This design comes from an exercise in tuning for small area, a short achievable clock period and few clock cycles per item on the open sky130 flow, not from production work. In this exercise RTL edits were held to simulation tests only and were not proved equivalent to the original. Not every run is shown, and edits may drop behaviour that the tests do not exercise.

<file path="flow/design.v">
`timescale 1ns / 10ps
module flex_counter #(
    parameter SIZE = 8
) (
    input logic clk,
    input logic n_rst,
    input logic clear,
    input logic count_enable,
    input logic [SIZE-1:0] rollover_val,
    output logic [SIZE-1:0] count_out,
    output logic rollover_flag
);
    logic [SIZE-1:0] count_next;
    logic rollover_next;
    always_comb begin
        if (clear) begin
            count_next = '0;
        end else if (count_enable) begin
            if (count_out >= rollover_val) begin
                count_next = '0; count_next[0] = 1'b1;
            end else begin
                count_next = count_out + 1;
            end
        end else begin
            count_next = count_out;
        end
    end
    always_comb begin
        rollover_next = 1'b0;
        if (!clear) begin
            rollover_next = (count_next >= rollover_val);
        end
    end
    always_ff @(posedge clk or negedge n_rst) begin
        if (!n_rst) begin
            count_out <= '0;
            rollover_flag <= 1'b0;
        end else begin
            count_out <= count_next;
            rollover_flag <= rollover_next;
        end
    end
endmodule
`timescale 1ns / 10ps
module sync #(
    parameter logic RST_VAL = 1'b0
) (
    input logic clk,
    input logic n_rst,
    input logic async_in,
    output logic sync_out
);
    logic stage1;
    always_ff @( posedge clk, negedge n_rst ) begin : sync_ff
        if(!n_rst) begin
            stage1 <= RST_VAL;
            sync_out <= RST_VAL;
        end
        else begin
            stage1 <= async_in;
            sync_out <= stage1;
        end
    end
endmodule
`timescale 1ns / 10ps
module counter (
    input logic clk,
    input logic n_rst,
    input logic cnt_up,
    input logic clear,
    output logic one_k_samples
);
    logic [9:0] count_out;
    logic [9:0] unused;
    flex_counter #(.SIZE(10)) counter (
        .clk(clk),
        .n_rst(n_rst),
        .clear(clear),
        .count_enable(cnt_up),
        .rollover_val(10'd1000),
        .count_out(count_out),
        .rollover_flag(one_k_samples)
    );
    assign unused = count_out;
endmodule
`timescale 1ns / 10ps
module magnitude (
  input  logic [16:0] in,
  output logic [15:0] out
);
  logic [16:0] in_temp;
  always_comb begin
    if (in[16] == 1'b1) begin
      in_temp = (~in) + 1'b1;
    end else begin
      in_temp = in;
    end
    out = in_temp[15:0];
  end
endmodule
`timescale 1ns / 10ps
module datapath (
    input  logic        clk,
    input  logic        n_reset,
    input  logic [15:0] sample_data,
    input  logic [15:0] fir_coefficient,
    input  logic [3:0]  f_we,         
    input  logic        shift,        
    input  logic        out_we,       
    input  logic        a_use_x,      
    input  logic [1:0]  alt_a_sel,    
    input  logic [1:0]  f_sel,        
    input  logic        f_byp,        
    input  logic        st2a_neg,     
    input  logic        st2_we_a,     
    input  logic        st2_we_b,     
    input  logic        bank_clear,   
    output logic        ovf,          
    output logic [15:0] fir_out
);
    logic [15:0] f0, f1, f2, f3;
    logic [15:0] x0, x1, x2;
    always_ff @(posedge clk or negedge n_reset) begin
        if (!n_reset) begin
            f0 <= '0; f1 <= '0; f2 <= '0; f3 <= '0;
        end else begin
            if (f_we[0]) f0 <= fir_coefficient;
            if (f_we[1]) f1 <= fir_coefficient;
            if (f_we[2]) f2 <= fir_coefficient;
            if (f_we[3]) f3 <= fir_coefficient;
        end
    end
    always_ff @(posedge clk or negedge n_reset) begin
        if (!n_reset) begin
            x0 <= '0; x1 <= '0; x2 <= '0;
        end else if (shift) begin
            x0 <= sample_data;
            x1 <= x0;
            x2 <= x1;
        end
    end
    logic [15:0] xalt, fpre, a_next;
    logic [17:0] fpre3;
    always_comb begin
        case (alt_a_sel)
            2'd1: xalt = x0;
            2'd2: xalt = x1;
            default: xalt = x2;
        endcase
    end
    always_ff @(posedge clk) begin
        if (f_byp) fpre <= fir_coefficient;
        else begin
            case (f_sel)
                2'd0: fpre <= f0;
                2'd1: fpre <= f1;
                2'd2: fpre <= f2;
                default: fpre <= f3;
            endcase
        end
    end
    triple triple (.f(fpre), .f3(fpre3));
    assign a_next = a_use_x ? xalt : sample_data;
    logic [7:0]  op_s1, op_s2, op_s3;
    logic [15:0] op_f;
    logic [17:0] op_f3;
    always_ff @(posedge clk) begin
        for (int j = 0; j < 8; j++) begin
            op_s1[j] <= a_next[2*j] & ~a_next[2*j+1];
            op_s2[j] <= ~a_next[2*j] & a_next[2*j+1];
            op_s3[j] <= a_next[2*j] & a_next[2*j+1];
        end
        op_f  <= fpre;
        op_f3 <= fpre3;
    end
    logic [31:0] rs, rc;
    mul_tree tree (.s1(op_s1), .s2(op_s2), .s3(op_s3), .f(op_f), .f3(op_f3), .rs(rs), .rc(rc));
    logic [31:0] ps, pc;
    always_ff @(posedge clk) begin
        ps <= rs;
        pc <= rc;
    end
    logic [31:0] prod;
    logic [15:0] p;                    
    logic        pneg;                 
    logic        pov;                  
    assign prod = ps + pc;
    always_ff @(posedge clk) begin
        p    <= prod[30:15] ^ {16{st2a_neg}};
        pneg <= st2a_neg;
        pov  <= prod[31];
    end
    logic [18:0] pe;
    assign pe = {{3{pneg}}, p};
    logic [17:0] bank_a, bank_b;       
    logic        bank_ov;
    logic [19:0] sum_ax, sum_bx, acc3x;
    logic [18:0] sum_a, sum_b;
    assign sum_ax = {bank_a[17], bank_a, 1'b1} + {pe, pneg};
    assign sum_bx = {bank_b[17], bank_b, 1'b1} + {pe, pneg};
    assign acc3x  = {bank_b[17], bank_b, 1'b1} + {pe, 1'b1};
    assign sum_a = sum_ax[19:1];
    assign sum_b = sum_bx[19:1];
    always_ff @(posedge clk or negedge n_reset) begin
        if (!n_reset) begin
            bank_a <= '0;
            bank_b <= {18{1'b1}};
            bank_ov <= 1'b0;
        end else if (bank_clear) begin
            bank_a <= '0;
            bank_b <= {18{1'b1}};
            bank_ov <= 1'b0;
        end else begin
            if (st2_we_a) bank_a <= sum_a[17:0];
            if (st2_we_b) bank_b <= sum_b[17:0];
            if (st2_we_b) bank_ov <= bank_ov | pov;
        end
    end
    logic [18:0] acc2, acc3, acc3m1;
    assign acc2   = sum_a;
    assign acc3m1 = sum_b;
    assign acc3   = acc3x[19:1];
    assign ovf = pov | bank_ov
               | (!acc2[18] && (acc2[17] || acc2[16]))
               | (acc3[18] && !(acc3[17] && acc3[16]));
    always_ff @(posedge clk or negedge n_reset) begin
        if (!n_reset) fir_out <= '0;
        else if (out_we) fir_out <= acc3[18] ? ~acc3m1[15:0] : acc3[15:0];
    end
endmodule
module triple (
    input  logic [15:0] f,
    output logic [17:0] f3
);
    logic [16:0] a, b, g0, p0;
    logic [16:0] g [0:5];
    logic [16:0] p [0:5];
    assign a = {1'b0, f};
    assign b = {f, 1'b0};
    assign g0 = a & b;
    assign p0 = a ^ b;
    assign g[0] = g0;
    assign p[0] = p0;
    genvar l, i;
    generate
        for (l = 0; l < 5; l++) begin : g_lvl
            for (i = 0; i < 17; i++) begin : g_bit
                if (i >= (1 << l)) begin : g_op
                    assign g[l+1][i] = g[l][i] | (p[l][i] & g[l][i - (1 << l)]);
                    assign p[l+1][i] = p[l][i] & p[l][i - (1 << l)];
                end else begin : g_pass
                    assign g[l+1][i] = g[l][i];
                    assign p[l+1][i] = p[l][i];
                end
            end
        end
    endgenerate
    assign f3[0] = p0[0];
    assign f3[16:1] = p0[16:1] ^ g[5][15:0];
    assign f3[17] = g[5][16];
endmodule
module mul_tree (
    input  logic [7:0]  s1,    
    input  logic [7:0]  s2,    
    input  logic [7:0]  s3,    
    input  logic [15:0] f,     
    input  logic [17:0] f3,    
    output logic [31:0] rs,    
    output logic [31:0] rc
);
    logic pp0_0, pp0_1, pp0_2, pp0_3, pp0_4, pp0_5, pp0_6, pp0_7, pp0_8, pp0_9, pp0_10, pp0_11, pp0_12, pp0_13, pp0_14, pp0_15, pp0_16, pp0_17, pp1_0, pp1_1, pp1_2, pp1_3, pp1_4, pp1_5, pp1_6, pp1_7, pp1_8, pp1_9, pp1_10, pp1_11, pp1_12, pp1_13, pp1_14, pp1_15, pp1_16, pp1_17, pp2_0, pp2_1, pp2_2, pp2_3, pp2_4, pp2_5, pp2_6, pp2_7, pp2_8, pp2_9, pp2_10, pp2_11, pp2_12, pp2_13, pp2_14, pp2_15, pp2_16, pp2_17, pp3_0, pp3_1, pp3_2, pp3_3, pp3_4, pp3_5, pp3_6, pp3_7, pp3_8, pp3_9, pp3_10, pp3_11, pp3_12, pp3_13, pp3_14, pp3_15, pp3_16, pp3_17, pp4_0, pp4_1, pp4_2, pp4_3, pp4_4, pp4_5, pp4_6, pp4_7, pp4_8, pp4_9, pp4_10, pp4_11, pp4_12, pp4_13, pp4_14, pp4_15, pp4_16, pp4_17, pp5_0, pp5_1, pp5_2, pp5_3, pp5_4, pp5_5, pp5_6, pp5_7, pp5_8, pp5_9, pp5_10, pp5_11, pp5_12, pp5_13, pp5_14, pp5_15, pp5_16, pp5_17, pp6_0, pp6_1, pp6_2, pp6_3, pp6_4, pp6_5, pp6_6, pp6_7, pp6_8, pp6_9, pp6_10, pp6_11, pp6_12, pp6_13, pp6_14, pp6_15, pp6_16, pp6_17, pp7_0, pp7_1, pp7_2, pp7_3, pp7_4, pp7_5, pp7_6, pp7_7, pp7_8, pp7_9, pp7_10, pp7_11, pp7_12, pp7_13, pp7_14, pp7_15, pp7_16, pp7_17, hs0, hc0, fs0, fc0, fs1, fc1, hs1, hc1, fs2, fc2, fs3, fc3, fs4, fc4, fs5, fc5, fs6, fc6, fs7, fc7, fs8, fc8, hs2, hc2, fs9, fc9, hs3, hc3, fs10, fc10, hs4, hc4, hs5, hc5, fs11, fc11, fs12, fc12, hs6, hc6, fs13, fc13, fs14, fc14, fs15, fc15, fs16, fc16, fs17, fc17, fs18, fc18, fs19, fc19, fs20, fc20, fs21, fc21, fs22, fc22, fs23, fc23, fs24, fc24, fs25, fc25, fs26, fc26, fs27, fc27, fs28, fc28, fs29, fc29, fs30, fc30, fs31, fc31, fs32, fc32, fs33, fc33, fs34, fc34, fs35, fc35, fs36, fc36, fs37, fc37, hs7, hc7, fs38, fc38, hs8, hc8, hs9, hc9, fs39, fc39, fs40, fc40, fs41, fc41, fs42, fc42, fs43, fc43, fs44, fc44, fs45, fc45, fs46, fc46, fs47, fc47, fs48, fc48, fs49, fc49, fs50, fc50, fs51, fc51, fs52, fc52, fs53, fc53, fs54, fc54, fs55, fc55, fs56, fc56, fs57, fc57, fs58, fc58, hs10, hc10, hs11, hc11, fs59, fc59, fs60, fc60, fs61, fc61, fs62, fc62, fs63, fc63, fs64, fc64, fs65, fc65, fs66, fc66, fs67, fc67, fs68, fc68, fs69, fc69, fs70, fc70, fs71, fc71, fs72, fc72, fs73, fc73, fs74, fc74, fs75, fc75, fs76, fc76, fs77, fc77, fs78, fc78, fs79, fc79, fs80, fc80, fs81, fc81, fs82, fc82, hs12, hc12;
    assign pp0_0 = (s1[0] & f[0]) | (s3[0] & f3[0]);
    assign pp0_1 = (s1[0] & f[1]) | (s2[0] & f[0]) | (s3[0] & f3[1]);
    assign pp0_2 = (s1[0] & f[2]) | (s2[0] & f[1]) | (s3[0] & f3[2]);
    assign pp0_3 = (s1[0] & f[3]) | (s2[0] & f[2]) | (s3[0] & f3[3]);
    assign pp0_4 = (s1[0] & f[4]) | (s2[0] & f[3]) | (s3[0] & f3[4]);
    assign pp0_5 = (s1[0] & f[5]) | (s2[0] & f[4]) | (s3[0] & f3[5]);
    assign pp0_6 = (s1[0] & f[6]) | (s2[0] & f[5]) | (s3[0] & f3[6]);
    assign pp0_7 = (s1[0] & f[7]) | (s2[0] & f[6]) | (s3[0] & f3[7]);
    assign pp0_8 = (s1[0] & f[8]) | (s2[0] & f[7]) | (s3[0] & f3[8]);
    assign pp0_9 = (s1[0] & f[9]) | (s2[0] & f[8]) | (s3[0] & f3[9]);
    assign pp0_10 = (s1[0] & f[10]) | (s2[0] & f[9]) | (s3[0] & f3[10]);
    assign pp0_11 = (s1[0] & f[11]) | (s2[0] & f[10]) | (s3[0] & f3[11]);
    assign pp0_12 = (s1[0] & f[12]) | (s2[0] & f[11]) | (s3[0] & f3[12]);
    assign pp0_13 = (s1[0] & f[13]) | (s2[0] & f[12]) | (s3[0] & f3[13]);
    assign pp0_14 = (s1[0] & f[14]) | (s2[0] & f[13]) | (s3[0] & f3[14]);
    assign pp0_15 = (s1[0] & f[15]) | (s2[0] & f[14]) | (s3[0] & f3[15]);
    assign pp0_16 = (s2[0] & f[15]) | (s3[0] & f3[16]);
    assign pp0_17 = (s3[0] & f3[17]);
    assign pp1_0 = (s1[1] & f[0]) | (s3[1] & f3[0]);
    assign pp1_1 = (s1[1] & f[1]) | (s2[1] & f[0]) | (s3[1] & f3[1]);
    assign pp1_2 = (s1[1] & f[2]) | (s2[1] & f[1]) | (s3[1] & f3[2]);
    assign pp1_3 = (s1[1] & f[3]) | (s2[1] & f[2]) | (s3[1] & f3[3]);
    assign pp1_4 = (s1[1] & f[4]) | (s2[1] & f[3]) | (s3[1] & f3[4]);
    assign pp1_5 = (s1[1] & f[5]) | (s2[1] & f[4]) | (s3[1] & f3[5]);
    assign pp1_6 = (s1[1] & f[6]) | (s2[1] & f[5]) | (s3[1] & f3[6]);
    assign pp1_7 = (s1[1] & f[7]) | (s2[1] & f[6]) | (s3[1] & f3[7]);
    assign pp1_8 = (s1[1] & f[8]) | (s2[1] & f[7]) | (s3[1] & f3[8]);
    assign pp1_9 = (s1[1] & f[9]) | (s2[1] & f[8]) | (s3[1] & f3[9]);
    assign pp1_10 = (s1[1] & f[10]) | (s2[1] & f[9]) | (s3[1] & f3[10]);
    assign pp1_11 = (s1[1] & f[11]) | (s2[1] & f[10]) | (s3[1] & f3[11]);
    assign pp1_12 = (s1[1] & f[12]) | (s2[1] & f[11]) | (s3[1] & f3[12]);
    assign pp1_13 = (s1[1] & f[13]) | (s2[1] & f[12]) | (s3[1] & f3[13]);
    assign pp1_14 = (s1[1] & f[14]) | (s2[1] & f[13]) | (s3[1] & f3[14]);
    assign pp1_15 = (s1[1] & f[15]) | (s2[1] & f[14]) | (s3[1] & f3[15]);
    assign pp1_16 = (s2[1] & f[15]) | (s3[1] & f3[16]);
    assign pp1_17 = (s3[1] & f3[17]);
    assign pp2_0 = (s1[2] & f[0]) | (s3[2] & f3[0]);
    assign pp2_1 = (s1[2] & f[1]) | (s2[2] & f[0]) | (s3[2] & f3[1]);
    assign pp2_2 = (s1[2] & f[2]) | (s2[2] & f[1]) | (s3[2] & f3[2]);
    assign pp2_3 = (s1[2] & f[3]) | (s2[2] & f[2]) | (s3[2] & f3[3]);
    assign pp2_4 = (s1[2] & f[4]) | (s2[2] & f[3]) | (s3[2] & f3[4]);
    assign pp2_5 = (s1[2] & f[5]) | (s2[2] & f[4]) | (s3[2] & f3[5]);
    assign pp2_6 = (s1[2] & f[6]) | (s2[2] & f[5]) | (s3[2] & f3[6]);
    assign pp2_7 = (s1[2] & f[7]) | (s2[2] & f[6]) | (s3[2] & f3[7]);
    assign pp2_8 = (s1[2] & f[8]) | (s2[2] & f[7]) | (s3[2] & f3[8]);
    assign pp2_9 = (s1[2] & f[9]) | (s2[2] & f[8]) | (s3[2] & f3[9]);
    assign pp2_10 = (s1[2] & f[10]) | (s2[2] & f[9]) | (s3[2] & f3[10]);
    assign pp2_11 = (s1[2] & f[11]) | (s2[2] & f[10]) | (s3[2] & f3[11]);
    assign pp2_12 = (s1[2] & f[12]) | (s2[2] & f[11]) | (s3[2] & f3[12]);
    assign pp2_13 = (s1[2] & f[13]) | (s2[2] & f[12]) | (s3[2] & f3[13]);
    assign pp2_14 = (s1[2] & f[14]) | (s2[2] & f[13]) | (s3[2] & f3[14]);
    assign pp2_15 = (s1[2] & f[15]) | (s2[2] & f[14]) | (s3[2] & f3[15]);
    assign pp2_16 = (s2[2] & f[15]) | (s3[2] & f3[16]);
    assign pp2_17 = (s3[2] & f3[17]);
    assign pp3_0 = (s1[3] & f[0]) | (s3[3] & f3[0]);
    assign pp3_1 = (s1[3] & f[1]) | (s2[3] & f[0]) | (s3[3] & f3[1]);
    assign pp3_2 = (s1[3] & f[2]) | (s2[3] & f[1]) | (s3[3] & f3[2]);
    assign pp3_3 = (s1[3] & f[3]) | (s2[3] & f[2]) | (s3[3] & f3[3]);
    assign pp3_4 = (s1[3] & f[4]) | (s2[3] & f[3]) | (s3[3] & f3[4]);
    assign pp3_5 = (s1[3] & f[5]) | (s2[3] & f[4]) | (s3[3] & f3[5]);
    assign pp3_6 = (s1[3] & f[6]) | (s2[3] & f[5]) | (s3[3] & f3[6]);
    assign pp3_7 = (s1[3] & f[7]) | (s2[3] & f[6]) | (s3[3] & f3[7]);
    assign pp3_8 = (s1[3] & f[8]) | (s2[3] & f[7]) | (s3[3] & f3[8]);
    assign pp3_9 = (s1[3] & f[9]) | (s2[3] & f[8]) | (s3[3] & f3[9]);
    assign pp3_10 = (s1[3] & f[10]) | (s2[3] & f[9]) | (s3[3] & f3[10]);
    assign pp3_11 = (s1[3] & f[11]) | (s2[3] & f[10]) | (s3[3] & f3[11]);
    assign pp3_12 = (s1[3] & f[12]) | (s2[3] & f[11]) | (s3[3] & f3[12]);
    assign pp3_13 = (s1[3] & f[13]) | (s2[3] & f[12]) | (s3[3] & f3[13]);
    assign pp3_14 = (s1[3] & f[14]) | (s2[3] & f[13]) | (s3[3] & f3[14]);
    assign pp3_15 = (s1[3] & f[15]) | (s2[3] & f[14]) | (s3[3] & f3[15]);
    assign pp3_16 = (s2[3] & f[15]) | (s3[3] & f3[16]);
    assign pp3_17 = (s3[3] & f3[17]);
    assign pp4_0 = (s1[4] & f[0]) | (s3[4] & f3[0]);
    assign pp4_1 = (s1[4] & f[1]) | (s2[4] & f[0]) | (s3[4] & f3[1]);
    assign pp4_2 = (s1[4] & f[2]) | (s2[4] & f[1]) | (s3[4] & f3[2]);
    assign pp4_3 = (s1[4] & f[3]) | (s2[4] & f[2]) | (s3[4] & f3[3]);
    assign pp4_4 = (s1[4] & f[4]) | (s2[4] & f[3]) | (s3[4] & f3[4]);
    assign pp4_5 = (s1[4] & f[5]) | (s2[4] & f[4]) | (s3[4] & f3[5]);
    assign pp4_6 = (s1[4] & f[6]) | (s2[4] & f[5]) | (s3[4] & f3[6]);
    assign pp4_7 = (s1[4] & f[7]) | (s2[4] & f[6]) | (s3[4] & f3[7]);
    assign pp4_8 = (s1[4] & f[8]) | (s2[4] & f[7]) | (s3[4] & f3[8]);
    assign pp4_9 = (s1[4] & f[9]) | (s2[4] & f[8]) | (s3[4] & f3[9]);
    assign pp4_10 = (s1[4] & f[10]) | (s2[4] & f[9]) | (s3[4] & f3[10]);
    assign pp4_11 = (s1[4] & f[11]) | (s2[4] & f[10]) | (s3[4] & f3[11]);
    assign pp4_12 = (s1[4] & f[12]) | (s2[4] & f[11]) | (s3[4] & f3[12]);
    assign pp4_13 = (s1[4] & f[13]) | (s2[4] & f[12]) | (s3[4] & f3[13]);
    assign pp4_14 = (s1[4] & f[14]) | (s2[4] & f[13]) | (s3[4] & f3[14]);
    assign pp4_15 = (s1[4] & f[15]) | (s2[4] & f[14]) | (s3[4] & f3[15]);
    assign pp4_16 = (s2[4] & f[15]) | (s3[4] & f3[16]);
    assign pp4_17 = (s3[4] & f3[17]);
    assign pp5_0 = (s1[5] & f[0]) | (s3[5] & f3[0]);
    assign pp5_1 = (s1[5] & f[1]) | (s2[5] & f[0]) | (s3[5] & f3[1]);
    assign pp5_2 = (s1[5] & f[2]) | (s2[5] & f[1]) | (s3[5] & f3[2]);
    assign pp5_3 = (s1[5] & f[3]) | (s2[5] & f[2]) | (s3[5] & f3[3]);
    assign pp5_4 = (s1[5] & f[4]) | (s2[5] & f[3]) | (s3[5] & f3[4]);
    assign pp5_5 = (s1[5] & f[5]) | (s2[5] & f[4]) | (s3[5] & f3[5]);
    assign pp5_6 = (s1[5] & f[6]) | (s2[5] & f[5]) | (s3[5] & f3[6]);
    assign pp5_7 = (s1[5] & f[7]) | (s2[5] & f[6]) | (s3[5] & f3[7]);
    assign pp5_8 = (s1[5] & f[8]) | (s2[5] & f[7]) | (s3[5] & f3[8]);
    assign pp5_9 = (s1[5] & f[9]) | (s2[5] & f[8]) | (s3[5] & f3[9]);
    assign pp5_10 = (s1[5] & f[10]) | (s2[5] & f[9]) | (s3[5] & f3[10]);
    assign pp5_11 = (s1[5] & f[11]) | (s2[5] & f[10]) | (s3[5] & f3[11]);
    assign pp5_12 = (s1[5] & f[12]) | (s2[5] & f[11]) | (s3[5] & f3[12]);
    assign pp5_13 = (s1[5] & f[13]) | (s2[5] & f[12]) | (s3[5] & f3[13]);
    assign pp5_14 = (s1[5] & f[14]) | (s2[5] & f[13]) | (s3[5] & f3[14]);
    assign pp5_15 = (s1[5] & f[15]) | (s2[5] & f[14]) | (s3[5] & f3[15]);
    assign pp5_16 = (s2[5] & f[15]) | (s3[5] & f3[16]);
    assign pp5_17 = (s3[5] & f3[17]);
    assign pp6_0 = (s1[6] & f[0]) | (s3[6] & f3[0]);
    assign pp6_1 = (s1[6] & f[1]) | (s2[6] & f[0]) | (s3[6] & f3[1]);
    assign pp6_2 = (s1[6] & f[2]) | (s2[6] & f[1]) | (s3[6] & f3[2]);
    assign pp6_3 = (s1[6] & f[3]) | (s2[6] & f[2]) | (s3[6] & f3[3]);
    assign pp6_4 = (s1[6] & f[4]) | (s2[6] & f[3]) | (s3[6] & f3[4]);
    assign pp6_5 = (s1[6] & f[5]) | (s2[6] & f[4]) | (s3[6] & f3[5]);
    assign pp6_6 = (s1[6] & f[6]) | (s2[6] & f[5]) | (s3[6] & f3[6]);
    assign pp6_7 = (s1[6] & f[7]) | (s2[6] & f[6]) | (s3[6] & f3[7]);
    assign pp6_8 = (s1[6] & f[8]) | (s2[6] & f[7]) | (s3[6] & f3[8]);
    assign pp6_9 = (s1[6] & f[9]) | (s2[6] & f[8]) | (s3[6] & f3[9]);
    assign pp6_10 = (s1[6] & f[10]) | (s2[6] & f[9]) | (s3[6] & f3[10]);
    assign pp6_11 = (s1[6] & f[11]) | (s2[6] & f[10]) | (s3[6] & f3[11]);
    assign pp6_12 = (s1[6] & f[12]) | (s2[6] & f[11]) | (s3[6] & f3[12]);
    assign pp6_13 = (s1[6] & f[13]) | (s2[6] & f[12]) | (s3[6] & f3[13]);
    assign pp6_14 = (s1[6] & f[14]) | (s2[6] & f[13]) | (s3[6] & f3[14]);
    assign pp6_15 = (s1[6] & f[15]) | (s2[6] & f[14]) | (s3[6] & f3[15]);
    assign pp6_16 = (s2[6] & f[15]) | (s3[6] & f3[16]);
    assign pp6_17 = (s3[6] & f3[17]);
    assign pp7_0 = (s1[7] & f[0]) | (s3[7] & f3[0]);
    assign pp7_1 = (s1[7] & f[1]) | (s2[7] & f[0]) | (s3[7] & f3[1]);
    assign pp7_2 = (s1[7] & f[2]) | (s2[7] & f[1]) | (s3[7] & f3[2]);
    assign pp7_3 = (s1[7] & f[3]) | (s2[7] & f[2]) | (s3[7] & f3[3]);
    assign pp7_4 = (s1[7] & f[4]) | (s2[7] & f[3]) | (s3[7] & f3[4]);
    assign pp7_5 = (s1[7] & f[5]) | (s2[7] & f[4]) | (s3[7] & f3[5]);
    assign pp7_6 = (s1[7] & f[6]) | (s2[7] & f[5]) | (s3[7] & f3[6]);
    assign pp7_7 = (s1[7] & f[7]) | (s2[7] & f[6]) | (s3[7] & f3[7]);
    assign pp7_8 = (s1[7] & f[8]) | (s2[7] & f[7]) | (s3[7] & f3[8]);
    assign pp7_9 = (s1[7] & f[9]) | (s2[7] & f[8]) | (s3[7] & f3[9]);
    assign pp7_10 = (s1[7] & f[10]) | (s2[7] & f[9]) | (s3[7] & f3[10]);
    assign pp7_11 = (s1[7] & f[11]) | (s2[7] & f[10]) | (s3[7] & f3[11]);
    assign pp7_12 = (s1[7] & f[12]) | (s2[7] & f[11]) | (s3[7] & f3[12]);
    assign pp7_13 = (s1[7] & f[13]) | (s2[7] & f[12]) | (s3[7] & f3[13]);
    assign pp7_14 = (s1[7] & f[14]) | (s2[7] & f[13]) | (s3[7] & f3[14]);
    assign pp7_15 = (s1[7] & f[15]) | (s2[7] & f[14]) | (s3[7] & f3[15]);
    assign pp7_16 = (s2[7] & f[15]) | (s3[7] & f3[16]);
    assign pp7_17 = (s3[7] & f3[17]);
    assign hs0 = pp0_12 ^ pp1_10;
    assign hc0 = pp0_12 & pp1_10;
    assign fs0 = pp0_13 ^ pp1_11 ^ pp2_9;
    assign fc0 = (pp0_13 & pp1_11) | (pp0_13 & pp2_9) | (pp1_11 & pp2_9);
    assign fs1 = pp0_14 ^ pp1_12 ^ pp2_10;
    assign fc1 = (pp0_14 & pp1_12) | (pp0_14 & pp2_10) | (pp1_12 & pp2_10);
    assign hs1 = pp3_8 ^ pp4_6;
    assign hc1 = pp3_8 & pp4_6;
    assign fs2 = pp0_15 ^ pp1_13 ^ pp2_11;
    assign fc2 = (pp0_15 & pp1_13) | (pp0_15 & pp2_11) | (pp1_13 & pp2_11);
    assign fs3 = pp3_9 ^ pp4_7 ^ pp5_5;
    assign fc3 = (pp3_9 & pp4_7) | (pp3_9 & pp5_5) | (pp4_7 & pp5_5);
    assign fs4 = pp0_16 ^ pp1_14 ^ pp2_12;
    assign fc4 = (pp0_16 & pp1_14) | (pp0_16 & pp2_12) | (pp1_14 & pp2_12);
    assign fs5 = pp3_10 ^ pp4_8 ^ pp5_6;
    assign fc5 = (pp3_10 & pp4_8) | (pp3_10 & pp5_6) | (pp4_8 & pp5_6);
    assign fs6 = pp0_17 ^ pp1_15 ^ pp2_13;
    assign fc6 = (pp0_17 & pp1_15) | (pp0_17 & pp2_13) | (pp1_15 & pp2_13);
    assign fs7 = pp3_11 ^ pp4_9 ^ pp5_7;
    assign fc7 = (pp3_11 & pp4_9) | (pp3_11 & pp5_7) | (pp4_9 & pp5_7);
    assign fs8 = pp1_16 ^ pp2_14 ^ pp3_12;
    assign fc8 = (pp1_16 & pp2_14) | (pp1_16 & pp3_12) | (pp2_14 & pp3_12);
    assign hs2 = pp4_10 ^ pp5_8;
    assign hc2 = pp4_10 & pp5_8;
    assign fs9 = pp1_17 ^ pp2_15 ^ pp3_13;
    assign fc9 = (pp1_17 & pp2_15) | (pp1_17 & pp3_13) | (pp2_15 & pp3_13);
    assign hs3 = pp4_11 ^ pp5_9;
    assign hc3 = pp4_11 & pp5_9;
    assign fs10 = pp2_16 ^ pp3_14 ^ pp4_12;
    assign fc10 = (pp2_16 & pp3_14) | (pp2_16 & pp4_12) | (pp3_14 & pp4_12);
    assign hs4 = pp2_17 ^ pp3_15;
    assign hc4 = pp2_17 & pp3_15;
    assign hs5 = pp0_8 ^ pp1_6;
    assign hc5 = pp0_8 & pp1_6;
    assign fs11 = pp0_9 ^ pp1_7 ^ pp2_5;
    assign fc11 = (pp0_9 & pp1_7) | (pp0_9 & pp2_5) | (pp1_7 & pp2_5);
    assign fs12 = pp0_10 ^ pp1_8 ^ pp2_6;
    assign fc12 = (pp0_10 & pp1_8) | (pp0_10 & pp2_6) | (pp1_8 & pp2_6);
    assign hs6 = pp3_4 ^ pp4_2;
    assign hc6 = pp3_4 & pp4_2;
    assign fs13 = pp0_11 ^ pp1_9 ^ pp2_7;
    assign fc13 = (pp0_11 & pp1_9) | (pp0_11 & pp2_7) | (pp1_9 & pp2_7);
    assign fs14 = pp3_5 ^ pp4_3 ^ pp5_1;
    assign fc14 = (pp3_5 & pp4_3) | (pp3_5 & pp5_1) | (pp4_3 & pp5_1);
    assign fs15 = hs0 ^ pp2_8 ^ pp3_6;
    assign fc15 = (hs0 & pp2_8) | (hs0 & pp3_6) | (pp2_8 & pp3_6);
    assign fs16 = pp4_4 ^ pp5_2 ^ pp6_0;
    assign fc16 = (pp4_4 & pp5_2) | (pp4_4 & pp6_0) | (pp5_2 & pp6_0);
    assign fs17 = hc0 ^ fs0 ^ pp3_7;
    assign fc17 = (hc0 & fs0) | (hc0 & pp3_7) | (fs0 & pp3_7);
    assign fs18 = pp4_5 ^ pp5_3 ^ pp6_1;
    assign fc18 = (pp4_5 & pp5_3) | (pp4_5 & pp6_1) | (pp5_3 & pp6_1);
    assign fs19 = fc0 ^ fs1 ^ hs1;
    assign fc19 = (fc0 & fs1) | (fc0 & hs1) | (fs1 & hs1);
    assign fs20 = pp5_4 ^ pp6_2 ^ pp7_0;
    assign fc20 = (pp5_4 & pp6_2) | (pp5_4 & pp7_0) | (pp6_2 & pp7_0);
    assign fs21 = fc1 ^ hc1 ^ fs2;
    assign fc21 = (fc1 & hc1) | (fc1 & fs2) | (hc1 & fs2);
    assign fs22 = fs3 ^ pp6_3 ^ pp7_1;
    assign fc22 = (fs3 & pp6_3) | (fs3 & pp7_1) | (pp6_3 & pp7_1);
    assign fs23 = fc2 ^ fc3 ^ fs4;
    assign fc23 = (fc2 & fc3) | (fc2 & fs4) | (fc3 & fs4);
    assign fs24 = fs5 ^ pp6_4 ^ pp7_2;
    assign fc24 = (fs5 & pp6_4) | (fs5 & pp7_2) | (pp6_4 & pp7_2);
    assign fs25 = fc4 ^ fc5 ^ fs6;
    assign fc25 = (fc4 & fc5) | (fc4 & fs6) | (fc5 & fs6);
    assign fs26 = fs7 ^ pp6_5 ^ pp7_3;
    assign fc26 = (fs7 & pp6_5) | (fs7 & pp7_3) | (pp6_5 & pp7_3);
    assign fs27 = fc6 ^ fc7 ^ fs8;
    assign fc27 = (fc6 & fc7) | (fc6 & fs8) | (fc7 & fs8);
    assign fs28 = hs2 ^ pp6_6 ^ pp7_4;
    assign fc28 = (hs2 & pp6_6) | (hs2 & pp7_4) | (pp6_6 & pp7_4);
    assign fs29 = fc8 ^ hc2 ^ fs9;
    assign fc29 = (fc8 & hc2) | (fc8 & fs9) | (hc2 & fs9);
    assign fs30 = hs3 ^ pp6_7 ^ pp7_5;
    assign fc30 = (hs3 & pp6_7) | (hs3 & pp7_5) | (pp6_7 & pp7_5);
    assign fs31 = fc9 ^ hc3 ^ fs10;
    assign fc31 = (fc9 & hc3) | (fc9 & fs10) | (hc3 & fs10);
    assign fs32 = pp5_10 ^ pp6_8 ^ pp7_6;
    assign fc32 = (pp5_10 & pp6_8) | (pp5_10 & pp7_6) | (pp6_8 & pp7_6);
    assign fs33 = fc10 ^ hs4 ^ pp4_13;
    assign fc33 = (fc10 & hs4) | (fc10 & pp4_13) | (hs4 & pp4_13);
    assign fs34 = pp5_11 ^ pp6_9 ^ pp7_7;
    assign fc34 = (pp5_11 & pp6_9) | (pp5_11 & pp7_7) | (pp6_9 & pp7_7);
    assign fs35 = hc4 ^ pp3_16 ^ pp4_14;
    assign fc35 = (hc4 & pp3_16) | (hc4 & pp4_14) | (pp3_16 & pp4_14);
    assign fs36 = pp5_12 ^ pp6_10 ^ pp7_8;
    assign fc36 = (pp5_12 & pp6_10) | (pp5_12 & pp7_8) | (pp6_10 & pp7_8);
    assign fs37 = pp3_17 ^ pp4_15 ^ pp5_13;
    assign fc37 = (pp3_17 & pp4_15) | (pp3_17 & pp5_13) | (pp4_15 & pp5_13);
    assign hs7 = pp6_11 ^ pp7_9;
    assign hc7 = pp6_11 & pp7_9;
    assign fs38 = pp4_16 ^ pp5_14 ^ pp6_12;
    assign fc38 = (pp4_16 & pp5_14) | (pp4_16 & pp6_12) | (pp5_14 & pp6_12);
    assign hs8 = pp4_17 ^ pp5_15;
    assign hc8 = pp4_17 & pp5_15;
    assign hs9 = pp0_6 ^ pp1_4;
    assign hc9 = pp0_6 & pp1_4;
    assign fs39 = pp0_7 ^ pp1_5 ^ pp2_3;
    assign fc39 = (pp0_7 & pp1_5) | (pp0_7 & pp2_3) | (pp1_5 & pp2_3);
    assign fs40 = hs5 ^ pp2_4 ^ pp3_2;
    assign fc40 = (hs5 & pp2_4) | (hs5 & pp3_2) | (pp2_4 & pp3_2);
    assign fs41 = hc5 ^ fs11 ^ pp3_3;
    assign fc41 = (hc5 & fs11) | (hc5 & pp3_3) | (fs11 & pp3_3);
    assign fs42 = fc11 ^ fs12 ^ hs6;
    assign fc42 = (fc11 & fs12) | (fc11 & hs6) | (fs12 & hs6);
    assign fs43 = fc12 ^ hc6 ^ fs13;
    assign fc43 = (fc12 & hc6) | (fc12 & fs13) | (hc6 & fs13);
    assign fs44 = fc13 ^ fc14 ^ fs15;
    assign fc44 = (fc13 & fc14) | (fc13 & fs15) | (fc14 & fs15);
    assign fs45 = fc15 ^ fc16 ^ fs17;
    assign fc45 = (fc15 & fc16) | (fc15 & fs17) | (fc16 & fs17);
    assign fs46 = fc17 ^ fc18 ^ fs19;
    assign fc46 = (fc17 & fc18) | (fc17 & fs19) | (fc18 & fs19);
    assign fs47 = fc19 ^ fc20 ^ fs21;
    assign fc47 = (fc19 & fc20) | (fc19 & fs21) | (fc20 & fs21);
    assign fs48 = fc21 ^ fc22 ^ fs23;
    assign fc48 = (fc21 & fc22) | (fc21 & fs23) | (fc22 & fs23);
    assign fs49 = fc23 ^ fc24 ^ fs25;
    assign fc49 = (fc23 & fc24) | (fc23 & fs25) | (fc24 & fs25);
    assign fs50 = fc25 ^ fc26 ^ fs27;
    assign fc50 = (fc25 & fc26) | (fc25 & fs27) | (fc26 & fs27);
    assign fs51 = fc27 ^ fc28 ^ fs29;
    assign fc51 = (fc27 & fc28) | (fc27 & fs29) | (fc28 & fs29);
    assign fs52 = fc29 ^ fc30 ^ fs31;
    assign fc52 = (fc29 & fc30) | (fc29 & fs31) | (fc30 & fs31);
    assign fs53 = fc31 ^ fc32 ^ fs33;
    assign fc53 = (fc31 & fc32) | (fc31 & fs33) | (fc32 & fs33);
    assign fs54 = fc33 ^ fc34 ^ fs35;
    assign fc54 = (fc33 & fc34) | (fc33 & fs35) | (fc34 & fs35);
    assign fs55 = fc35 ^ fc36 ^ fs37;
    assign fc55 = (fc35 & fc36) | (fc35 & fs37) | (fc36 & fs37);
    assign fs56 = fc37 ^ hc7 ^ fs38;
    assign fc56 = (fc37 & hc7) | (fc37 & fs38) | (hc7 & fs38);
    assign fs57 = fc38 ^ hs8 ^ pp6_13;
    assign fc57 = (fc38 & hs8) | (fc38 & pp6_13) | (hs8 & pp6_13);
    assign fs58 = hc8 ^ pp5_16 ^ pp6_14;
    assign fc58 = (hc8 & pp5_16) | (hc8 & pp6_14) | (pp5_16 & pp6_14);
    assign hs10 = pp5_17 ^ pp6_15;
    assign hc10 = pp5_17 & pp6_15;
    assign hs11 = pp0_4 ^ pp1_2;
    assign hc11 = pp0_4 & pp1_2;
    assign fs59 = pp0_5 ^ pp1_3 ^ pp2_1;
    assign fc59 = (pp0_5 & pp1_3) | (pp0_5 & pp2_1) | (pp1_3 & pp2_1);
    assign fs60 = hs9 ^ pp2_2 ^ pp3_0;
    assign fc60 = (hs9 & pp2_2) | (hs9 & pp3_0) | (pp2_2 & pp3_0);
    assign fs61 = hc9 ^ fs39 ^ pp3_1;
    assign fc61 = (hc9 & fs39) | (hc9 & pp3_1) | (fs39 & pp3_1);
    assign fs62 = fc39 ^ fs40 ^ pp4_0;
    assign fc62 = (fc39 & fs40) | (fc39 & pp4_0) | (fs40 & pp4_0);
    assign fs63 = fc40 ^ fs41 ^ pp4_1;
    assign fc63 = (fc40 & fs41) | (fc40 & pp4_1) | (fs41 & pp4_1);
    assign fs64 = fc41 ^ fs42 ^ pp5_0;
    assign fc64 = (fc41 & fs42) | (fc41 & pp5_0) | (fs42 & pp5_0);
    assign fs65 = fc42 ^ fs43 ^ fs14;
    assign fc65 = (fc42 & fs43) | (fc42 & fs14) | (fs43 & fs14);
    assign fs66 = fc43 ^ fs44 ^ fs16;
    assign fc66 = (fc43 & fs44) | (fc43 & fs16) | (fs44 & fs16);
    assign fs67 = fc44 ^ fs45 ^ fs18;
    assign fc67 = (fc44 & fs45) | (fc44 & fs18) | (fs45 & fs18);
    assign fs68 = fc45 ^ fs46 ^ fs20;
    assign fc68 = (fc45 & fs46) | (fc45 & fs20) | (fs46 & fs20);
    assign fs69 = fc46 ^ fs47 ^ fs22;
    assign fc69 = (fc46 & fs47) | (fc46 & fs22) | (fs47 & fs22);
    assign fs70 = fc47 ^ fs48 ^ fs24;
    assign fc70 = (fc47 & fs48) | (fc47 & fs24) | (fs48 & fs24);
    assign fs71 = fc48 ^ fs49 ^ fs26;
    assign fc71 = (fc48 & fs49) | (fc48 & fs26) | (fs49 & fs26);
    assign fs72 = fc49 ^ fs50 ^ fs28;
    assign fc72 = (fc49 & fs50) | (fc49 & fs28) | (fs50 & fs28);
    assign fs73 = fc50 ^ fs51 ^ fs30;
    assign fc73 = (fc50 & fs51) | (fc50 & fs30) | (fs51 & fs30);
    assign fs74 = fc51 ^ fs52 ^ fs32;
    assign fc74 = (fc51 & fs52) | (fc51 & fs32) | (fs52 & fs32);
    assign fs75 = fc52 ^ fs53 ^ fs34;
    assign fc75 = (fc52 & fs53) | (fc52 & fs34) | (fs53 & fs34);
    assign fs76 = fc53 ^ fs54 ^ fs36;
    assign fc76 = (fc53 & fs54) | (fc53 & fs36) | (fs54 & fs36);
    assign fs77 = fc54 ^ fs55 ^ hs7;
    assign fc77 = (fc54 & fs55) | (fc54 & hs7) | (fs55 & hs7);
    assign fs78 = fc55 ^ fs56 ^ pp7_10;
    assign fc78 = (fc55 & fs56) | (fc55 & pp7_10) | (fs56 & pp7_10);
    assign fs79 = fc56 ^ fs57 ^ pp7_11;
    assign fc79 = (fc56 & fs57) | (fc56 & pp7_11) | (fs57 & pp7_11);
    assign fs80 = fc57 ^ fs58 ^ pp7_12;
    assign fc80 = (fc57 & fs58) | (fc57 & pp7_12) | (fs58 & pp7_12);
    assign fs81 = fc58 ^ hs10 ^ pp7_13;
    assign fc81 = (fc58 & hs10) | (fc58 & pp7_13) | (hs10 & pp7_13);
    assign fs82 = hc10 ^ pp6_16 ^ pp7_14;
    assign fc82 = (hc10 & pp6_16) | (hc10 & pp7_14) | (pp6_16 & pp7_14);
    assign hs12 = pp6_17 ^ pp7_15;
    assign hc12 = pp6_17 & pp7_15;
    assign rs[0] = pp0_0;
    assign rc[0] = 1'b0;
    assign rs[1] = pp0_1;
    assign rc[1] = 1'b0;
    assign rs[2] = pp0_2;
    assign rc[2] = pp1_0;
    assign rs[3] = pp0_3;
    assign rc[3] = pp1_1;
    assign rs[4] = hs11;
    assign rc[4] = pp2_0;
    assign rs[5] = hc11;
    assign rc[5] = fs59;
    assign rs[6] = fc59;
    assign rc[6] = fs60;
    assign rs[7] = fc60;
    assign rc[7] = fs61;
    assign rs[8] = fc61;
    assign rc[8] = fs62;
    assign rs[9] = fc62;
    assign rc[9] = fs63;
    assign rs[10] = fc63;
    assign rc[10] = fs64;
    assign rs[11] = fc64;
    assign rc[11] = fs65;
    assign rs[12] = fc65;
    assign rc[12] = fs66;
    assign rs[13] = fc66;
    assign rc[13] = fs67;
    assign rs[14] = fc67;
    assign rc[14] = fs68;
    assign rs[15] = fc68;
    assign rc[15] = fs69;
    assign rs[16] = fc69;
    assign rc[16] = fs70;
    assign rs[17] = fc70;
    assign rc[17] = fs71;
    assign rs[18] = fc71;
    assign rc[18] = fs72;
    assign rs[19] = fc72;
    assign rc[19] = fs73;
    assign rs[20] = fc73;
    assign rc[20] = fs74;
    assign rs[21] = fc74;
    assign rc[21] = fs75;
    assign rs[22] = fc75;
    assign rc[22] = fs76;
    assign rs[23] = fc76;
    assign rc[23] = fs77;
    assign rs[24] = fc77;
    assign rc[24] = fs78;
    assign rs[25] = fc78;
    assign rc[25] = fs79;
    assign rs[26] = fc79;
    assign rc[26] = fs80;
    assign rs[27] = fc80;
    assign rc[27] = fs81;
    assign rs[28] = fc81;
    assign rc[28] = fs82;
    assign rs[29] = fc82;
    assign rc[29] = hs12;
    assign rs[30] = hc12;
    assign rc[30] = pp7_16;
    assign rs[31] = pp7_17;
    assign rc[31] = 1'b0;
endmodule
`timescale 1ns / 10ps
module controller (
    input  logic       clk,
    input  logic       n_rst,
    input  logic       dr,
    input  logic       lc,
    input  logic       ovf,
    output logic       cnt_up,
    output logic       clear,
    output logic       modwait,
    output logic       err,
    output logic [3:0] f_we,
    output logic       shift,
    output logic       out_we,
    output logic       a_use_x,
    output logic [1:0] alt_a_sel,
    output logic [1:0] f_sel,
    output logic       f_byp,
    output logic       st2a_neg,
    output logic       st2_we_a,
    output logic       st2_we_b,
    output logic       bank_clear
);
    typedef enum logic [2:0] {
        IDLE  = 3'd0,
        FAST  = 3'd1,    
        SLOW  = 3'd2,    
        LOAD  = 3'd3,    
        LWAIT = 3'd4     
    } state_t;
    typedef enum logic [3:0] {
        K_DEF = 4'd0,    
        K_L3  = 4'd2,    
        K_L2  = 4'd3,    
        K_L1  = 4'd4,    
        K_P0  = 4'd5,    
        K_B1  = 4'd6,    
        K_B2  = 4'd7,    
        K_B3  = 4'd8     
    } kind_t;
    state_t state, state_next;
    logic [1:0] k, k_next;
    logic [3:0] sc, sc_next;         
    logic slow_first;                
    logic [2:0] pw, pw_next;         
    logic fast_seen, slow_seen, seen_load;
    logic abort, slow_commit, event_samp, arm, kill;
    assign fast_seen = (state == IDLE) && dr && !lc && (pw == 3'd3);
    assign slow_seen = (state == IDLE) && dr && !lc && (pw != 3'd3);
    assign abort = (state == SLOW) && slow_first && !dr;
    assign slow_commit = (state == SLOW) && (sc == 4'd8) && !abort;
    assign event_samp = (state == FAST) || abort || slow_commit;
    assign kill = ((pw == 3'd3) && !fast_seen)
                || ((state == IDLE) && (pw != 3'd0) && (pw != 3'd3) && (dr || lc))
                || ((state == FAST) && !dr)
                || abort;
    always_comb begin
        state_next = state;
        k_next = k;
        sc_next = sc;
        seen_load = 1'b0;
        case (state)
            IDLE: begin
                if (lc) begin
                    state_next = LOAD;
                    k_next = 2'd0;
                    seen_load = 1'b1;
                end else if (dr) begin
                    if (pw == 3'd3) begin
                        state_next = FAST;
                    end else begin
                        state_next = SLOW;
                        sc_next = 4'd4;
                    end
                end
            end
            FAST: state_next = IDLE;
            SLOW: begin
                if (abort || (sc == 4'd8)) state_next = IDLE;
                else sc_next = sc + 4'd1;
            end
            LOAD: state_next = LWAIT;
            LWAIT: begin
                if (k == 2'd3) begin
                    state_next = IDLE;
                end else if (lc) begin
                    state_next = LOAD;
                    k_next = k + 2'd1;
                    seen_load = 1'b1;
                end
            end
            default: state_next = IDLE;
        endcase
    end
    assign shift  = ((state == FAST) && dr) || slow_commit;
    assign out_we = shift;
    assign cnt_up = shift;
    assign clear  = (state == LOAD) && (k == 2'd0);
    always_comb begin
        f_we = 4'd0;
        if (seen_load) f_we[k_next] = 1'b1;
        if (state == LOAD) f_we[k] = 1'b1;
    end
    assign arm = event_samp || ((state == LOAD) && (k == 2'd3));
    assign f_byp = seen_load && (k_next != 2'd0);
    always_comb begin
        pw_next = 3'd0;
        if (arm) pw_next = 3'd1;
        else if (!kill && (pw == 3'd1 || pw == 3'd2 || pw == 3'd3)) pw_next = pw + 3'd1;
    end
    logic [3:0] kind1;
    always_comb begin
        kind1 = K_DEF;
        if (f_byp) kind1 = (k_next == 2'd1) ? K_L1 : (k_next == 2'd2) ? K_L2 : K_L3;
        else if (kill) kind1 = K_DEF;
        else if (pw == 3'd1) kind1 = K_B1;
        else if (pw == 3'd2) kind1 = K_B2;
        else if (pw == 3'd3) kind1 = K_B3;
        else if ((state == SLOW) && (sc != 4'd8)) kind1 = sc + 4'd1;
    end
    logic [3:0] kind2;
    always_comb begin
        kind2 = K_DEF;
        if (slow_seen) kind2 = K_P0;
        else if (arm) kind2 = K_B1;
        else if (pw == 3'd1) kind2 = K_B2;
        else if (pw == 3'd2) kind2 = K_B3;
        else if ((state == SLOW) && !abort && (sc < 4'd7)) kind2 = sc + 4'd2;
    end
    logic a_use_x_n;
    logic [1:0] a_sel_n, op_n, f_sel_n;
    always_comb begin
        a_use_x_n = 1'b1; a_sel_n = 2'd1; op_n = 2'd0;
        case (kind1)
            K_L3: begin a_sel_n = 2'd3; op_n = 2'd3; end
            K_L2: begin a_sel_n = 2'd2; op_n = 2'd2; end
            K_L1: begin a_sel_n = 2'd1; op_n = 2'd1; end
            K_B1: begin a_sel_n = 2'd2; op_n = 2'd3; end
            K_B2: begin a_sel_n = 2'd1; op_n = 2'd2; end
            K_B3: begin a_use_x_n = 1'b0; op_n = 2'd1; end
            default: a_use_x_n = 1'b0;
        endcase
        case (kind2)
            K_B1: f_sel_n = 2'd3;
            K_B2: f_sel_n = 2'd2;
            K_B3: f_sel_n = 2'd1;
            default: f_sel_n = 2'd0;
        endcase
    end
    logic [1:0] ptag_op, tag_op, tag_st1;
    assign st2a_neg   = (tag_st1 == 2'd1) || (tag_st1 == 2'd3);
    assign bank_clear = shift || ((state == LOAD) && (k == 2'd0));
    always_ff @(posedge clk or negedge n_rst) begin
        if (!n_rst) begin
            state <= IDLE;
            k <= 2'd0;
            sc <= 4'd0;
            slow_first <= 1'b0;
            pw <= 3'd0;
            modwait <= 1'b0;
            err <= 1'b0;
            a_use_x <= 1'b0;
            alt_a_sel <= 2'd1;
            f_sel <= 2'd0;
            ptag_op <= 2'd0;
            tag_op <= 2'd0;
            tag_st1 <= 2'd0;
            st2_we_a <= 1'b0;
            st2_we_b <= 1'b0;
        end else begin
            state <= state_next;
            k <= k_next;
            sc <= sc_next;
            slow_first <= slow_seen;
            pw <= pw_next;
            modwait <= (state_next == FAST) || (state_next == SLOW) || (state_next == LOAD);
            if (state == FAST) err <= dr ? ovf : 1'b1;
            else if (abort) err <= 1'b1;
            else if (slow_commit) err <= ovf;
            else if (seen_load) err <= 1'b0;
            a_use_x <= a_use_x_n;
            alt_a_sel <= a_sel_n;
            f_sel <= f_sel_n;
            ptag_op <= op_n;
            tag_op <= kill ? 2'd0 : ptag_op;
            tag_st1 <= kill ? 2'd0 : tag_op;
            st2_we_a <= !kill && ((tag_st1 == 2'd1) || (tag_st1 == 2'd2));
            st2_we_b <= !kill && (tag_st1 != 2'd0);
        end
    end
endmodule
`timescale 1ns / 10ps
module fir_filter (
    input logic clk,
    input logic n_rst,
    input logic [15:0] sample_data,
    input logic [15:0] fir_coefficient,
    input logic load_coeff,
    input logic data_ready,
    output logic one_k_samples,
    output logic modwait,
    output logic [15:0] fir_out,
    output logic err
);
    logic cnt_up;
    logic clear;
    logic ovf;
    logic lc;
    logic dr;
    logic [3:0] f_we;
    logic shift;
    logic out_we;
    logic a_use_x;
    logic [1:0] alt_a_sel;
    logic [1:0] f_sel;
    logic f_byp;
    logic st2a_neg;
    logic st2_we_a;
    logic st2_we_b;
    logic bank_clear;
    counter counter (
        .clk(clk),
        .n_rst(n_rst),
        .cnt_up(cnt_up),
        .clear(clear),
        .one_k_samples(one_k_samples)
    );
    controller FIR_controller (
        .clk(clk),
        .n_rst(n_rst),
        .dr(dr),
        .lc(lc),
        .ovf(ovf),
        .cnt_up(cnt_up),
        .clear(clear),
        .modwait(modwait),
        .err(err),
        .f_we(f_we),
        .shift(shift),
        .out_we(out_we),
        .a_use_x(a_use_x),
        .alt_a_sel(alt_a_sel),
        .f_sel(f_sel),
        .f_byp(f_byp),
        .st2a_neg(st2a_neg),
        .st2_we_a(st2_we_a),
        .st2_we_b(st2_we_b),
        .bank_clear(bank_clear)
    );
    datapath datapath (
        .clk(clk),
        .n_reset(n_rst),
        .sample_data(sample_data),
        .fir_coefficient(fir_coefficient),
        .f_we(f_we),
        .shift(shift),
        .out_we(out_we),
        .a_use_x(a_use_x),
        .alt_a_sel(alt_a_sel),
        .f_sel(f_sel),
        .f_byp(f_byp),
        .st2a_neg(st2a_neg),
        .st2_we_a(st2_we_a),
        .st2_we_b(st2_we_b),
        .bank_clear(bank_clear),
        .ovf(ovf),
        .fir_out(fir_out)
    );
    sync sync_lc (
        .clk(clk),
        .n_rst(n_rst),
        .async_in(load_coeff),
        .sync_out(lc)
    );
    sync sync_dr (
        .clk(clk),
        .n_rst(n_rst),
        .async_in(data_ready),
        .sync_out(dr)
    );
endmodule
</file>
<file path="flow/flow/run.sh">
#!/bin/bash
# The standard layout (standard.sh: the standard synthesis, then
# floorplan, place, CTS, route and finish), with repair_timing asked to reach
# more setup slack than the design's clock period needs. Make's output goes
# to flow_make.log; each ORFS step keeps its own log under orfs/logs/.
set -euo pipefail
bash standard.sh SETUP_SLACK_MARGIN=7.7 finish > flow_make.log 2>&1
</file>
<file path="flow/standard.sh">
#!/bin/bash
# synth_recipe.tcl (not shown) runs the flow's synth.tcl, then flattens the netlist and writes it again
# the make line also repeats each setting of config.mk as NAME=value (left out here)
make -C /OpenROAD-flow-scripts/flow DESIGN_CONFIG=/design/flow/config.mk WORK_HOME=/design/flow/orfs CLKGATE_MAP_FILE= SYNTH_SCRIPT=/design/flow/synth_recipe.tcl "${@:-finish}"
</file>
<file path="flow/config.mk">
export PLATFORM = sky130hd
export DESIGN_NAME = fir_filter
export DESIGN_NICKNAME = fir_filter
export VERILOG_FILES = /design/flow/design.v
export SDC_FILE = /design/flow/constraint.sdc
export NUM_CORES = 4
export LEC_CHECK = 0
export ABC_AREA = 1
export CAP_MARGIN = 20
export CORE_MARGIN = 2
export CORE_UTILIZATION = 55
export SLEW_MARGIN = 20
</file>
<file path="flow/constraint.sdc">
create_clock -name core_clock -period 11.0 [get_ports {clk}]
set_input_delay 2.2000 -clock core_clock [delete_from_list [all_inputs] [get_ports {clk}]]
set_output_delay 2.2000 -clock core_clock [all_outputs]
set_load 0.01 [all_outputs]
</file>
==> results.txt, run 1 <==
Synth
The area share of the leading cell type in the synthesized netlist is 0.214. Of the total synthesized cell area, the portion taken by AND, OR, NAND and NOR gates is 0.198. The synthesis warning total is 7. The number of synthesized register bits is 358. After synthesis the cells add up to 0.0221 mm². After synthesis, the largest family of logic cells by area is simple AND/OR/NAND/NOR gates. The number of nets in the synthesized netlist is 3086. The post-synthesis average cell area is 7.77 µm². Counting flops with an async set or reset pin after synthesis yields a share of 0.581. Of the total synthesized cell area, the portion taken by XOR and XNOR cells is 0.0364.

The portion of the post-synthesis area used by sequential elements is 0.372. For this run, the leading register cell type out of synthesis is sky130_fd_sc_hd__dfrtp_1. The number of different library cells used by synthesis comes to 51. In the post-synthesis netlist, the biggest area contributors are sky130_fd_sc_hd__dfrtp_1, sky130_fd_sc_hd__dfxtp_1, sky130_fd_sc_hd__nand2_1, sky130_fd_sc_hd__fa_1, sky130_fd_sc_hd__ha_1.

Layout
The register with the most flip-flops in the layout has 30 of them. The biggest cell category by area in the final layout is multi-input combinational cells. The final sequential cell count is 358. In the layout the commonest cells are sky130_fd_sc_hd__nand2_1, sky130_fd_sc_hd__inv_1, sky130_fd_sc_hd__o21ai_0. The register with the most flip-flops in the final layout is datapath.ps. Non-clock buffers in the final layout number 72. The number of non-clock inverters in the layout is 392. 0 antenna diodes ended up in the layout. The layout has 56 clock buffers. The buffer share of cell area is 0.0250.

After the last flow step, the layout net total stands at 3062. The sequential share of cell area is 0.342. The library cell used most frequently in the layout, excluding fill and tap cells, is sky130_fd_sc_hd__nand2_1.

The largest registers in the layout are datapath.ps: 30 flops, datapath.pc: 29 flops. Summing all multi-input logic gate instances after layout gives 0.0119 mm². The proportion of cell area spent on the clock network is 0.0546.

Route
After detailed routing, the average wire length per cell comes to 17.0 µm. The routed layout has 18400 vias. The number of DRC markers in iteration 0 is 1281. In the routed layout, each cell is associated on average with a via count of 5.44.

The count of nets left with antenna violations after detail routing is 0. In the routed design, unresolved DRC markers number 0. The final routed wirelength across all metal layers is 57.6 mm.

Timing
The final number of hold-violating endpoints was 0. Measured against its own limit, the worst slew margin works out to 0.321. The transition time of the tightest slew-check pin is 1.02 ns. The achievable clock frequency is 299 MHz. The final critical-path share of the clock period is 0.304.

The count of endpoints failing setup in the final report is 0.

Worst setup path
The signal on the critical path passes through buf_2. The critical register-to-register path startpoint is datapath.op_f[8]$_DFF_P_. Grouping stages by cell kind, the critical path spends the most delay in flip-flops. The register-to-register setup slack is 7.80 ns. The worst register-to-register path has a depth of 7. In this run the worst path has a maximum fanout of 2. STA classifies the critical path startpoint as a flop. The total stage count of the critical path is 1. The worst endpoint data arrival time is 1.15 ns.

For this design, the slowest cell found on the critical path is sky130_fd_sc_hd__dfrtp_1. STA classifies the critical path endpoint as an output port. The delay contributed by the slowest stage of the critical path is 0.41 ns. The worst setup path is of the reg -> out kind. For the worst setup path, the data required time is 8.80 ns.

Floorplanning
The height of the die is 205 µm. The I/O pin count is 55. The die is 205 µm wide. After floorplanning, the core was divided into 73 placement rows. For this configuration, the core starts out at a cell density of 0.557. The die area is 0.0418 mm².

Place
Detailed placement ended at an HPWL of 42.0 mm. The post-placement worst setup slack is 7.38 ns. The number of port buffers is 54. Once placement finished, the instance area stood at 0.0228 mm². The instance count after placement with tap cells included is 3296. The congestion estimate from routability-driven global placement came to 0.930.

Worst hold path
The terminating pin of the worst hold path is sync_lc.sync_out$_DFF_PN0_. The startpoint identified for the worst hold timing path is sync_lc.stage1$_DFF_PN0_.

CTS
The tree is rooted in a sky130_fd_sc_hd__clkbuf_16. The number of buffers created by CTS is 41. The number of levels in the clock H-tree is 2. The cts-stage hold buffer count is 0.

The total clock sinks is 358. The clock passes through at most 3 buffers. TritonCTS built the clock tree.

GRT
The wire length of the first global-routing pass is 93.2 mm. The overall routing resource usage is 0.280. The number of global-route vias before repair is 17800.

The overflow left after global routing is 0.

Status
The run finished with no timing, DRC or antenna violations.
Testbench counts for the RTL of run 1, summed over its fixed seeds: cycles 32,288, samples 8,040.
run 1: what timing repair did:
| action | in CTS | in global routing |
|---|---|---|
| setup buffers | 3 | 5 |
| setup endpoints to repair | 25 | 35 |
| gates resized for setup | 83 | 16 |
| cloned | 0 | 0 |
run 1: per-layer routing:
layer	routed length (µm)	global-route usage
met5	12	0
met4	1150	0.0828
met2	26400	0.449
met1	26600	0.391
met3	3470	0.0442
run 1: cell usage after synthesis, drive strengths merged, types with 7 or more instances:
cell	count
dfrtp	189
dfxtp	150
nor3	18
xnor2	32
nor2	208
ha	116
o221ai	26
a22oi	16
clkbuf	109
mux2	7
inv	391
a22o	61
buf	30
o21ai	220
o211ai	16
a21oi	180
nand4	16
xor2	60
nand2	704
nand3	130
a31oi	18
dfstp	19
fa	87
o21bai	10
**Run 1: drive-strength map**

Scale: 3 px per µm.
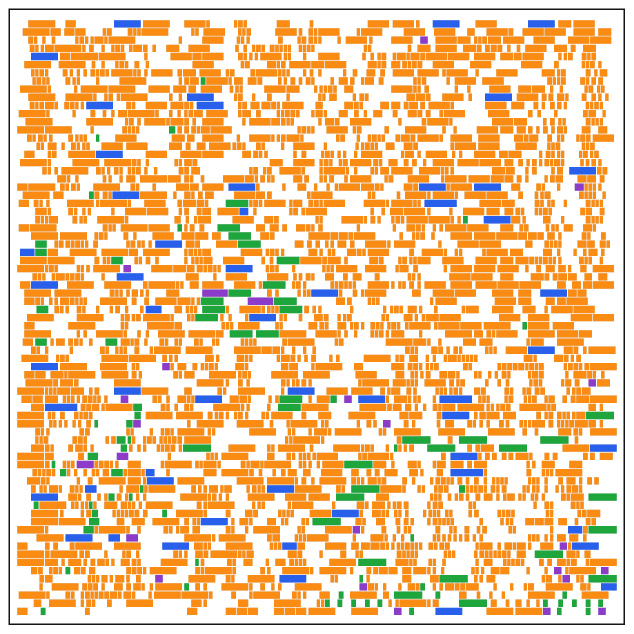
x6 and larger: marked blue, cells 54, most used clkbuf_16. x3 and x4: marked purple, cells 24, most used buf_4. x1 and smaller: marked orange, cells 2682, most used nand2_1. x2: marked green, cells 94, most used dfstp_2.

**Run 1: sequential cells coloured by instance or generate block**

Scale: 2 px per µm.
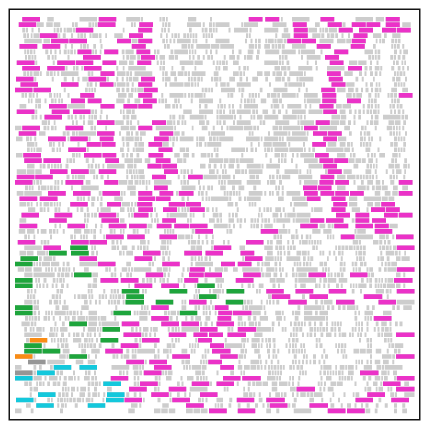
datapath: marked magenta, flops 315, where widely spread. counter: marked cyan, flops 11, where bottom left. sync_dr: marked orange, flops 2. FIR_controller: marked green, flops 28.

**Run 1: critical path on the layout**

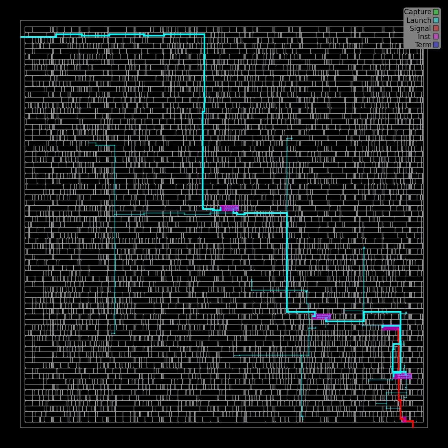
crit path setup slack, layout: 7.65 ns
non-filler instance count after layout: 3379
Final min period: 3.35 ns
final total negative setup slack: 0 ns
final core area utilization: 0.608

==> run 2: changes to the inputs <==
--- a/flow/config.mk
+++ b/flow/config.mk
@@ -7,3 +7,2 @@
 export LEC_CHECK = 0
-export ABC_AREA = 1
 export CAP_MARGIN = 20
**Run 2: critical path on the layout**

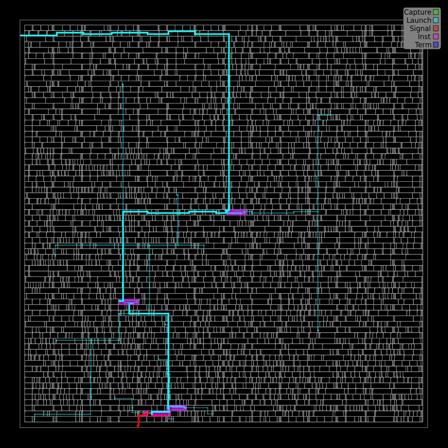
non-filler instance count after layout: 2588
crit path setup slack, layout: 7.69 ns

**Run 2: the clock network**

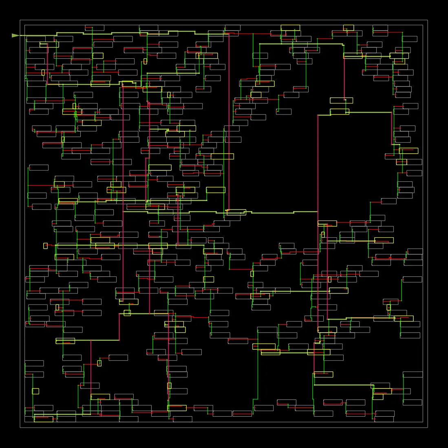
Worst Skew: 0.0428 ns
count of clock tree sinks: 358

**Run 2: drive-strength map**

Scale: 3 px per µm.
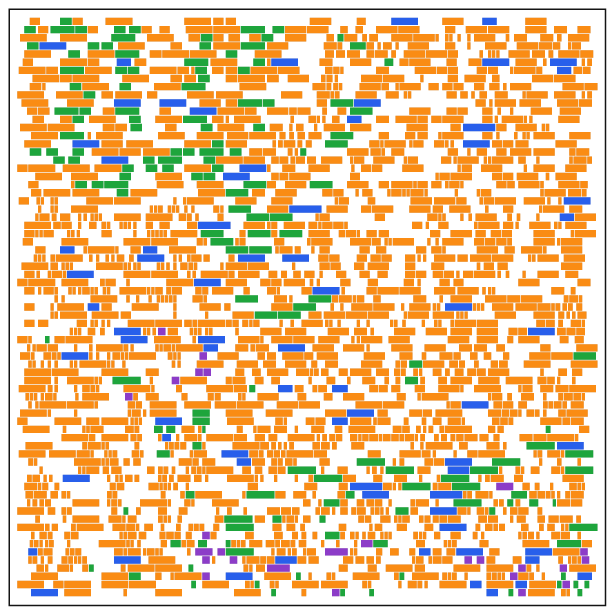
x3 and x4: marked purple, cells 26, most used buf_4. x1 and smaller: marked orange, cells 1822, most used nand2_1. x6 and larger: marked blue, cells 71, most used clkbuf_16. x2: marked green, cells 158, most used mux2_2.

==> results.txt, run 2 <==
Synth
The portion of the post-synthesis area used by sequential elements came to 0.396 (was 0.372). The fraction of synthesis flops using an asynchronous set or reset pin is 0.581 (unchanged). The post-synthesis average cell area is 10.1 µm² (was 7.77 µm²). The post-synthesis instance area is 0.0208 mm² (was 0.0221 mm²). The primary flip-flop cell chosen by synthesis mapping is sky130_fd_sc_hd__dfrtp_1 (unchanged). The area share of the leading cell type in the synthesized netlist came to 0.228 (was 0.214).

The number of distinct standard cells referenced by the synthesized netlist was 87 (was 51). Post-synth top cells: sky130_fd_sc_hd__nand2_1, sky130_fd_sc_hd__dfrtp_1, sky130_fd_sc_hd__inv_1, sky130_fd_sc_hd__dfxtp_1, sky130_fd_sc_hd__a222oi_1 (was sky130_fd_sc_hd__nand2_1, sky130_fd_sc_hd__inv_1, sky130_fd_sc_hd__o21ai_0, sky130_fd_sc_hd__nor2_1, sky130_fd_sc_hd__dfrtp_1). The number of synthesized register bits is 358 (unchanged). The synthesis warning total was 7 (unchanged).

Layout
The top register by number of flip-flops is datapath.ps (unchanged). The final-stage net count is 2284 (was 3062). Most frequent cells in the layout: sky130_fd_sc_hd__nand2_1, sky130_fd_sc_hd__dfrtp_1, sky130_fd_sc_hd__inv_1 (was sky130_fd_sc_hd__nand2_1, sky130_fd_sc_hd__inv_1, sky130_fd_sc_hd__o21ai_0). The final design utilization is 0.618 (was 0.608). The most common library cell in the layout ignoring fill and taps is sky130_fd_sc_hd__nand2_1 (unchanged).

Worst setup path
The endpoint required time on the critical path is 8.80 ns (about the same). The total stage count of the critical path is 1 (unchanged). The kind of start point of the critical path is a flop (unchanged). The register-to-register setup slack is 7.80 ns (about the same). The type of the worst setup path is reg -> out (unchanged). The family with the most delay on the worst path is flip-flops (unchanged).

The slowest cell on the critical path is sky130_fd_sc_hd__dfrtp_1 (unchanged). The kind of capture point of the worst setup path is an output port (unchanged). List of cells traversed by the critical path: buf_2 (unchanged). The largest fanout on the critical path is 2 (unchanged). The critical register-to-register path startpoint is datapath.op_s3[0]$_DFF_P_ (was datapath.op_f[8]$_DFF_P_).

Timing
The count of endpoints failing setup in the final report is 0 (unchanged). The transition time of the tightest slew-check pin is 1.06 ns (was 1.02 ns). The final number of hold-violating endpoints is 0 (unchanged). The achievable clock frequency is 303 MHz (was 299 MHz). The minimum clock period is 3.31 ns (was 3.35 ns).

Worst hold path
The hold path startpoint was sync_lc.stage1$_DFF_PN0_ (unchanged). The terminating pin of the worst hold path was sync_lc.sync_out$_DFF_PN0_ (unchanged).

Floorplanning
The width of the die is 198 µm (was 205 µm). The height of the die is 198 µm (was 205 µm). The die area came to 0.0393 mm² (was 0.0418 mm²). The number of rows created at floorplan is 71 (was 73). The effective utilization at floorplan is 0.555 (was 0.557).

Route
The mean number of vias per cell is 5.90 (was 5.44). The count of nets left with antenna violations after detail routing was 0 (unchanged). The remaining routing DRC violations is 0 (unchanged). The number of DRC markers in iteration 0 is 1906 (was 1281).

Status
Status: finished clean (unchanged).

CTS
The cts-stage hold buffer count is 0 (unchanged). The CTS tree is done (unchanged). The number of buffers created by CTS is 40 (was 41). The number of buffers on the longest clock path was 3 (unchanged). The number of levels in the clock H-tree is 2 (unchanged).

Place
The instance count after placement with tap cells included is 2499 (was 3296). The number of port buffers is 54 (unchanged). The post-placement worst setup slack is 7.18 ns (was 7.38 ns). The routability congestion estimate from global placement is 0.881 (was 0.930).

GRT
The wire length of the first global-routing pass is 77.2 mm (was 93.2 mm). The number of global-route vias before repair is 14800 (was 17800). The overall routing resource usage is 0.246 (was 0.280).
-- run 2: cell type report --
class / count / area (µm²) / area share
clock buffers: 62 / 1210 / 0.0525
flip-flops and latches: 358 / 8260 / 0.357
well taps: 511 / 639 / 0.0277
repair buffers: 81 / 743 / 0.0321
inverters: 188 / 706 / 0.0305
clock inverters: 12 / 208 / 0.00898
multi-input cells: 1376 / 11300 / 0.491
-- run 2: cell families (layout without fill, tap and decap cells) --
| logic type | count (synthesis) | in the layout | synth area share |
|---|---|---|---|
| compound gates | 438 | 438 | 0.158 |
| xor+xnor | 98 | 98 | 0.0413 |
| fa+ha+maj | 203 | 203 | 0.154 |
| buf+inv | 315 | 343 | 0.0599 |
| flops | 358 | 358 | 0.396 |
| mux | 148 | 148 | 0.0859 |
| simple gates | 489 | 489 | 0.105 |
-- run 2: repair_timing --
item | CTS | global route
pin swaps | 0 | 5
cloned | 0 | 2
setup endpoints to repair | 29 | 47
gates resized for setup | 80 | 33
setup buffers | 3 | 8
-- run 2: routing by layer --
metal	track usage	wire (µm)	vias to the layer above
li1	-	-	7177
met1	0.349	21900	7476
met2	0.385	21500	522
met3	0.0410	3200	82
met4	0.0788	1090	0
met5	0	0	-
==> run 3: changes to the inputs <==
--- a/flow/design.v
+++ b/flow/design.v
@@ -122,16 +122,12 @@
     logic [15:0] x0, x1, x2;
-    always_ff @(posedge clk or negedge n_reset) begin
-        if (!n_reset) begin
-            f0 <= '0; f1 <= '0; f2 <= '0; f3 <= '0;
-        end else begin
-            if (f_we[0]) f0 <= fir_coefficient;
-            if (f_we[1]) f1 <= fir_coefficient;
-            if (f_we[2]) f2 <= fir_coefficient;
-            if (f_we[3]) f3 <= fir_coefficient;
-        end
+    logic [3:0]  fv;
+    logic [2:0]  xv;
+    always_ff @(posedge clk) begin
+        if (f_we[0]) f0 <= fir_coefficient;
+        if (f_we[1]) f1 <= fir_coefficient;
+        if (f_we[2]) f2 <= fir_coefficient;
+        if (f_we[3]) f3 <= fir_coefficient;
     end
-    always_ff @(posedge clk or negedge n_reset) begin
-        if (!n_reset) begin
-            x0 <= '0; x1 <= '0; x2 <= '0;
-        end else if (shift) begin
+    always_ff @(posedge clk) begin
+        if (shift) begin
             x0 <= sample_data;
@@ -141,2 +137,11 @@
     end
+    always_ff @(posedge clk or negedge n_reset) begin
+        if (!n_reset) begin
+            fv <= '0;
+            xv <= '0;
+        end else begin
+            fv <= fv | f_we;
+            if (shift) xv <= {xv[1:0], 1'b1};
+        end
+    end
     logic [15:0] xalt, fpre, a_next;
@@ -145,5 +150,5 @@
         case (alt_a_sel)
-            2'd1: xalt = x0;
-            2'd2: xalt = x1;
-            default: xalt = x2;
+            2'd1: xalt = x0 & {16{xv[0]}};
+            2'd2: xalt = x1 & {16{xv[1]}};
+            default: xalt = x2 & {16{xv[2]}};
         endcase
@@ -154,6 +159,6 @@
             case (f_sel)
-                2'd0: fpre <= f0;
-                2'd1: fpre <= f1;
-                2'd2: fpre <= f2;
-                default: fpre <= f3;
+                2'd0: fpre <= f0 & {16{fv[0]}};
+                2'd1: fpre <= f1 & {16{fv[1]}};
+                2'd2: fpre <= f2 & {16{fv[2]}};
+                default: fpre <= f3 & {16{fv[3]}};
             endcase
--- a/flow/config.mk
+++ b/flow/config.mk
@@ -9,3 +9,5 @@
 export CORE_MARGIN = 2
-export CORE_UTILIZATION = 55
+export CORE_UTILIZATION = 70
+export CTS_CLUSTER_DIAMETER = 100
+export CTS_CLUSTER_SIZE = 24
 export SLEW_MARGIN = 20
**Run 3: M3 wires**

Scale: 3 px per µm.
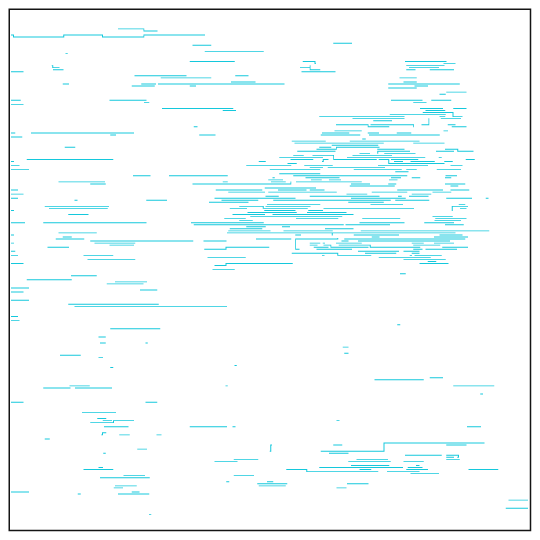
224 nets have wire on it. The layer holds 8.3% of the routed length. The layer carries 3640 µm of wire.

**Run 3: the clock network**

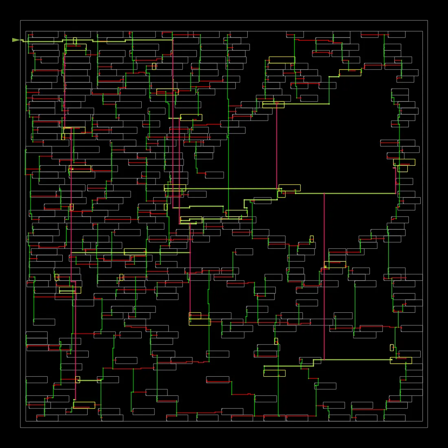
Clock buffer cells: 30
worst-skew pair later-pin latency: 0.54 ns

**Run 3: drive-strength map**

Scale: 4 px per µm.
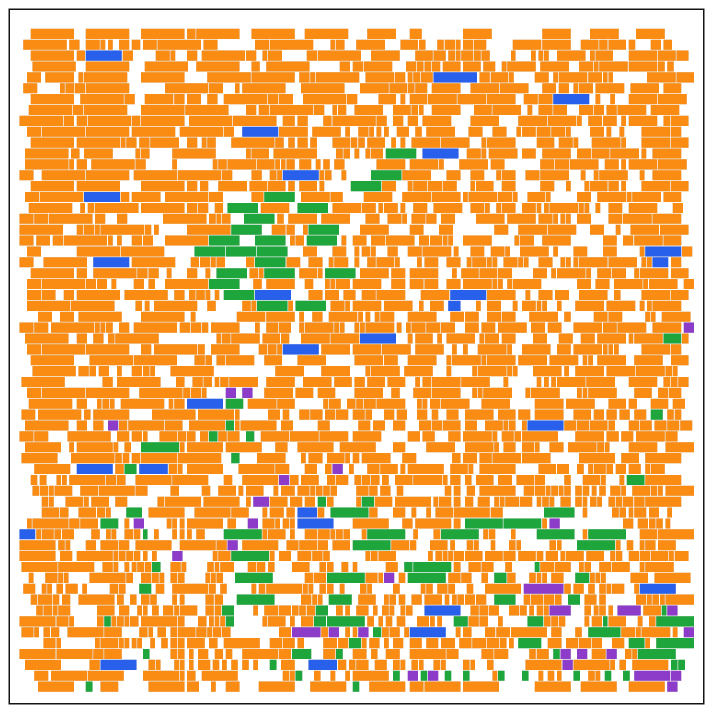
x3 and x4: marked purple, cells 30, most used buf_4. x6 and larger: marked blue, cells 27, most used clkbuf_16. x2: marked green, cells 101, most used dfxtp_2. x1 and smaller: marked orange, cells 1735, most used inv_1.

==> results.txt, run 3 <==
Place
The post-placement worst setup slack came to 7.41 ns (was 7.18 ns). The instance area after placement is 0.0207 mm² (was 0.0215 mm²). The routability congestion estimate from global placement is 0.933 (was 0.881). The detailed-placement wirelength estimate was 30.8 mm (was 33.6 mm).

The number of port buffers is 54 (unchanged).

GRT
The most crowded layer after global routing is met2 (unchanged). The overflow left after global routing is 0 (unchanged). The met1 usage in global routing is 0.408 (was 0.349). The global routing met3 resource utilization is 0.0428 (was 0.0410). The overall routing resource usage is 0.287 (was 0.246). The wire length of the first global-routing pass is 71.4 mm (was 77.2 mm).

Layout
The number of non-clock inverters in the layout is 191 (was 188). Most frequent cells in the layout: sky130_fd_sc_hd__inv_1, sky130_fd_sc_hd__dfxtp_1, sky130_fd_sc_hd__a222oi_1 (was sky130_fd_sc_hd__nand2_1, sky130_fd_sc_hd__dfrtp_1, sky130_fd_sc_hd__inv_1). The sequential share of cell area was 0.419 (was 0.357). The antenna cell count was 0 (unchanged). The final cell count without fillers came to 2271 (was 2588). The final-stage net count is 2119 (was 2284). The buffer share of cell area is 0.0320 (was 0.0321). The final design utilization is 0.766 (was 0.618). The final sequential cell count is 365 (was 358). The number of non-clock buffers is 80 (was 81). Largest registers in the final layout: datapath.ps: 30 flops, datapath.pc: 29 flops (unchanged). The flip-flop count of the largest register, all copies and words added is 30 (unchanged). The biggest cell category by area in the final layout is multi-input combinational cells (unchanged). The proportion of cell area spent on the clock network was 0.0271 (was 0.0615). The register cell area after layout came to 0.00900 mm² (was 0.00826 mm²).

Worst hold path
The hold path startpoint is sync_dr.stage1$_DFF_PN0_ (was sync_lc.stage1$_DFF_PN0_). The terminating pin of the worst hold path is sync_dr.sync_out$_DFF_PN0_ (was sync_lc.sync_out$_DFF_PN0_).

CTS
The buffer cell driving the clock tree root is sky130_fd_sc_hd__clkbuf_16 (unchanged). The number of buffers created by CTS came to 19 (was 40). The number of buffers on the longest clock path is 3 (unchanged). The number of levels in the clock H-tree is 1 (was 2).

The total clock sinks was 365 (was 358).

Synth
Post-synth top cells: sky130_fd_sc_hd__inv_1, sky130_fd_sc_hd__dfxtp_1, sky130_fd_sc_hd__a222oi_1, sky130_fd_sc_hd__ha_1, sky130_fd_sc_hd__nand2_1 (was sky130_fd_sc_hd__nand2_1, sky130_fd_sc_hd__dfrtp_1, sky130_fd_sc_hd__inv_1, sky130_fd_sc_hd__dfxtp_1, sky130_fd_sc_hd__a222oi_1). The area share of the leading cell type in the synthesized netlist is 0.168 (was 0.228). The primary flip-flop cell chosen by synthesis mapping is sky130_fd_sc_hd__dfxtp_1 (was sky130_fd_sc_hd__dfrtp_1). The number of distinct standard cells referenced by the synthesized netlist is 74 (was 87). The post-synthesis net count was 2135 (was 2288).

The number of synthesized register bits is 365 (was 358). The post-synthesis average cell area came to 10.6 µm² (was 10.1 µm²). The portion of the post-synthesis area used by sequential elements is 0.447 (was 0.396). The fraction of synthesis flops using an asynchronous set or reset pin is 0.282 (was 0.581). The synthesis warning total is 7 (unchanged).

Route
The number of DRC markers in iteration 0 is 2414 (was 1906). The wire length on met1 is 18.8 mm (was 21.9 mm). The met3 routed wirelength is 3.64 mm (was 3.20 mm). The overall via count from detail_route is 14700 (was 15300). The average routed wire per standard cell came to 19.4 µm (was 18.4 µm). The length of routed met2 wiring was 20.4 mm (was 21.5 mm).

Status
Status: finished clean (unchanged).

Timing
The tightest slew margin relative to the limit is 0.344 (was 0.294). The final clock skew is 0.0235 ns (was 0.0428 ns). The achievable clock frequency is 301 MHz (was 303 MHz). The sum of negative setup slack is 0 ns (unchanged). The final number of hold-violating endpoints is 0 (unchanged).

The setup slack after layout is 7.68 ns (was 7.69 ns). The minimum clock period came to 3.32 ns (was 3.31 ns). The transition time of the tightest slew-check pin is 0.984 ns (was 1.06 ns).

Worst setup path
The number of cells on the worst reg-to-reg path is 8 (unchanged). The total stage count of the critical path is 1 (unchanged). The type of the worst setup path was reg -> out (unchanged). The endpoint required time on the critical path was 8.80 ns (about the same).

The critical register-to-register path startpoint is datapath.op_f[9]$_DFF_P_ (was datapath.op_s3[0]$_DFF_P_). List of cells traversed by the critical path: buf_6 (was buf_2). The worst endpoint data arrival time is 1.12 ns (was 1.11 ns). The kind of start point of the critical path is a flop (unchanged).

The slowest cell on the critical path is sky130_fd_sc_hd__dfrtp_2 (was sky130_fd_sc_hd__dfrtp_1). The register-to-register setup slack is 7.84 ns (was 7.80 ns). The kind of capture point of the worst setup path is an output port (unchanged).

The family with the most delay on the worst path is flip-flops (unchanged). The largest fanout on the critical path is 2 (unchanged).

Floorplanning
The number of rows created at floorplan is 61 (was 71). The I/O pin count came to 55 (unchanged). The width of the die is 173 µm (was 198 µm). The die area is 0.0300 mm² (was 0.0393 mm²). The count of inserted tapcells is 378 (was 511).
Testbench counts for the RTL of run 3, summed over its fixed seeds: cycles 32,288, samples 8,040.
[run 3: cell count changes in the layout (fill, tap and decap cells not counted), moves of 30 or more]
cell / delta
sky130_fd_sc_hd__edfxtp_1: +112
sky130_fd_sc_hd__nor2_1: +30
sky130_fd_sc_hd__mux2_1: -30
sky130_fd_sc_hd__a22oi_1: +33
sky130_fd_sc_hd__dfrtp_1: -107
sky130_fd_sc_hd__nand2_1: -165
sky130_fd_sc_hd__mux2_2: -50
[run 3: cells by family after synthesis]
family / Yosys count / synth area share
AOI/OAI and AO/OA: 524 / 0.190
xor gates and xnor gates: 100 / 0.0437
adders and majority gates: 204 / 0.160
buffers and inverters: 308 / 0.0591
DFF: 365 / 0.447
muxes: 28 / 0.0142
and+or+nand+nor: 367 / 0.0857
[run 3: what timing repair did]
action                     4_1_cts  5_1_grt
hold endpoints to repair         0        0
gates resized for setup         86       42
setup buffers                    6       10
setup endpoints to repair       42       52
pin swaps                        3       14
gates cloned                     0        1
hold buffers                     0        0
==> run 4: changes to the inputs <==
--- a/flow/design.v
+++ b/flow/design.v
@@ -180,10 +180,13 @@
     end
-    logic [31:0] rs, rc;
-    mul_tree tree (.s1(op_s1), .s2(op_s2), .s3(op_s3), .f(op_f), .f3(op_f3), .rs(rs), .rc(rc));
-    logic [31:0] ps, pc;
+    logic [31:9] rs, rc;
+    logic        cl;
+    mul_tree tree (.s1(op_s1), .s2(op_s2), .s3(op_s3), .f(op_f), .f3(op_f3), .rs(rs), .rc(rc), .cl(cl));
+    logic [31:9] ps, pc;
+    logic        pcl;
     always_ff @(posedge clk) begin
-        ps <= rs;
-        pc <= rc;
+        ps  <= rs;
+        pc  <= rc;
+        pcl <= cl;
     end
-    logic [31:0] prod;
+    logic [31:9] prod;
     logic [15:0] p;                    
@@ -191,3 +194,3 @@
     logic        pov;                  
-    assign prod = ps + pc;
+    assign prod = ps + pc + {22'd0, pcl};
     always_ff @(posedge clk) begin
@@ -272,4 +275,5 @@
     input  logic [17:0] f3,    
-    output logic [31:0] rs,    
-    output logic [31:0] rc
+    output logic [31:9] rs,    
+    output logic [31:9] rc,
+    output logic        cl     
 );
@@ -612,20 +616,14 @@
     assign hc12 = pp6_17 & pp7_15;
-    assign rs[0] = pp0_0;
-    assign rc[0] = 1'b0;
-    assign rs[1] = pp0_1;
-    assign rc[1] = 1'b0;
-    assign rs[2] = pp0_2;
-    assign rc[2] = pp1_0;
-    assign rs[3] = pp0_3;
-    assign rc[3] = pp1_1;
-    assign rs[4] = hs11;
-    assign rc[4] = pp2_0;
-    assign rs[5] = hc11;
-    assign rc[5] = fs59;
-    assign rs[6] = fc59;
-    assign rc[6] = fs60;
-    assign rs[7] = fc60;
-    assign rc[7] = fs61;
-    assign rs[8] = fc61;
-    assign rc[8] = fs62;
+    logic [9:0] lc;
+    assign lc[0] = 1'b0;
+    assign lc[1] = pp0_0 & lc[0];
+    assign lc[2] = pp0_1 & lc[1];
+    assign lc[3] = (pp0_2 & pp1_0) | ((pp0_2 | pp1_0) & lc[2]);
+    assign lc[4] = (pp0_3 & pp1_1) | ((pp0_3 | pp1_1) & lc[3]);
+    assign lc[5] = (hs11 & pp2_0) | ((hs11 | pp2_0) & lc[4]);
+    assign lc[6] = (hc11 & fs59) | ((hc11 | fs59) & lc[5]);
+    assign lc[7] = (fc59 & fs60) | ((fc59 | fs60) & lc[6]);
+    assign lc[8] = (fc60 & fs61) | ((fc60 | fs61) & lc[7]);
+    assign lc[9] = (fc61 & fs62) | ((fc61 | fs62) & lc[8]);
+    assign cl = lc[9];
     assign rs[9] = fc62;
--- a/flow/flow/run.sh
+++ b/flow/flow/run.sh
@@ -6,2 +6,2 @@
 set -euo pipefail
-bash standard.sh SETUP_SLACK_MARGIN=7.7 finish > flow_make.log 2>&1
+bash standard.sh SETUP_SLACK_MARGIN=8.0 finish > flow_make.log 2>&1
**Run 4: sequential cells coloured by instance or generate block**

Scale: 3 px per µm.
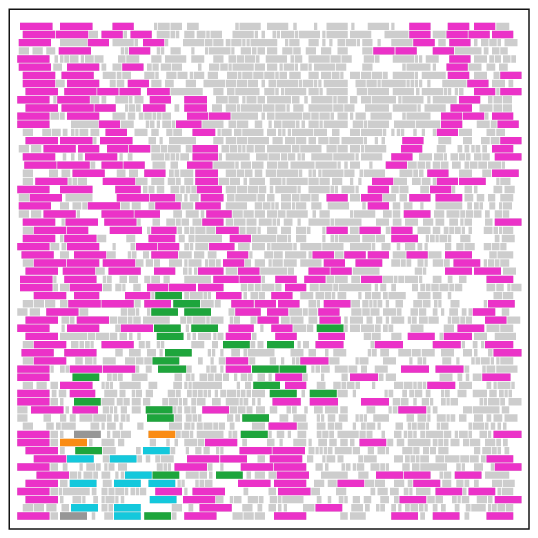
FIR_controller: marked green, flops 28. datapath: marked magenta, flops 309, where widely spread. counter: marked cyan, flops 11, where bottom left. sync_dr: marked orange, flops 2.
non-filler instance count after layout: 2313
area of the die: 0.0298 mm²

**Run 4: drive-strength map**

Scale: 4 px per µm.
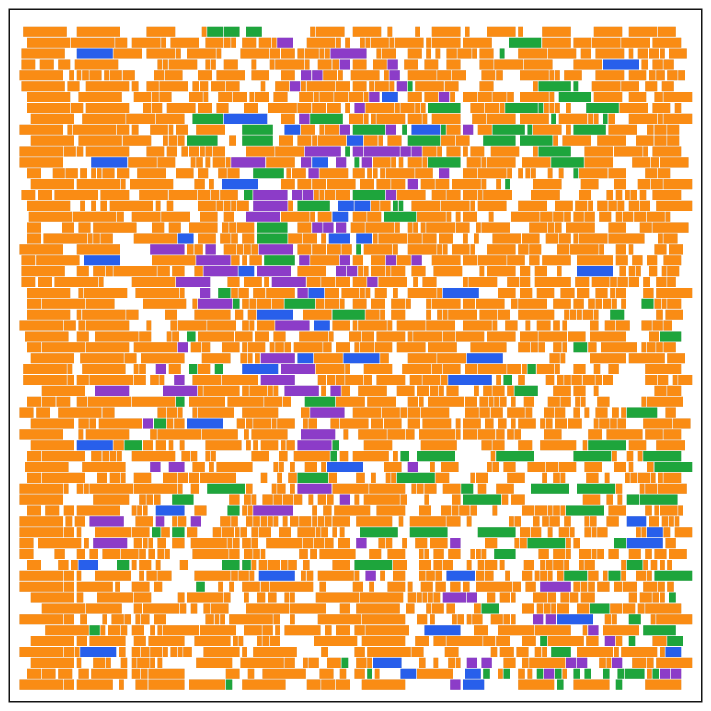
x1 and smaller: marked orange, cells 1661, most used inv_1. x3 and x4: marked purple, cells 99, most used buf_4. x6 and larger: marked blue, cells 46, most used clkbuf_16. x2: marked green, cells 129, most used fa_2.
growth of design area from synthesis to finish: 10.4%
crit path setup slack, layout: 7.68 ns
buffers outside the clock class: 141

**Run 4: critical path on the layout**

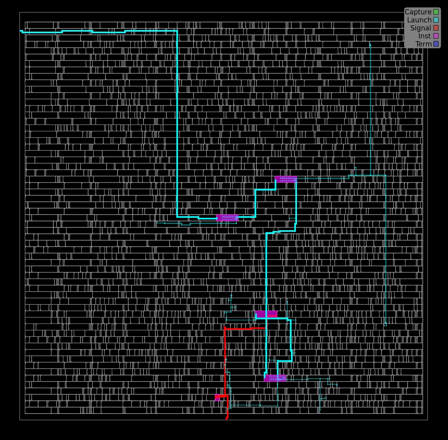
Final min period: 3.32 ns
final core area utilization: 0.788

==> results.txt, run 4 <==
Synth
Post-synth top cells: sky130_fd_sc_hd__inv_1, sky130_fd_sc_hd__dfxtp_1, sky130_fd_sc_hd__nand2_1, sky130_fd_sc_hd__a222oi_1, sky130_fd_sc_hd__edfxtp_1 (was sky130_fd_sc_hd__inv_1, sky130_fd_sc_hd__dfxtp_1, sky130_fd_sc_hd__a222oi_1, sky130_fd_sc_hd__ha_1, sky130_fd_sc_hd__nand2_1). The primary flip-flop cell chosen by synthesis mapping is sky130_fd_sc_hd__dfxtp_1 (unchanged). The fraction of synthesis flops using an asynchronous set or reset pin was 0.293 (was 0.282). The post-synthesis instance area came to 0.0199 mm² (was 0.0200 mm²). The area share of the leading cell type in the synthesized netlist is 0.169 (was 0.168).

The number of distinct standard cells referenced by the synthesized netlist came to 80 (was 74). The synthesis warning total is 7 (unchanged). The number of synthesized register bits came to 352 (was 365).

Place
The instance count after placement with tap cells included was 2204 (was 2220). The number of port buffers is 54 (unchanged). The instance area after placement is 0.0206 mm² (was 0.0207 mm²). The routability congestion estimate from global placement is 0.918 (was 0.933). The detailed-placement wirelength estimate is 33.8 mm (was 30.8 mm). The post-placement worst setup slack came to 7.49 ns (was 7.41 ns).

Worst setup path
The largest fanout on the critical path was 2 (unchanged). The family with the most delay on the worst path was flip-flops (unchanged). The type of the worst setup path is reg -> out (unchanged). The slowest cell on the critical path is sky130_fd_sc_hd__dfrtp_1 (was sky130_fd_sc_hd__dfrtp_2). The critical register-to-register path startpoint was datapath.op_s3[2]$_DFF_P_ (was datapath.op_f[9]$_DFF_P_).

The endpoint required time on the critical path was 8.80 ns (about the same). List of cells traversed by the critical path: buf_2 (was buf_6). The total stage count of the critical path is 1 (unchanged).

The kind of start point of the critical path is a flop (unchanged).

Layout
Largest registers in the final layout: datapath.ps: 23 flops, datapath.pc: 22 flops (was datapath.ps: 30 flops, datapath.pc: 29 flops). The most common library cell in the layout ignoring fill and taps is sky130_fd_sc_hd__inv_1 (unchanged). The final-stage net count is 2156 (was 2119). The antenna cell count is 0 (unchanged).

The top register by number of flip-flops is datapath.ps (unchanged).

GRT
The overflow left after global routing was 0 (unchanged). The overall routing resource usage is 0.323 (was 0.287). The number of global-route vias before repair is 14900 (was 14200).

The wire length of the first global-routing pass is 78.5 mm (was 71.4 mm).

Floorplanning
The width of the die is 173 µm (about the same). The number of rows created at floorplan is 61 (unchanged).

CTS
The CTS tree is done (unchanged). The number of levels in the clock H-tree is 1 (unchanged). The number of buffers on the longest clock path is 3 (unchanged). The cts-stage hold buffer count is 0 (unchanged). The number of buffers created by CTS is 18 (was 19).

The buffer cell driving the clock tree root was sky130_fd_sc_hd__clkbuf_16 (unchanged). The total clock sinks was 352 (was 365).

Timing
The achievable clock frequency is 301 MHz (about the same). The count of endpoints failing setup in the final report is 0 (unchanged). The final clock skew is 0.0211 ns (was 0.0235 ns). The sum of negative setup slack was 0 ns (unchanged). The final number of hold-violating endpoints is 0 (unchanged).

Route
The remaining routing DRC violations was 0 (unchanged). The overall via count from detail_route came to 15400 (was 14700). The average routed wire per standard cell came to 21.4 µm (was 19.4 µm). The met3 routed wirelength came to 4.52 mm (was 3.64 mm). The count of nets left with antenna violations after detail routing is 0 (unchanged). The final routed wirelength across all metal layers is 49.5 mm (was 44.0 mm). The length of routed met2 wiring is 23.6 mm (was 20.4 mm).

Status
Status: finished clean (unchanged).

Worst hold path
The hold path startpoint is sync_dr.stage1$_DFF_PN0_ (unchanged).
Testbench counts for the RTL of run 4, summed over its fixed seeds: cycles 32,288, samples 8,040.
==> run 4: timing repair <==
action	CTS	global route
resized for setup	146	78
pin swaps	29	51
endpoints found under the setup margin	61	130
setup buffers	42	34
cloned	0	1
==> run 4: cell type report <==
type,instances,area [µm²]
Multi-Input combinational cell,1224,10200
Sequential cell,352,8820
Fill cell,1790,5930
Timing Repair Buffer,141,1230
Inverter,186,701
Clock buffer,30,515
Tap cell,378,473
Clock inverter,2,60.1
==> run 4: cell families after synthesis <==
family,synth area share
and+or+nand+nor,0.0929
adders and majority gates,0.158
xor gates and xnor gates,0.0453
buffers and inverters,0.0596
muxes,0.0176
AOI/OAI and AO/OA,0.190
DFF,0.437
==> run 4: metal layers <==
metal | GRT usage | up-vias
li1 | - | 6892
met1 | 0.435 | 7420
met2 | 0.542 | 877
met3 | 0.0539 | 201
met4 | 0.101 | 0
met5 | 0 | -
==> run 5: changes to the inputs <==
--- a/flow/flow/run.sh
+++ b/flow/flow/run.sh
@@ -6,2 +6,2 @@
 set -euo pipefail
-bash standard.sh SETUP_SLACK_MARGIN=8.0 finish > flow_make.log 2>&1
+bash standard.sh SETUP_SLACK_MARGIN=7.7 finish > flow_make.log 2>&1
--- a/flow/config.mk
+++ b/flow/config.mk
@@ -9,3 +9,3 @@
 export CORE_MARGIN = 2
-export CORE_UTILIZATION = 70
+export CORE_UTILIZATION = 55
 export CTS_CLUSTER_DIAMETER = 100
**Run 5: the clock network**

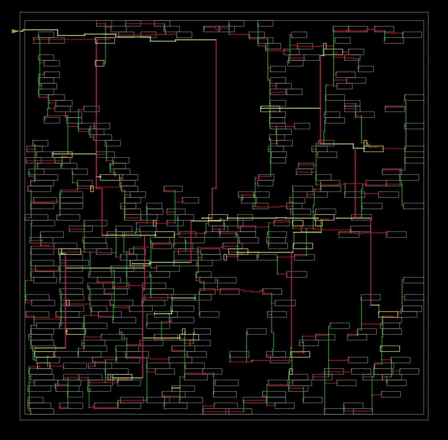
Worst Skew: 0.0250 ns
CTS buffer count: 19
Clock buffer cells: 31

**Run 5: sequential cells coloured by instance or generate block**

Scale: 2 px per µm.
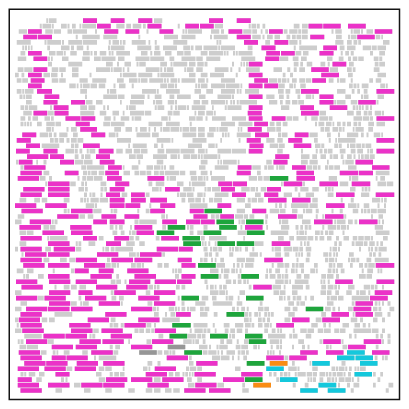
sync_dr: marked orange, flops 2. FIR_controller: marked green, flops 28. datapath: marked magenta, flops 309, where widely spread. counter: marked cyan, flops 11, where bottom right.
Another 2 sequential cells are not coloured.

**Run 5: drive-strength map**

Scale: 3 px per µm.
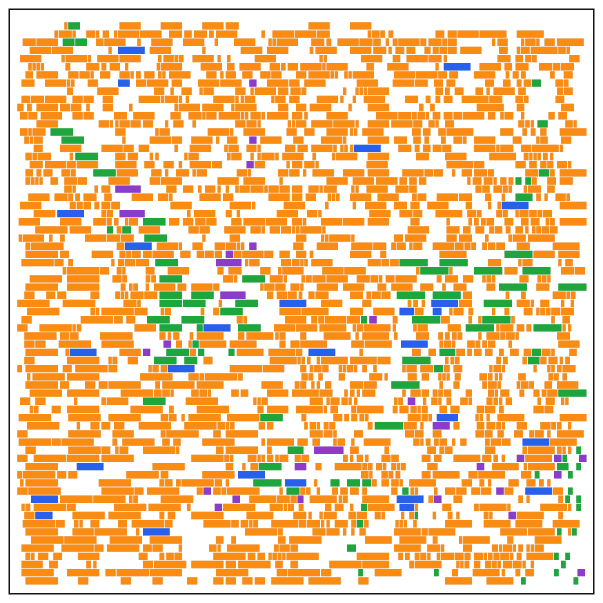
x3 and x4: marked purple, cells 29, most used buf_4. x2: marked green, cells 95, most used dfxtp_2. x1 and smaller: marked orange, cells 1721, most used inv_1. x6 and larger: marked blue, cells 27, most used clkbuf_16.
crit path setup slack, layout: 7.69 ns
fin area: 0.0213 mm²

==> results.txt, run 5 <==
Worst setup path
The type of the worst setup path is reg -> out (unchanged). List of cells traversed by the critical path: buf_2 (unchanged). The endpoint required time on the critical path is 8.80 ns (about the same). The worst endpoint data arrival time is 1.11 ns (was 1.12 ns).

The delay contributed by the slowest stage of the critical path is 0.43 ns (about the same). The kind of start point of the critical path is a flop (unchanged). The family with the most delay on the worst path is flip-flops (unchanged). The total stage count of the critical path is 1 (unchanged). The slowest cell on the critical path is sky130_fd_sc_hd__dfrtp_1 (unchanged). The number of cells on the worst reg-to-reg path is 8 (was 7). The largest fanout on the critical path is 2 (unchanged).

Layout
Most frequent cells in the layout: sky130_fd_sc_hd__inv_1, sky130_fd_sc_hd__nand2_1, sky130_fd_sc_hd__a222oi_1 (unchanged). The final design utilization was 0.598 (was 0.788). The flip-flop count of the largest register, all copies and words added came to 23 (unchanged). The number of fill cells came to 3023 (was 1790).

The footprint of the multi-input gates is 0.0101 mm² (was 0.0102 mm²). The final cell count without fillers is 2334 (was 2313). Largest registers in the final layout: datapath.ps: 23 flops, datapath.pc: 22 flops (unchanged).

GRT
The overall routing resource usage came to 0.255 (was 0.323). The overflow left after global routing came to 0 (unchanged). The wire length of the first global-routing pass was 78.0 mm (was 78.5 mm).

CTS
The total clock sinks is 352 (unchanged). The clock latency at the later pin of the worst-skew pair is 0.54 ns (about the same). The buffer cell driving the clock tree root was sky130_fd_sc_hd__clkbuf_16 (unchanged). The number of buffers on the longest clock path was 3 (unchanged). The number of levels in the clock H-tree came to 1 (unchanged). The CTS tree was done (unchanged).

Worst hold path
The terminating pin of the worst hold path is sync_dr.sync_out$_DFF_PN0_ (unchanged).

Synth
Post-synth top cells: sky130_fd_sc_hd__inv_1, sky130_fd_sc_hd__dfxtp_1, sky130_fd_sc_hd__nand2_1, sky130_fd_sc_hd__a222oi_1, sky130_fd_sc_hd__edfxtp_1 (unchanged). The primary flip-flop cell chosen by synthesis mapping is sky130_fd_sc_hd__dfxtp_1 (unchanged). The portion of the post-synthesis area used by sequential elements is 0.437 (unchanged). The post-synthesis instance area was 0.0199 mm² (unchanged).

Largest cells by area after synthesis: sky130_fd_sc_hd__edfxtp_1, sky130_fd_sc_hd__dfxtp_1, sky130_fd_sc_hd__dfrtp_1, sky130_fd_sc_hd__fa_1, sky130_fd_sc_hd__ha_1 (unchanged). The post-synthesis net count came to 2114 (unchanged). The most repeated cell in the gate-level netlist after synthesis is sky130_fd_sc_hd__inv_1 (unchanged). The area share of the leading cell type in the synthesized netlist is 0.169 (unchanged).

Timing
The final number of hold-violating endpoints is 0 (unchanged). The achievable clock frequency is 302 MHz (was 301 MHz). The final critical-path share of the clock period was 0.301 (was 0.302). The sum of negative setup slack is 0 ns (unchanged).

Place
The instance area after placement was 0.0207 mm² (was 0.0206 mm²). The routability congestion estimate from global placement is 0.912 (was 0.918). The instance count after placement with tap cells included is 2287 (was 2204). The detailed-placement wirelength estimate is 34.8 mm (was 33.8 mm).

Status
Status: finished clean (unchanged).

Floorplanning
The width of the die is 194 µm (was 173 µm). The height of the die is 194 µm (was 173 µm). The effective utilization at floorplan is 0.559 (was 0.713).

The I/O pin count was 55 (unchanged). The die area is 0.0378 mm² (was 0.0298 mm²).

Route
The remaining routing DRC violations is 0 (unchanged). The overall via count from detail_route is 14300 (was 15400). The number of DRC markers in iteration 0 is 2083 (was 2681).
## run 5: cell counts after synthesis
Identical to the previous run, type by type.
## run 5: layout make-up
type                            instances  share of cell area
Sequential cell                       352               0.411
Tap cell                              461              0.0271
Inverter                              186              0.0329
Timing Repair Buffer                   76              0.0294
Clock inverter                          3             0.00170
Multi-Input combinational cell       1224               0.472
Antenna cell                            1            0.000117
Clock buffer                           31              0.0259
## run 5: kinds of logic after synthesis
family | after synthesis | share of synthesized area
buffers and inverters | 305 | 0.0596
adder cells (fa/ha/maj) | 200 | 0.158
multiplexers | 35 | 0.0176
XOR/XNOR | 103 | 0.0453
AND/OR/NAND/NOR | 382 | 0.0929
flip-flops | 352 | 0.437
AO/OA/AOI/OAI | 504 | 0.190
## run 5: layer usage
| layer | vias to the layer above | global-route usage | routed length (µm) |
|---|---|---|---|
| met3 | 74 | 0.0342 | 2890 |
| met5 | - | 0 | 0 |
| li1 | 6756 | - | - |
| met1 | 6945 | 0.334 | 19800 |
| met4 | 0 | 0.0726 | 1350 |
| met2 | 516 | 0.445 | 23400 |
## run 5: timing repair
item	4_1_cts	5_1_grt
gates resized for setup	76	34
pin swaps	1	5
endpoints found under the setup margin	39	32
hold buffers	0	0
setup buffers	5	7
==> run 6: changes to the inputs <==
--- a/flow/config.mk
+++ b/flow/config.mk
@@ -7,3 +7,3 @@
 export LEC_CHECK = 0
-export CAP_MARGIN = 20
+export CAP_MARGIN = 10
 export CORE_MARGIN = 2
@@ -12,2 +12,2 @@
 export CTS_CLUSTER_SIZE = 24
-export SLEW_MARGIN = 20
+export SLEW_MARGIN = 10
**Run 6: M3 wires**

Scale: 2 px per µm.
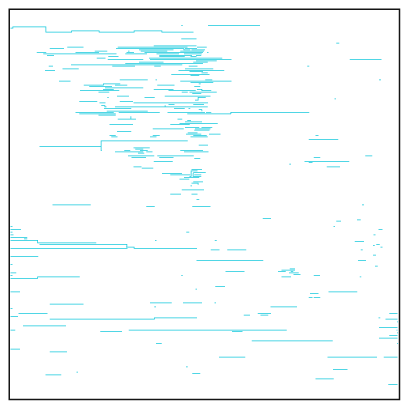
The wires run mostly horizontal. The layer holds 5.7% of the routed length. 174 nets have wire on it.
final wirelength: 47.7 mm
number of vias after detailed routing: 14300
met3 Resource Use GR: 0.0340

**Run 6: the clock network**

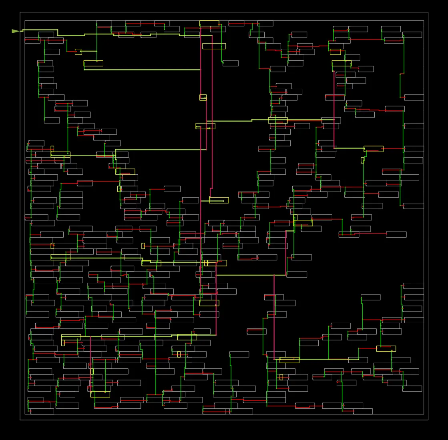
Worst Skew: 0.0258 ns
count of clock tree sinks: 352
Clock buffer cells: 30

**Run 6: critical path on the layout**

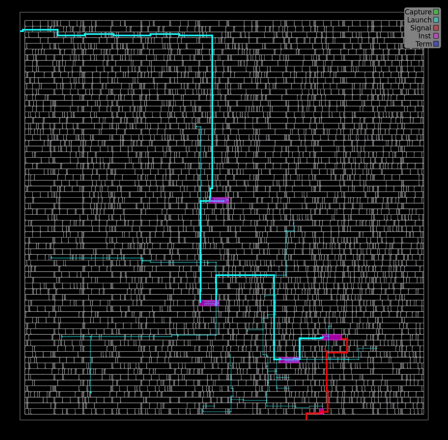
final core area utilization: 0.598
non-filler instance count after layout: 2336
Final min period: 3.32 ns

==> results.txt, run 6 <==
Synth
The fraction of synthesis flops using an asynchronous set or reset pin came to 0.293 (unchanged). The post-synthesis instance area was 0.0199 mm² (unchanged). The portion of the post-synthesis area used by sequential elements is 0.437 (unchanged). The post-synthesis average cell area was 10.6 µm² (unchanged). Post-synth top cells: sky130_fd_sc_hd__inv_1, sky130_fd_sc_hd__dfxtp_1, sky130_fd_sc_hd__nand2_1, sky130_fd_sc_hd__a222oi_1, sky130_fd_sc_hd__edfxtp_1 (unchanged). The primary flip-flop cell chosen by synthesis mapping is sky130_fd_sc_hd__dfxtp_1 (unchanged). The number of distinct standard cells referenced by the synthesized netlist was 80 (unchanged). The number of synthesized register bits is 352 (unchanged).

The area share of the leading cell type in the synthesized netlist is 0.169 (unchanged). Largest cells by area after synthesis: sky130_fd_sc_hd__edfxtp_1, sky130_fd_sc_hd__dfxtp_1, sky130_fd_sc_hd__dfrtp_1, sky130_fd_sc_hd__fa_1, sky130_fd_sc_hd__ha_1 (unchanged). The most repeated cell in the gate-level netlist after synthesis is sky130_fd_sc_hd__inv_1 (unchanged). The synthesis warning total is 7 (unchanged). The number of flops mapped to enable cells by yosys was 112 (unchanged).

The number of instances in the synthesized netlist was 1881 (unchanged). The post-synthesis net count is 2114 (unchanged).

Worst setup path
The delay contributed by the slowest stage of the critical path is 0.42 ns (was 0.43 ns). The largest fanout on the critical path is 2 (unchanged). The worst endpoint data arrival time came to 1.12 ns (was 1.11 ns). The family with the most delay on the worst path was flip-flops (unchanged). The total stage count of the critical path came to 1 (unchanged).

The type of the worst setup path is reg -> out (unchanged). The combined buffer and inverter count along the critical path is 1 (unchanged). The critical register-to-register path startpoint is datapath.op_f[12]$_DFF_P_ (was datapath.op_s2[5]$_DFF_P_). The number of cells on the worst reg-to-reg path is 6 (was 8). The kind of start point of the critical path is a flop (unchanged). The register-to-register setup slack is 7.83 ns (was 7.84 ns). The reg-to-reg critical path endpoint is datapath.pc[13]$_DFF_P_ (was datapath.pc[17]$_DFF_P_). List of cells traversed by the critical path: buf_2 (unchanged). The kind of capture point of the worst setup path is an output port (unchanged). The endpoint required time on the critical path is 8.80 ns (about the same). The slowest cell on the critical path is sky130_fd_sc_hd__dfrtp_1 (unchanged).

Layout
The area added between synthesis and finish was 7.03% (was 6.92%). The number of fill cells is 3033 (was 3023). The biggest cell category by area in the final layout is multi-input combinational cells (unchanged). The final sequential cell count is 352 (unchanged). The top register by number of flip-flops is datapath.ps (unchanged). The final instance area came to 0.0213 mm² (about the same).

The antenna cell count is 1 (unchanged). The number of non-clock buffers came to 78 (was 76). Most frequent cells in the layout: sky130_fd_sc_hd__inv_1, sky130_fd_sc_hd__nand2_1, sky130_fd_sc_hd__a222oi_1 (unchanged). The number of non-clock inverters in the layout is 186 (unchanged). The layout multi-input combinational cell count is 1224 (unchanged).

The buffer share of cell area is 0.0309 (was 0.0294). The footprint of the multi-input gates is 0.0101 mm² (about the same). The multi-input gate share of the layout cell area is 0.472 (about the same). The sequential share of cell area is 0.410 (was 0.411). The fraction of final layout cells with drive strength greater than 1 was 0.0822 (was 0.0807). Largest registers in the final layout: datapath.ps: 23 flops, datapath.pc: 22 flops (unchanged). The final-stage net count is 2094 (was 2092). The proportion of cell area spent on the clock network was 0.0272 (was 0.0276). The most common library cell in the layout ignoring fill and taps is sky130_fd_sc_hd__inv_1 (unchanged). The register cell area after layout is 0.00875 mm² (about the same). The flip-flop count of the largest register, all copies and words added is 23 (unchanged).

Place
The instance area after placement was 0.0206 mm² (was 0.0207 mm²). The detailed-placement wirelength estimate is 34.8 mm (about the same). The instance count after placement with tap cells included was 2287 (unchanged).

The number of port buffers is 54 (unchanged). The routability congestion estimate from global placement came to 0.912 (unchanged). The post-placement worst setup slack was 7.35 ns (was 7.48 ns).

Route
The count of nets left with antenna violations after detail routing was 0 (unchanged). The mean number of vias per cell came to 6.13 (was 6.12). The number of DRC markers in iteration 0 is 2122 (was 2083). The average routed wire per standard cell is 20.4 µm (was 20.3 µm).

The remaining routing DRC violations was 0 (unchanged).

Timing
The final number of hold-violating endpoints came to 0 (unchanged). The sum of negative setup slack is 0 ns (unchanged). The final critical-path share of the clock period is 0.302 (was 0.301). The achievable clock frequency was 301 MHz (was 302 MHz). The tightest slew margin relative to the limit is 0.253 (was 0.318). The transition time of the tightest slew-check pin is 1.12 ns (was 1.02 ns). The count of endpoints failing setup in the final report is 0 (unchanged). The setup slack after layout is 7.68 ns (was 7.69 ns).

GRT
The met1 usage in global routing is 0.333 (was 0.334). The number of global-route vias before repair was 14400 (was 14300). The overflow left after global routing is 0 (unchanged).

The most crowded layer after global routing is met2 (unchanged). The met2 demand-to-capacity share in global routing was 0.444 (was 0.445). The overall routing resource usage came to 0.256 (was 0.255).

The wire length of the first global-routing pass is 78.1 mm (was 78.0 mm).

Floorplanning
The height of the die is 194 µm (unchanged). The width of the die is 194 µm (unchanged). The number of rows created at floorplan is 69 (unchanged). The I/O pin count is 55 (unchanged). The die area came to 0.0378 mm² (unchanged). The count of inserted tapcells is 461 (unchanged).

The effective utilization at floorplan was 0.559 (unchanged).

CTS
The number of buffers on the longest clock path is 3 (unchanged). The clock latency at the later pin of the worst-skew pair came to 0.54 ns (about the same). The cts-stage hold buffer count is 0 (unchanged). The number of buffers created by CTS is 19 (unchanged). The CTS tree is done (unchanged).

The buffer cell driving the clock tree root is sky130_fd_sc_hd__clkbuf_16 (unchanged). The number of levels in the clock H-tree is 1 (unchanged).

Worst hold path
The kind of path behind the tightest hold check is reg -> reg (unchanged). The terminating pin of the worst hold path is sync_dr.sync_out$_DFF_PN0_ (unchanged). The hold path startpoint is sync_dr.stage1$_DFF_PN0_ (unchanged).

Status
Status: finished clean (unchanged).
[run 6: cell types whose count changed in the layout (fill, tap and decap cells not counted), sizes merged]
| cell | previous run | this run |
|---|---|---|
| buf | 40 | 43 |
| clkbuf | 33 | 31 |
| clkinv | 0 | 3 |
| inv | 189 | 187 |
[run 6: routing by layer]
layer  wire length (µm)  up-vias
li1                   -     6772
met1              20100     6977
met2              23300      479
met3               2710       84
met4               1580        0
met5                  0        -
[run 6: timing repair]
item / CTS / global route
gates resized for setup: 76 / 36
pin swaps: 1 / 5
endpoints found under the setup margin: 41 / 40
buffers inserted: 7 / 7
[run 6: cell families (layout without fill, tap and decap cells)]
kind of cell	Yosys count	in the layout	share of synthesized area
muxes	35	35	0.0176
adders and majority gates	200	200	0.158
DFF	352	352	0.437
other	0	1	0
and+or+nand+nor	382	382	0.0929
buffers and inverters	305	298	0.0596
AOI/OAI and AO/OA	504	504	0.190
xor gates and xnor gates	103	103	0.0453
==> run 7: changes to the inputs <==
--- a/flow/config.mk
+++ b/flow/config.mk
@@ -9,3 +9,3 @@
 export CORE_MARGIN = 2
-export CORE_UTILIZATION = 55
+export CORE_UTILIZATION = 62
 export CTS_CLUSTER_DIAMETER = 100
**Run 7: drive-strength map**

Scale: 4 px per µm.
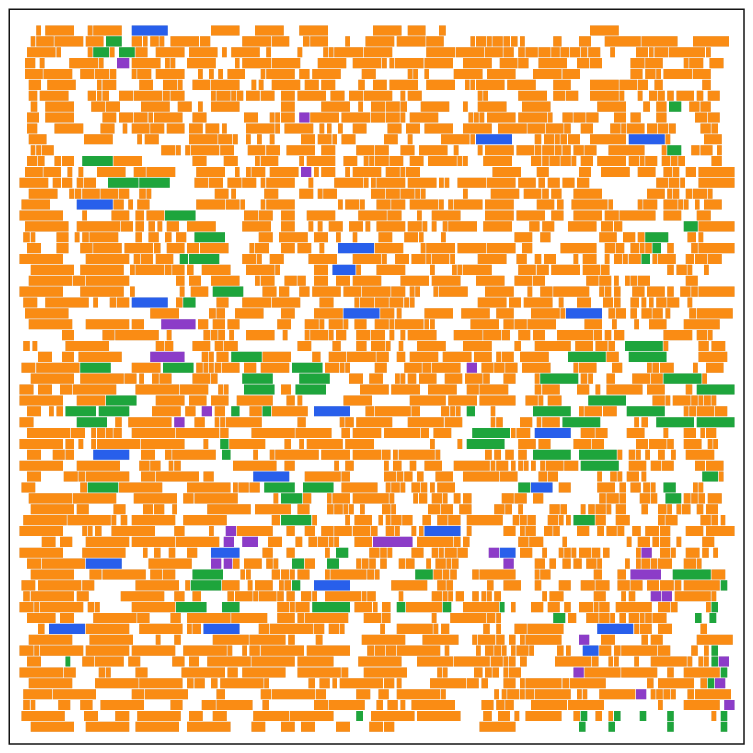
x1 and smaller: marked orange, cells 1723, most used inv_1. x2: marked green, cells 96, most used dfxtp_2. x3 and x4: marked purple, cells 26, most used buf_4. x6 and larger: marked blue, cells 23, most used clkbuf_16.

**Run 7: the clock network**

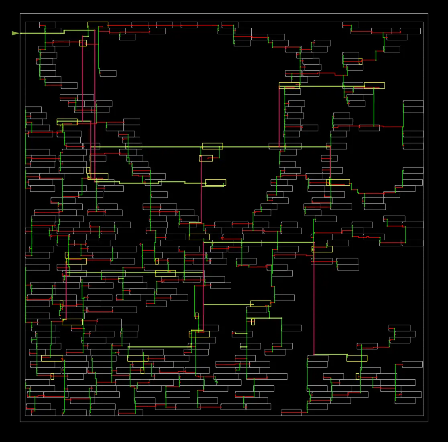
count of sequential standard cells: 352
Clock buffer cells: 29
CTS buffer count: 18
Worst Skew: 0.0251 ns

**Run 7: sequential cells coloured by instance or generate block**

Scale: 2 px per µm.
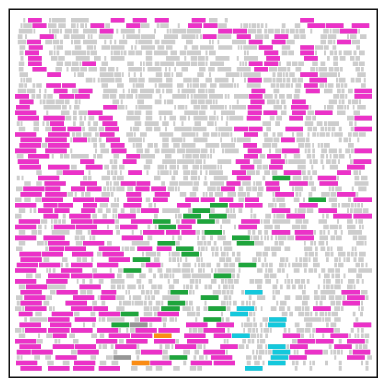
FIR_controller: marked green, flops 28. datapath: marked magenta, flops 309, where widely spread. counter: marked cyan, flops 11, where bottom right. sync_dr: marked orange, flops 2.
non-filler instance count after layout: 2270
final core area utilization: 0.668
area of the die: 0.0336 mm²

==> results.txt, run 7 <==
Synth
The number of instances in the synthesized netlist is 1881 (unchanged). The portion of the post-synthesis area used by sequential elements was 0.437 (unchanged). The post-synthesis instance area came to 0.0199 mm² (unchanged).

Largest cells by area after synthesis: sky130_fd_sc_hd__edfxtp_1, sky130_fd_sc_hd__dfxtp_1, sky130_fd_sc_hd__dfrtp_1, sky130_fd_sc_hd__fa_1, sky130_fd_sc_hd__ha_1 (unchanged). The cell taking the most area after synthesis is sky130_fd_sc_hd__edfxtp_1 (unchanged). The synthesis warning total is 7 (unchanged). The number of flops mapped to enable cells by yosys is 112 (unchanged). The area share of the leading cell type in the synthesized netlist is 0.169 (unchanged).

The post-synthesis net count was 2114 (unchanged). The number of synthesized register bits is 352 (unchanged). The most repeated cell in the gate-level netlist after synthesis was sky130_fd_sc_hd__inv_1 (unchanged).

The number of distinct standard cells referenced by the synthesized netlist is 80 (unchanged). The post-synthesis average cell area is 10.6 µm² (unchanged). The fraction of synthesis flops using an asynchronous set or reset pin was 0.293 (unchanged). Post-synth top cells: sky130_fd_sc_hd__inv_1, sky130_fd_sc_hd__dfxtp_1, sky130_fd_sc_hd__nand2_1, sky130_fd_sc_hd__a222oi_1, sky130_fd_sc_hd__edfxtp_1 (unchanged).

Layout
The sequential share of cell area came to 0.414 (was 0.410). The footprint of the multi-input gates is 0.0101 mm² (about the same). The antenna cell count is 0 (was 1). The fraction of final layout cells with drive strength greater than 1 is 0.0776 (was 0.0822). Most frequent cells in the layout: sky130_fd_sc_hd__inv_1, sky130_fd_sc_hd__nand2_1, sky130_fd_sc_hd__a222oi_1 (unchanged). The multi-input gate share of the layout cell area is 0.476 (was 0.472). Largest registers in the final layout: datapath.ps: 23 flops, datapath.pc: 22 flops (unchanged).

The proportion of cell area spent on the clock network was 0.0246 (was 0.0272). The layout multi-input combinational cell count is 1224 (unchanged). The flip-flop count of the largest register, all copies and words added is 23 (unchanged). The buffer share of cell area was 0.0289 (was 0.0309). The biggest cell category by area in the final layout is multi-input combinational cells (unchanged).

The most common library cell in the layout ignoring fill and taps is sky130_fd_sc_hd__inv_1 (unchanged). The number of fill cells is 2507 (was 3033). The final-stage net count is 2089 (was 2094). The number of non-clock inverters in the layout came to 186 (unchanged). The top register by number of flip-flops is datapath.ps (unchanged). The final instance area is 0.0211 mm² (was 0.0213 mm²). The register cell area after layout is 0.00875 mm² (about the same).

CTS
The buffer cell driving the clock tree root is sky130_fd_sc_hd__clkbuf_16 (unchanged). The total clock sinks was 352 (unchanged). The number of buffers on the longest clock path is 3 (unchanged).

The clock latency at the later pin of the worst-skew pair is 0.53 ns (was 0.54 ns). The CTS tree was done (unchanged). The buffers inserted during post-CTS setup optimization is 5 (was 7). The number of levels in the clock H-tree was 1 (unchanged). The cts-stage hold buffer count came to 0 (unchanged). The post-cts sizing count came to 77 (was 76).

Timing
The final critical-path share of the clock period came to 0.302 (about the same). The minimum clock period was 3.32 ns (about the same). The final number of hold-violating endpoints is 0 (unchanged). The setup slack after layout was 7.68 ns (about the same). The count of endpoints failing setup in the final report is 0 (unchanged).

The tightest slew margin relative to the limit is 0.305 (was 0.253). The sum of negative setup slack is 0 ns (unchanged). The transition time of the tightest slew-check pin is 1.04 ns (was 1.12 ns).

The achievable clock frequency is 301 MHz (about the same).

Place
The instance area after placement is 0.0206 mm² (about the same). The post-placement worst setup slack was 7.49 ns (was 7.35 ns). The number of port buffers is 54 (unchanged). The instance count after placement with tap cells included was 2229 (was 2287). The detailed-placement wirelength estimate is 33.8 mm (was 34.8 mm). The routability congestion estimate from global placement is 0.910 (was 0.912).

Route
The mean number of vias per cell is 6.38 (was 6.13). The remaining routing DRC violations came to 0 (unchanged). The number of DRC markers in iteration 0 is 2413 (was 2122). The average routed wire per standard cell is 20.4 µm (about the same). The met3 routed wirelength was 3.57 mm (was 2.71 mm). The wire length on met1 is 18.9 mm (was 20.1 mm). The length of routed met2 wiring is 22.2 mm (was 23.3 mm). The count of nets left with antenna violations after detail routing is 0 (unchanged). The overall via count from detail_route is 14500 (was 14300). The final routed wirelength across all metal layers came to 46.3 mm (was 47.7 mm).

GRT
The overflow left after global routing came to 0 (unchanged). The most crowded layer after global routing is met2 (unchanged). The number of global-route vias before repair came to 14300 (was 14400). The wire length of the first global-routing pass was 74.8 mm (was 78.1 mm). The met1 usage in global routing is 0.361 (was 0.333). The overall routing resource usage is 0.278 (was 0.256). The met2 demand-to-capacity share in global routing is 0.481 (was 0.444).

Worst setup path
The kind of capture point of the worst setup path is an output port (unchanged). The reg-to-reg critical path endpoint is datapath.pc[14]$_DFF_P_ (was datapath.pc[13]$_DFF_P_). The total stage count of the critical path is 1 (unchanged). The combined buffer and inverter count along the critical path was 1 (unchanged). The kind of start point of the critical path is a flop (unchanged). The delay contributed by the slowest stage of the critical path is 0.43 ns (was 0.42 ns). The family with the most delay on the worst path is flip-flops (unchanged). The number of cells on the worst reg-to-reg path came to 6 (unchanged). List of cells traversed by the critical path: clkbuf_2 (was buf_2).

The largest fanout on the critical path is 2 (unchanged). The worst endpoint data arrival time is 1.12 ns (about the same). The endpoint required time on the critical path came to 8.80 ns (about the same). The slowest cell on the critical path is sky130_fd_sc_hd__dfrtp_1 (unchanged). The register-to-register setup slack was 7.79 ns (was 7.83 ns). The type of the worst setup path was reg -> out (unchanged).

The critical register-to-register path startpoint is datapath.op_f[11]$_DFF_P_ (was datapath.op_f[12]$_DFF_P_).

Status
Status: finished clean (unchanged).

Floorplanning
The width of the die is 183 µm (was 194 µm). The height of the die is 183 µm (was 194 µm). The number of rows created at floorplan was 65 (was 69). The effective utilization at floorplan came to 0.630 (was 0.559). The I/O pin count is 55 (unchanged). The count of inserted tapcells is 402 (was 461).

Worst hold path
The kind of path behind the tightest hold check is reg -> reg (unchanged).

Run
The number of violations of the max-capacitance limit came to 0 (unchanged).
[run 7: kinds of logic (layout without fill, tap and decap cells)]
logic type      count (synthesis)  count (layout)  share of synthesized area
flops                         352             352                      0.437
buf+inv                       305             292                     0.0596
simple gates                  382             382                     0.0929
compound gates                504             504                      0.190
mux                            35              35                     0.0176
fa+ha+maj                     200             200                      0.158
xor+xnor                      103             103                     0.0453
[run 7: worst min-delay path by stage]
stage | startpoint | endpoint | depth (start not counted)
detailed placement | sync_dr.stage1$_DFF_PN0_ | sync_dr.sync_out$_DFF_PN0_ | 0
finish | sync_lc.stage1$_DFF_PN0_ | sync_lc.sync_out$_DFF_PN0_ | 0
CTS | sync_dr.stage1$_DFF_PN0_ | sync_dr.sync_out$_DFF_PN0_ | 0
global route | datapath.fpre[10]$_DFF_P_ | datapath.op_f[10]$_DFF_P_ | 0
global placement | sync_dr.stage1$_DFF_PN0_ | sync_dr.sync_out$_DFF_PN0_ | 0
floorplan | sync_dr.stage1$_DFF_PN0_ | sync_dr.sync_out$_DFF_PN0_ | 0

[separate check: timing with driven ports]
No port has a modelled driver above. Below, the same layouts with a new extraction and two added sets of constraints.
Step 1 (the two cells are an assumption about what drives the block):
set clk [get_ports {clk}]
set_driving_cell -lib_cell sky130_fd_sc_hd__clkbuf_16 $clk
set_driving_cell -lib_cell sky130_fd_sc_hd__buf_2 [delete_from_list [all_inputs] $clk]
Step 2 also shifts input and output timing later by t, the mid clock arrival at the registers, as if the neighbouring blocks saw the same clock.
Three values: ideal, step 1, step 2; two values: the first two.
run	t (ns)	slack for setup (ns)	hold WS [ns]	latest minus earliest clock arrival (ns)
run 1	0.625	7.653 / 7.595 / 7.465	0.357 / 0.357 / 0.357	0.028 / 0.028
run 2	0.621	7.695 / 7.637 / 7.555	0.348 / 0.348 / 0.348	0.043 / 0.043
run 3	0.585	7.677 / 7.624 / 7.544	0.356 / 0.356 / 0.356	0.023 / 0.023
run 4	0.584	7.676 / 7.623 / 7.562	0.385 / 0.385 / 0.385	0.023 / 0.024
run 5	0.587	7.693 / 7.635 / 7.586	0.368 / 0.368 / 0.368	0.028 / 0.027
run 6	0.587	7.681 / 7.627 / 7.599	0.370 / 0.370 / 0.370	0.032 / 0.031
run 7	0.573	7.678 / 7.628 / 7.615	0.378 / 0.378 / 0.378	0.026 / 0.026
After both steps setup and hold are still met in every run listed. For run 1, which loses most, drivers alone change the setup slack by -0.058 ns; drivers and shift together by -0.188 ns. The worst setup slack also covers recovery checks on asynchronous resets.
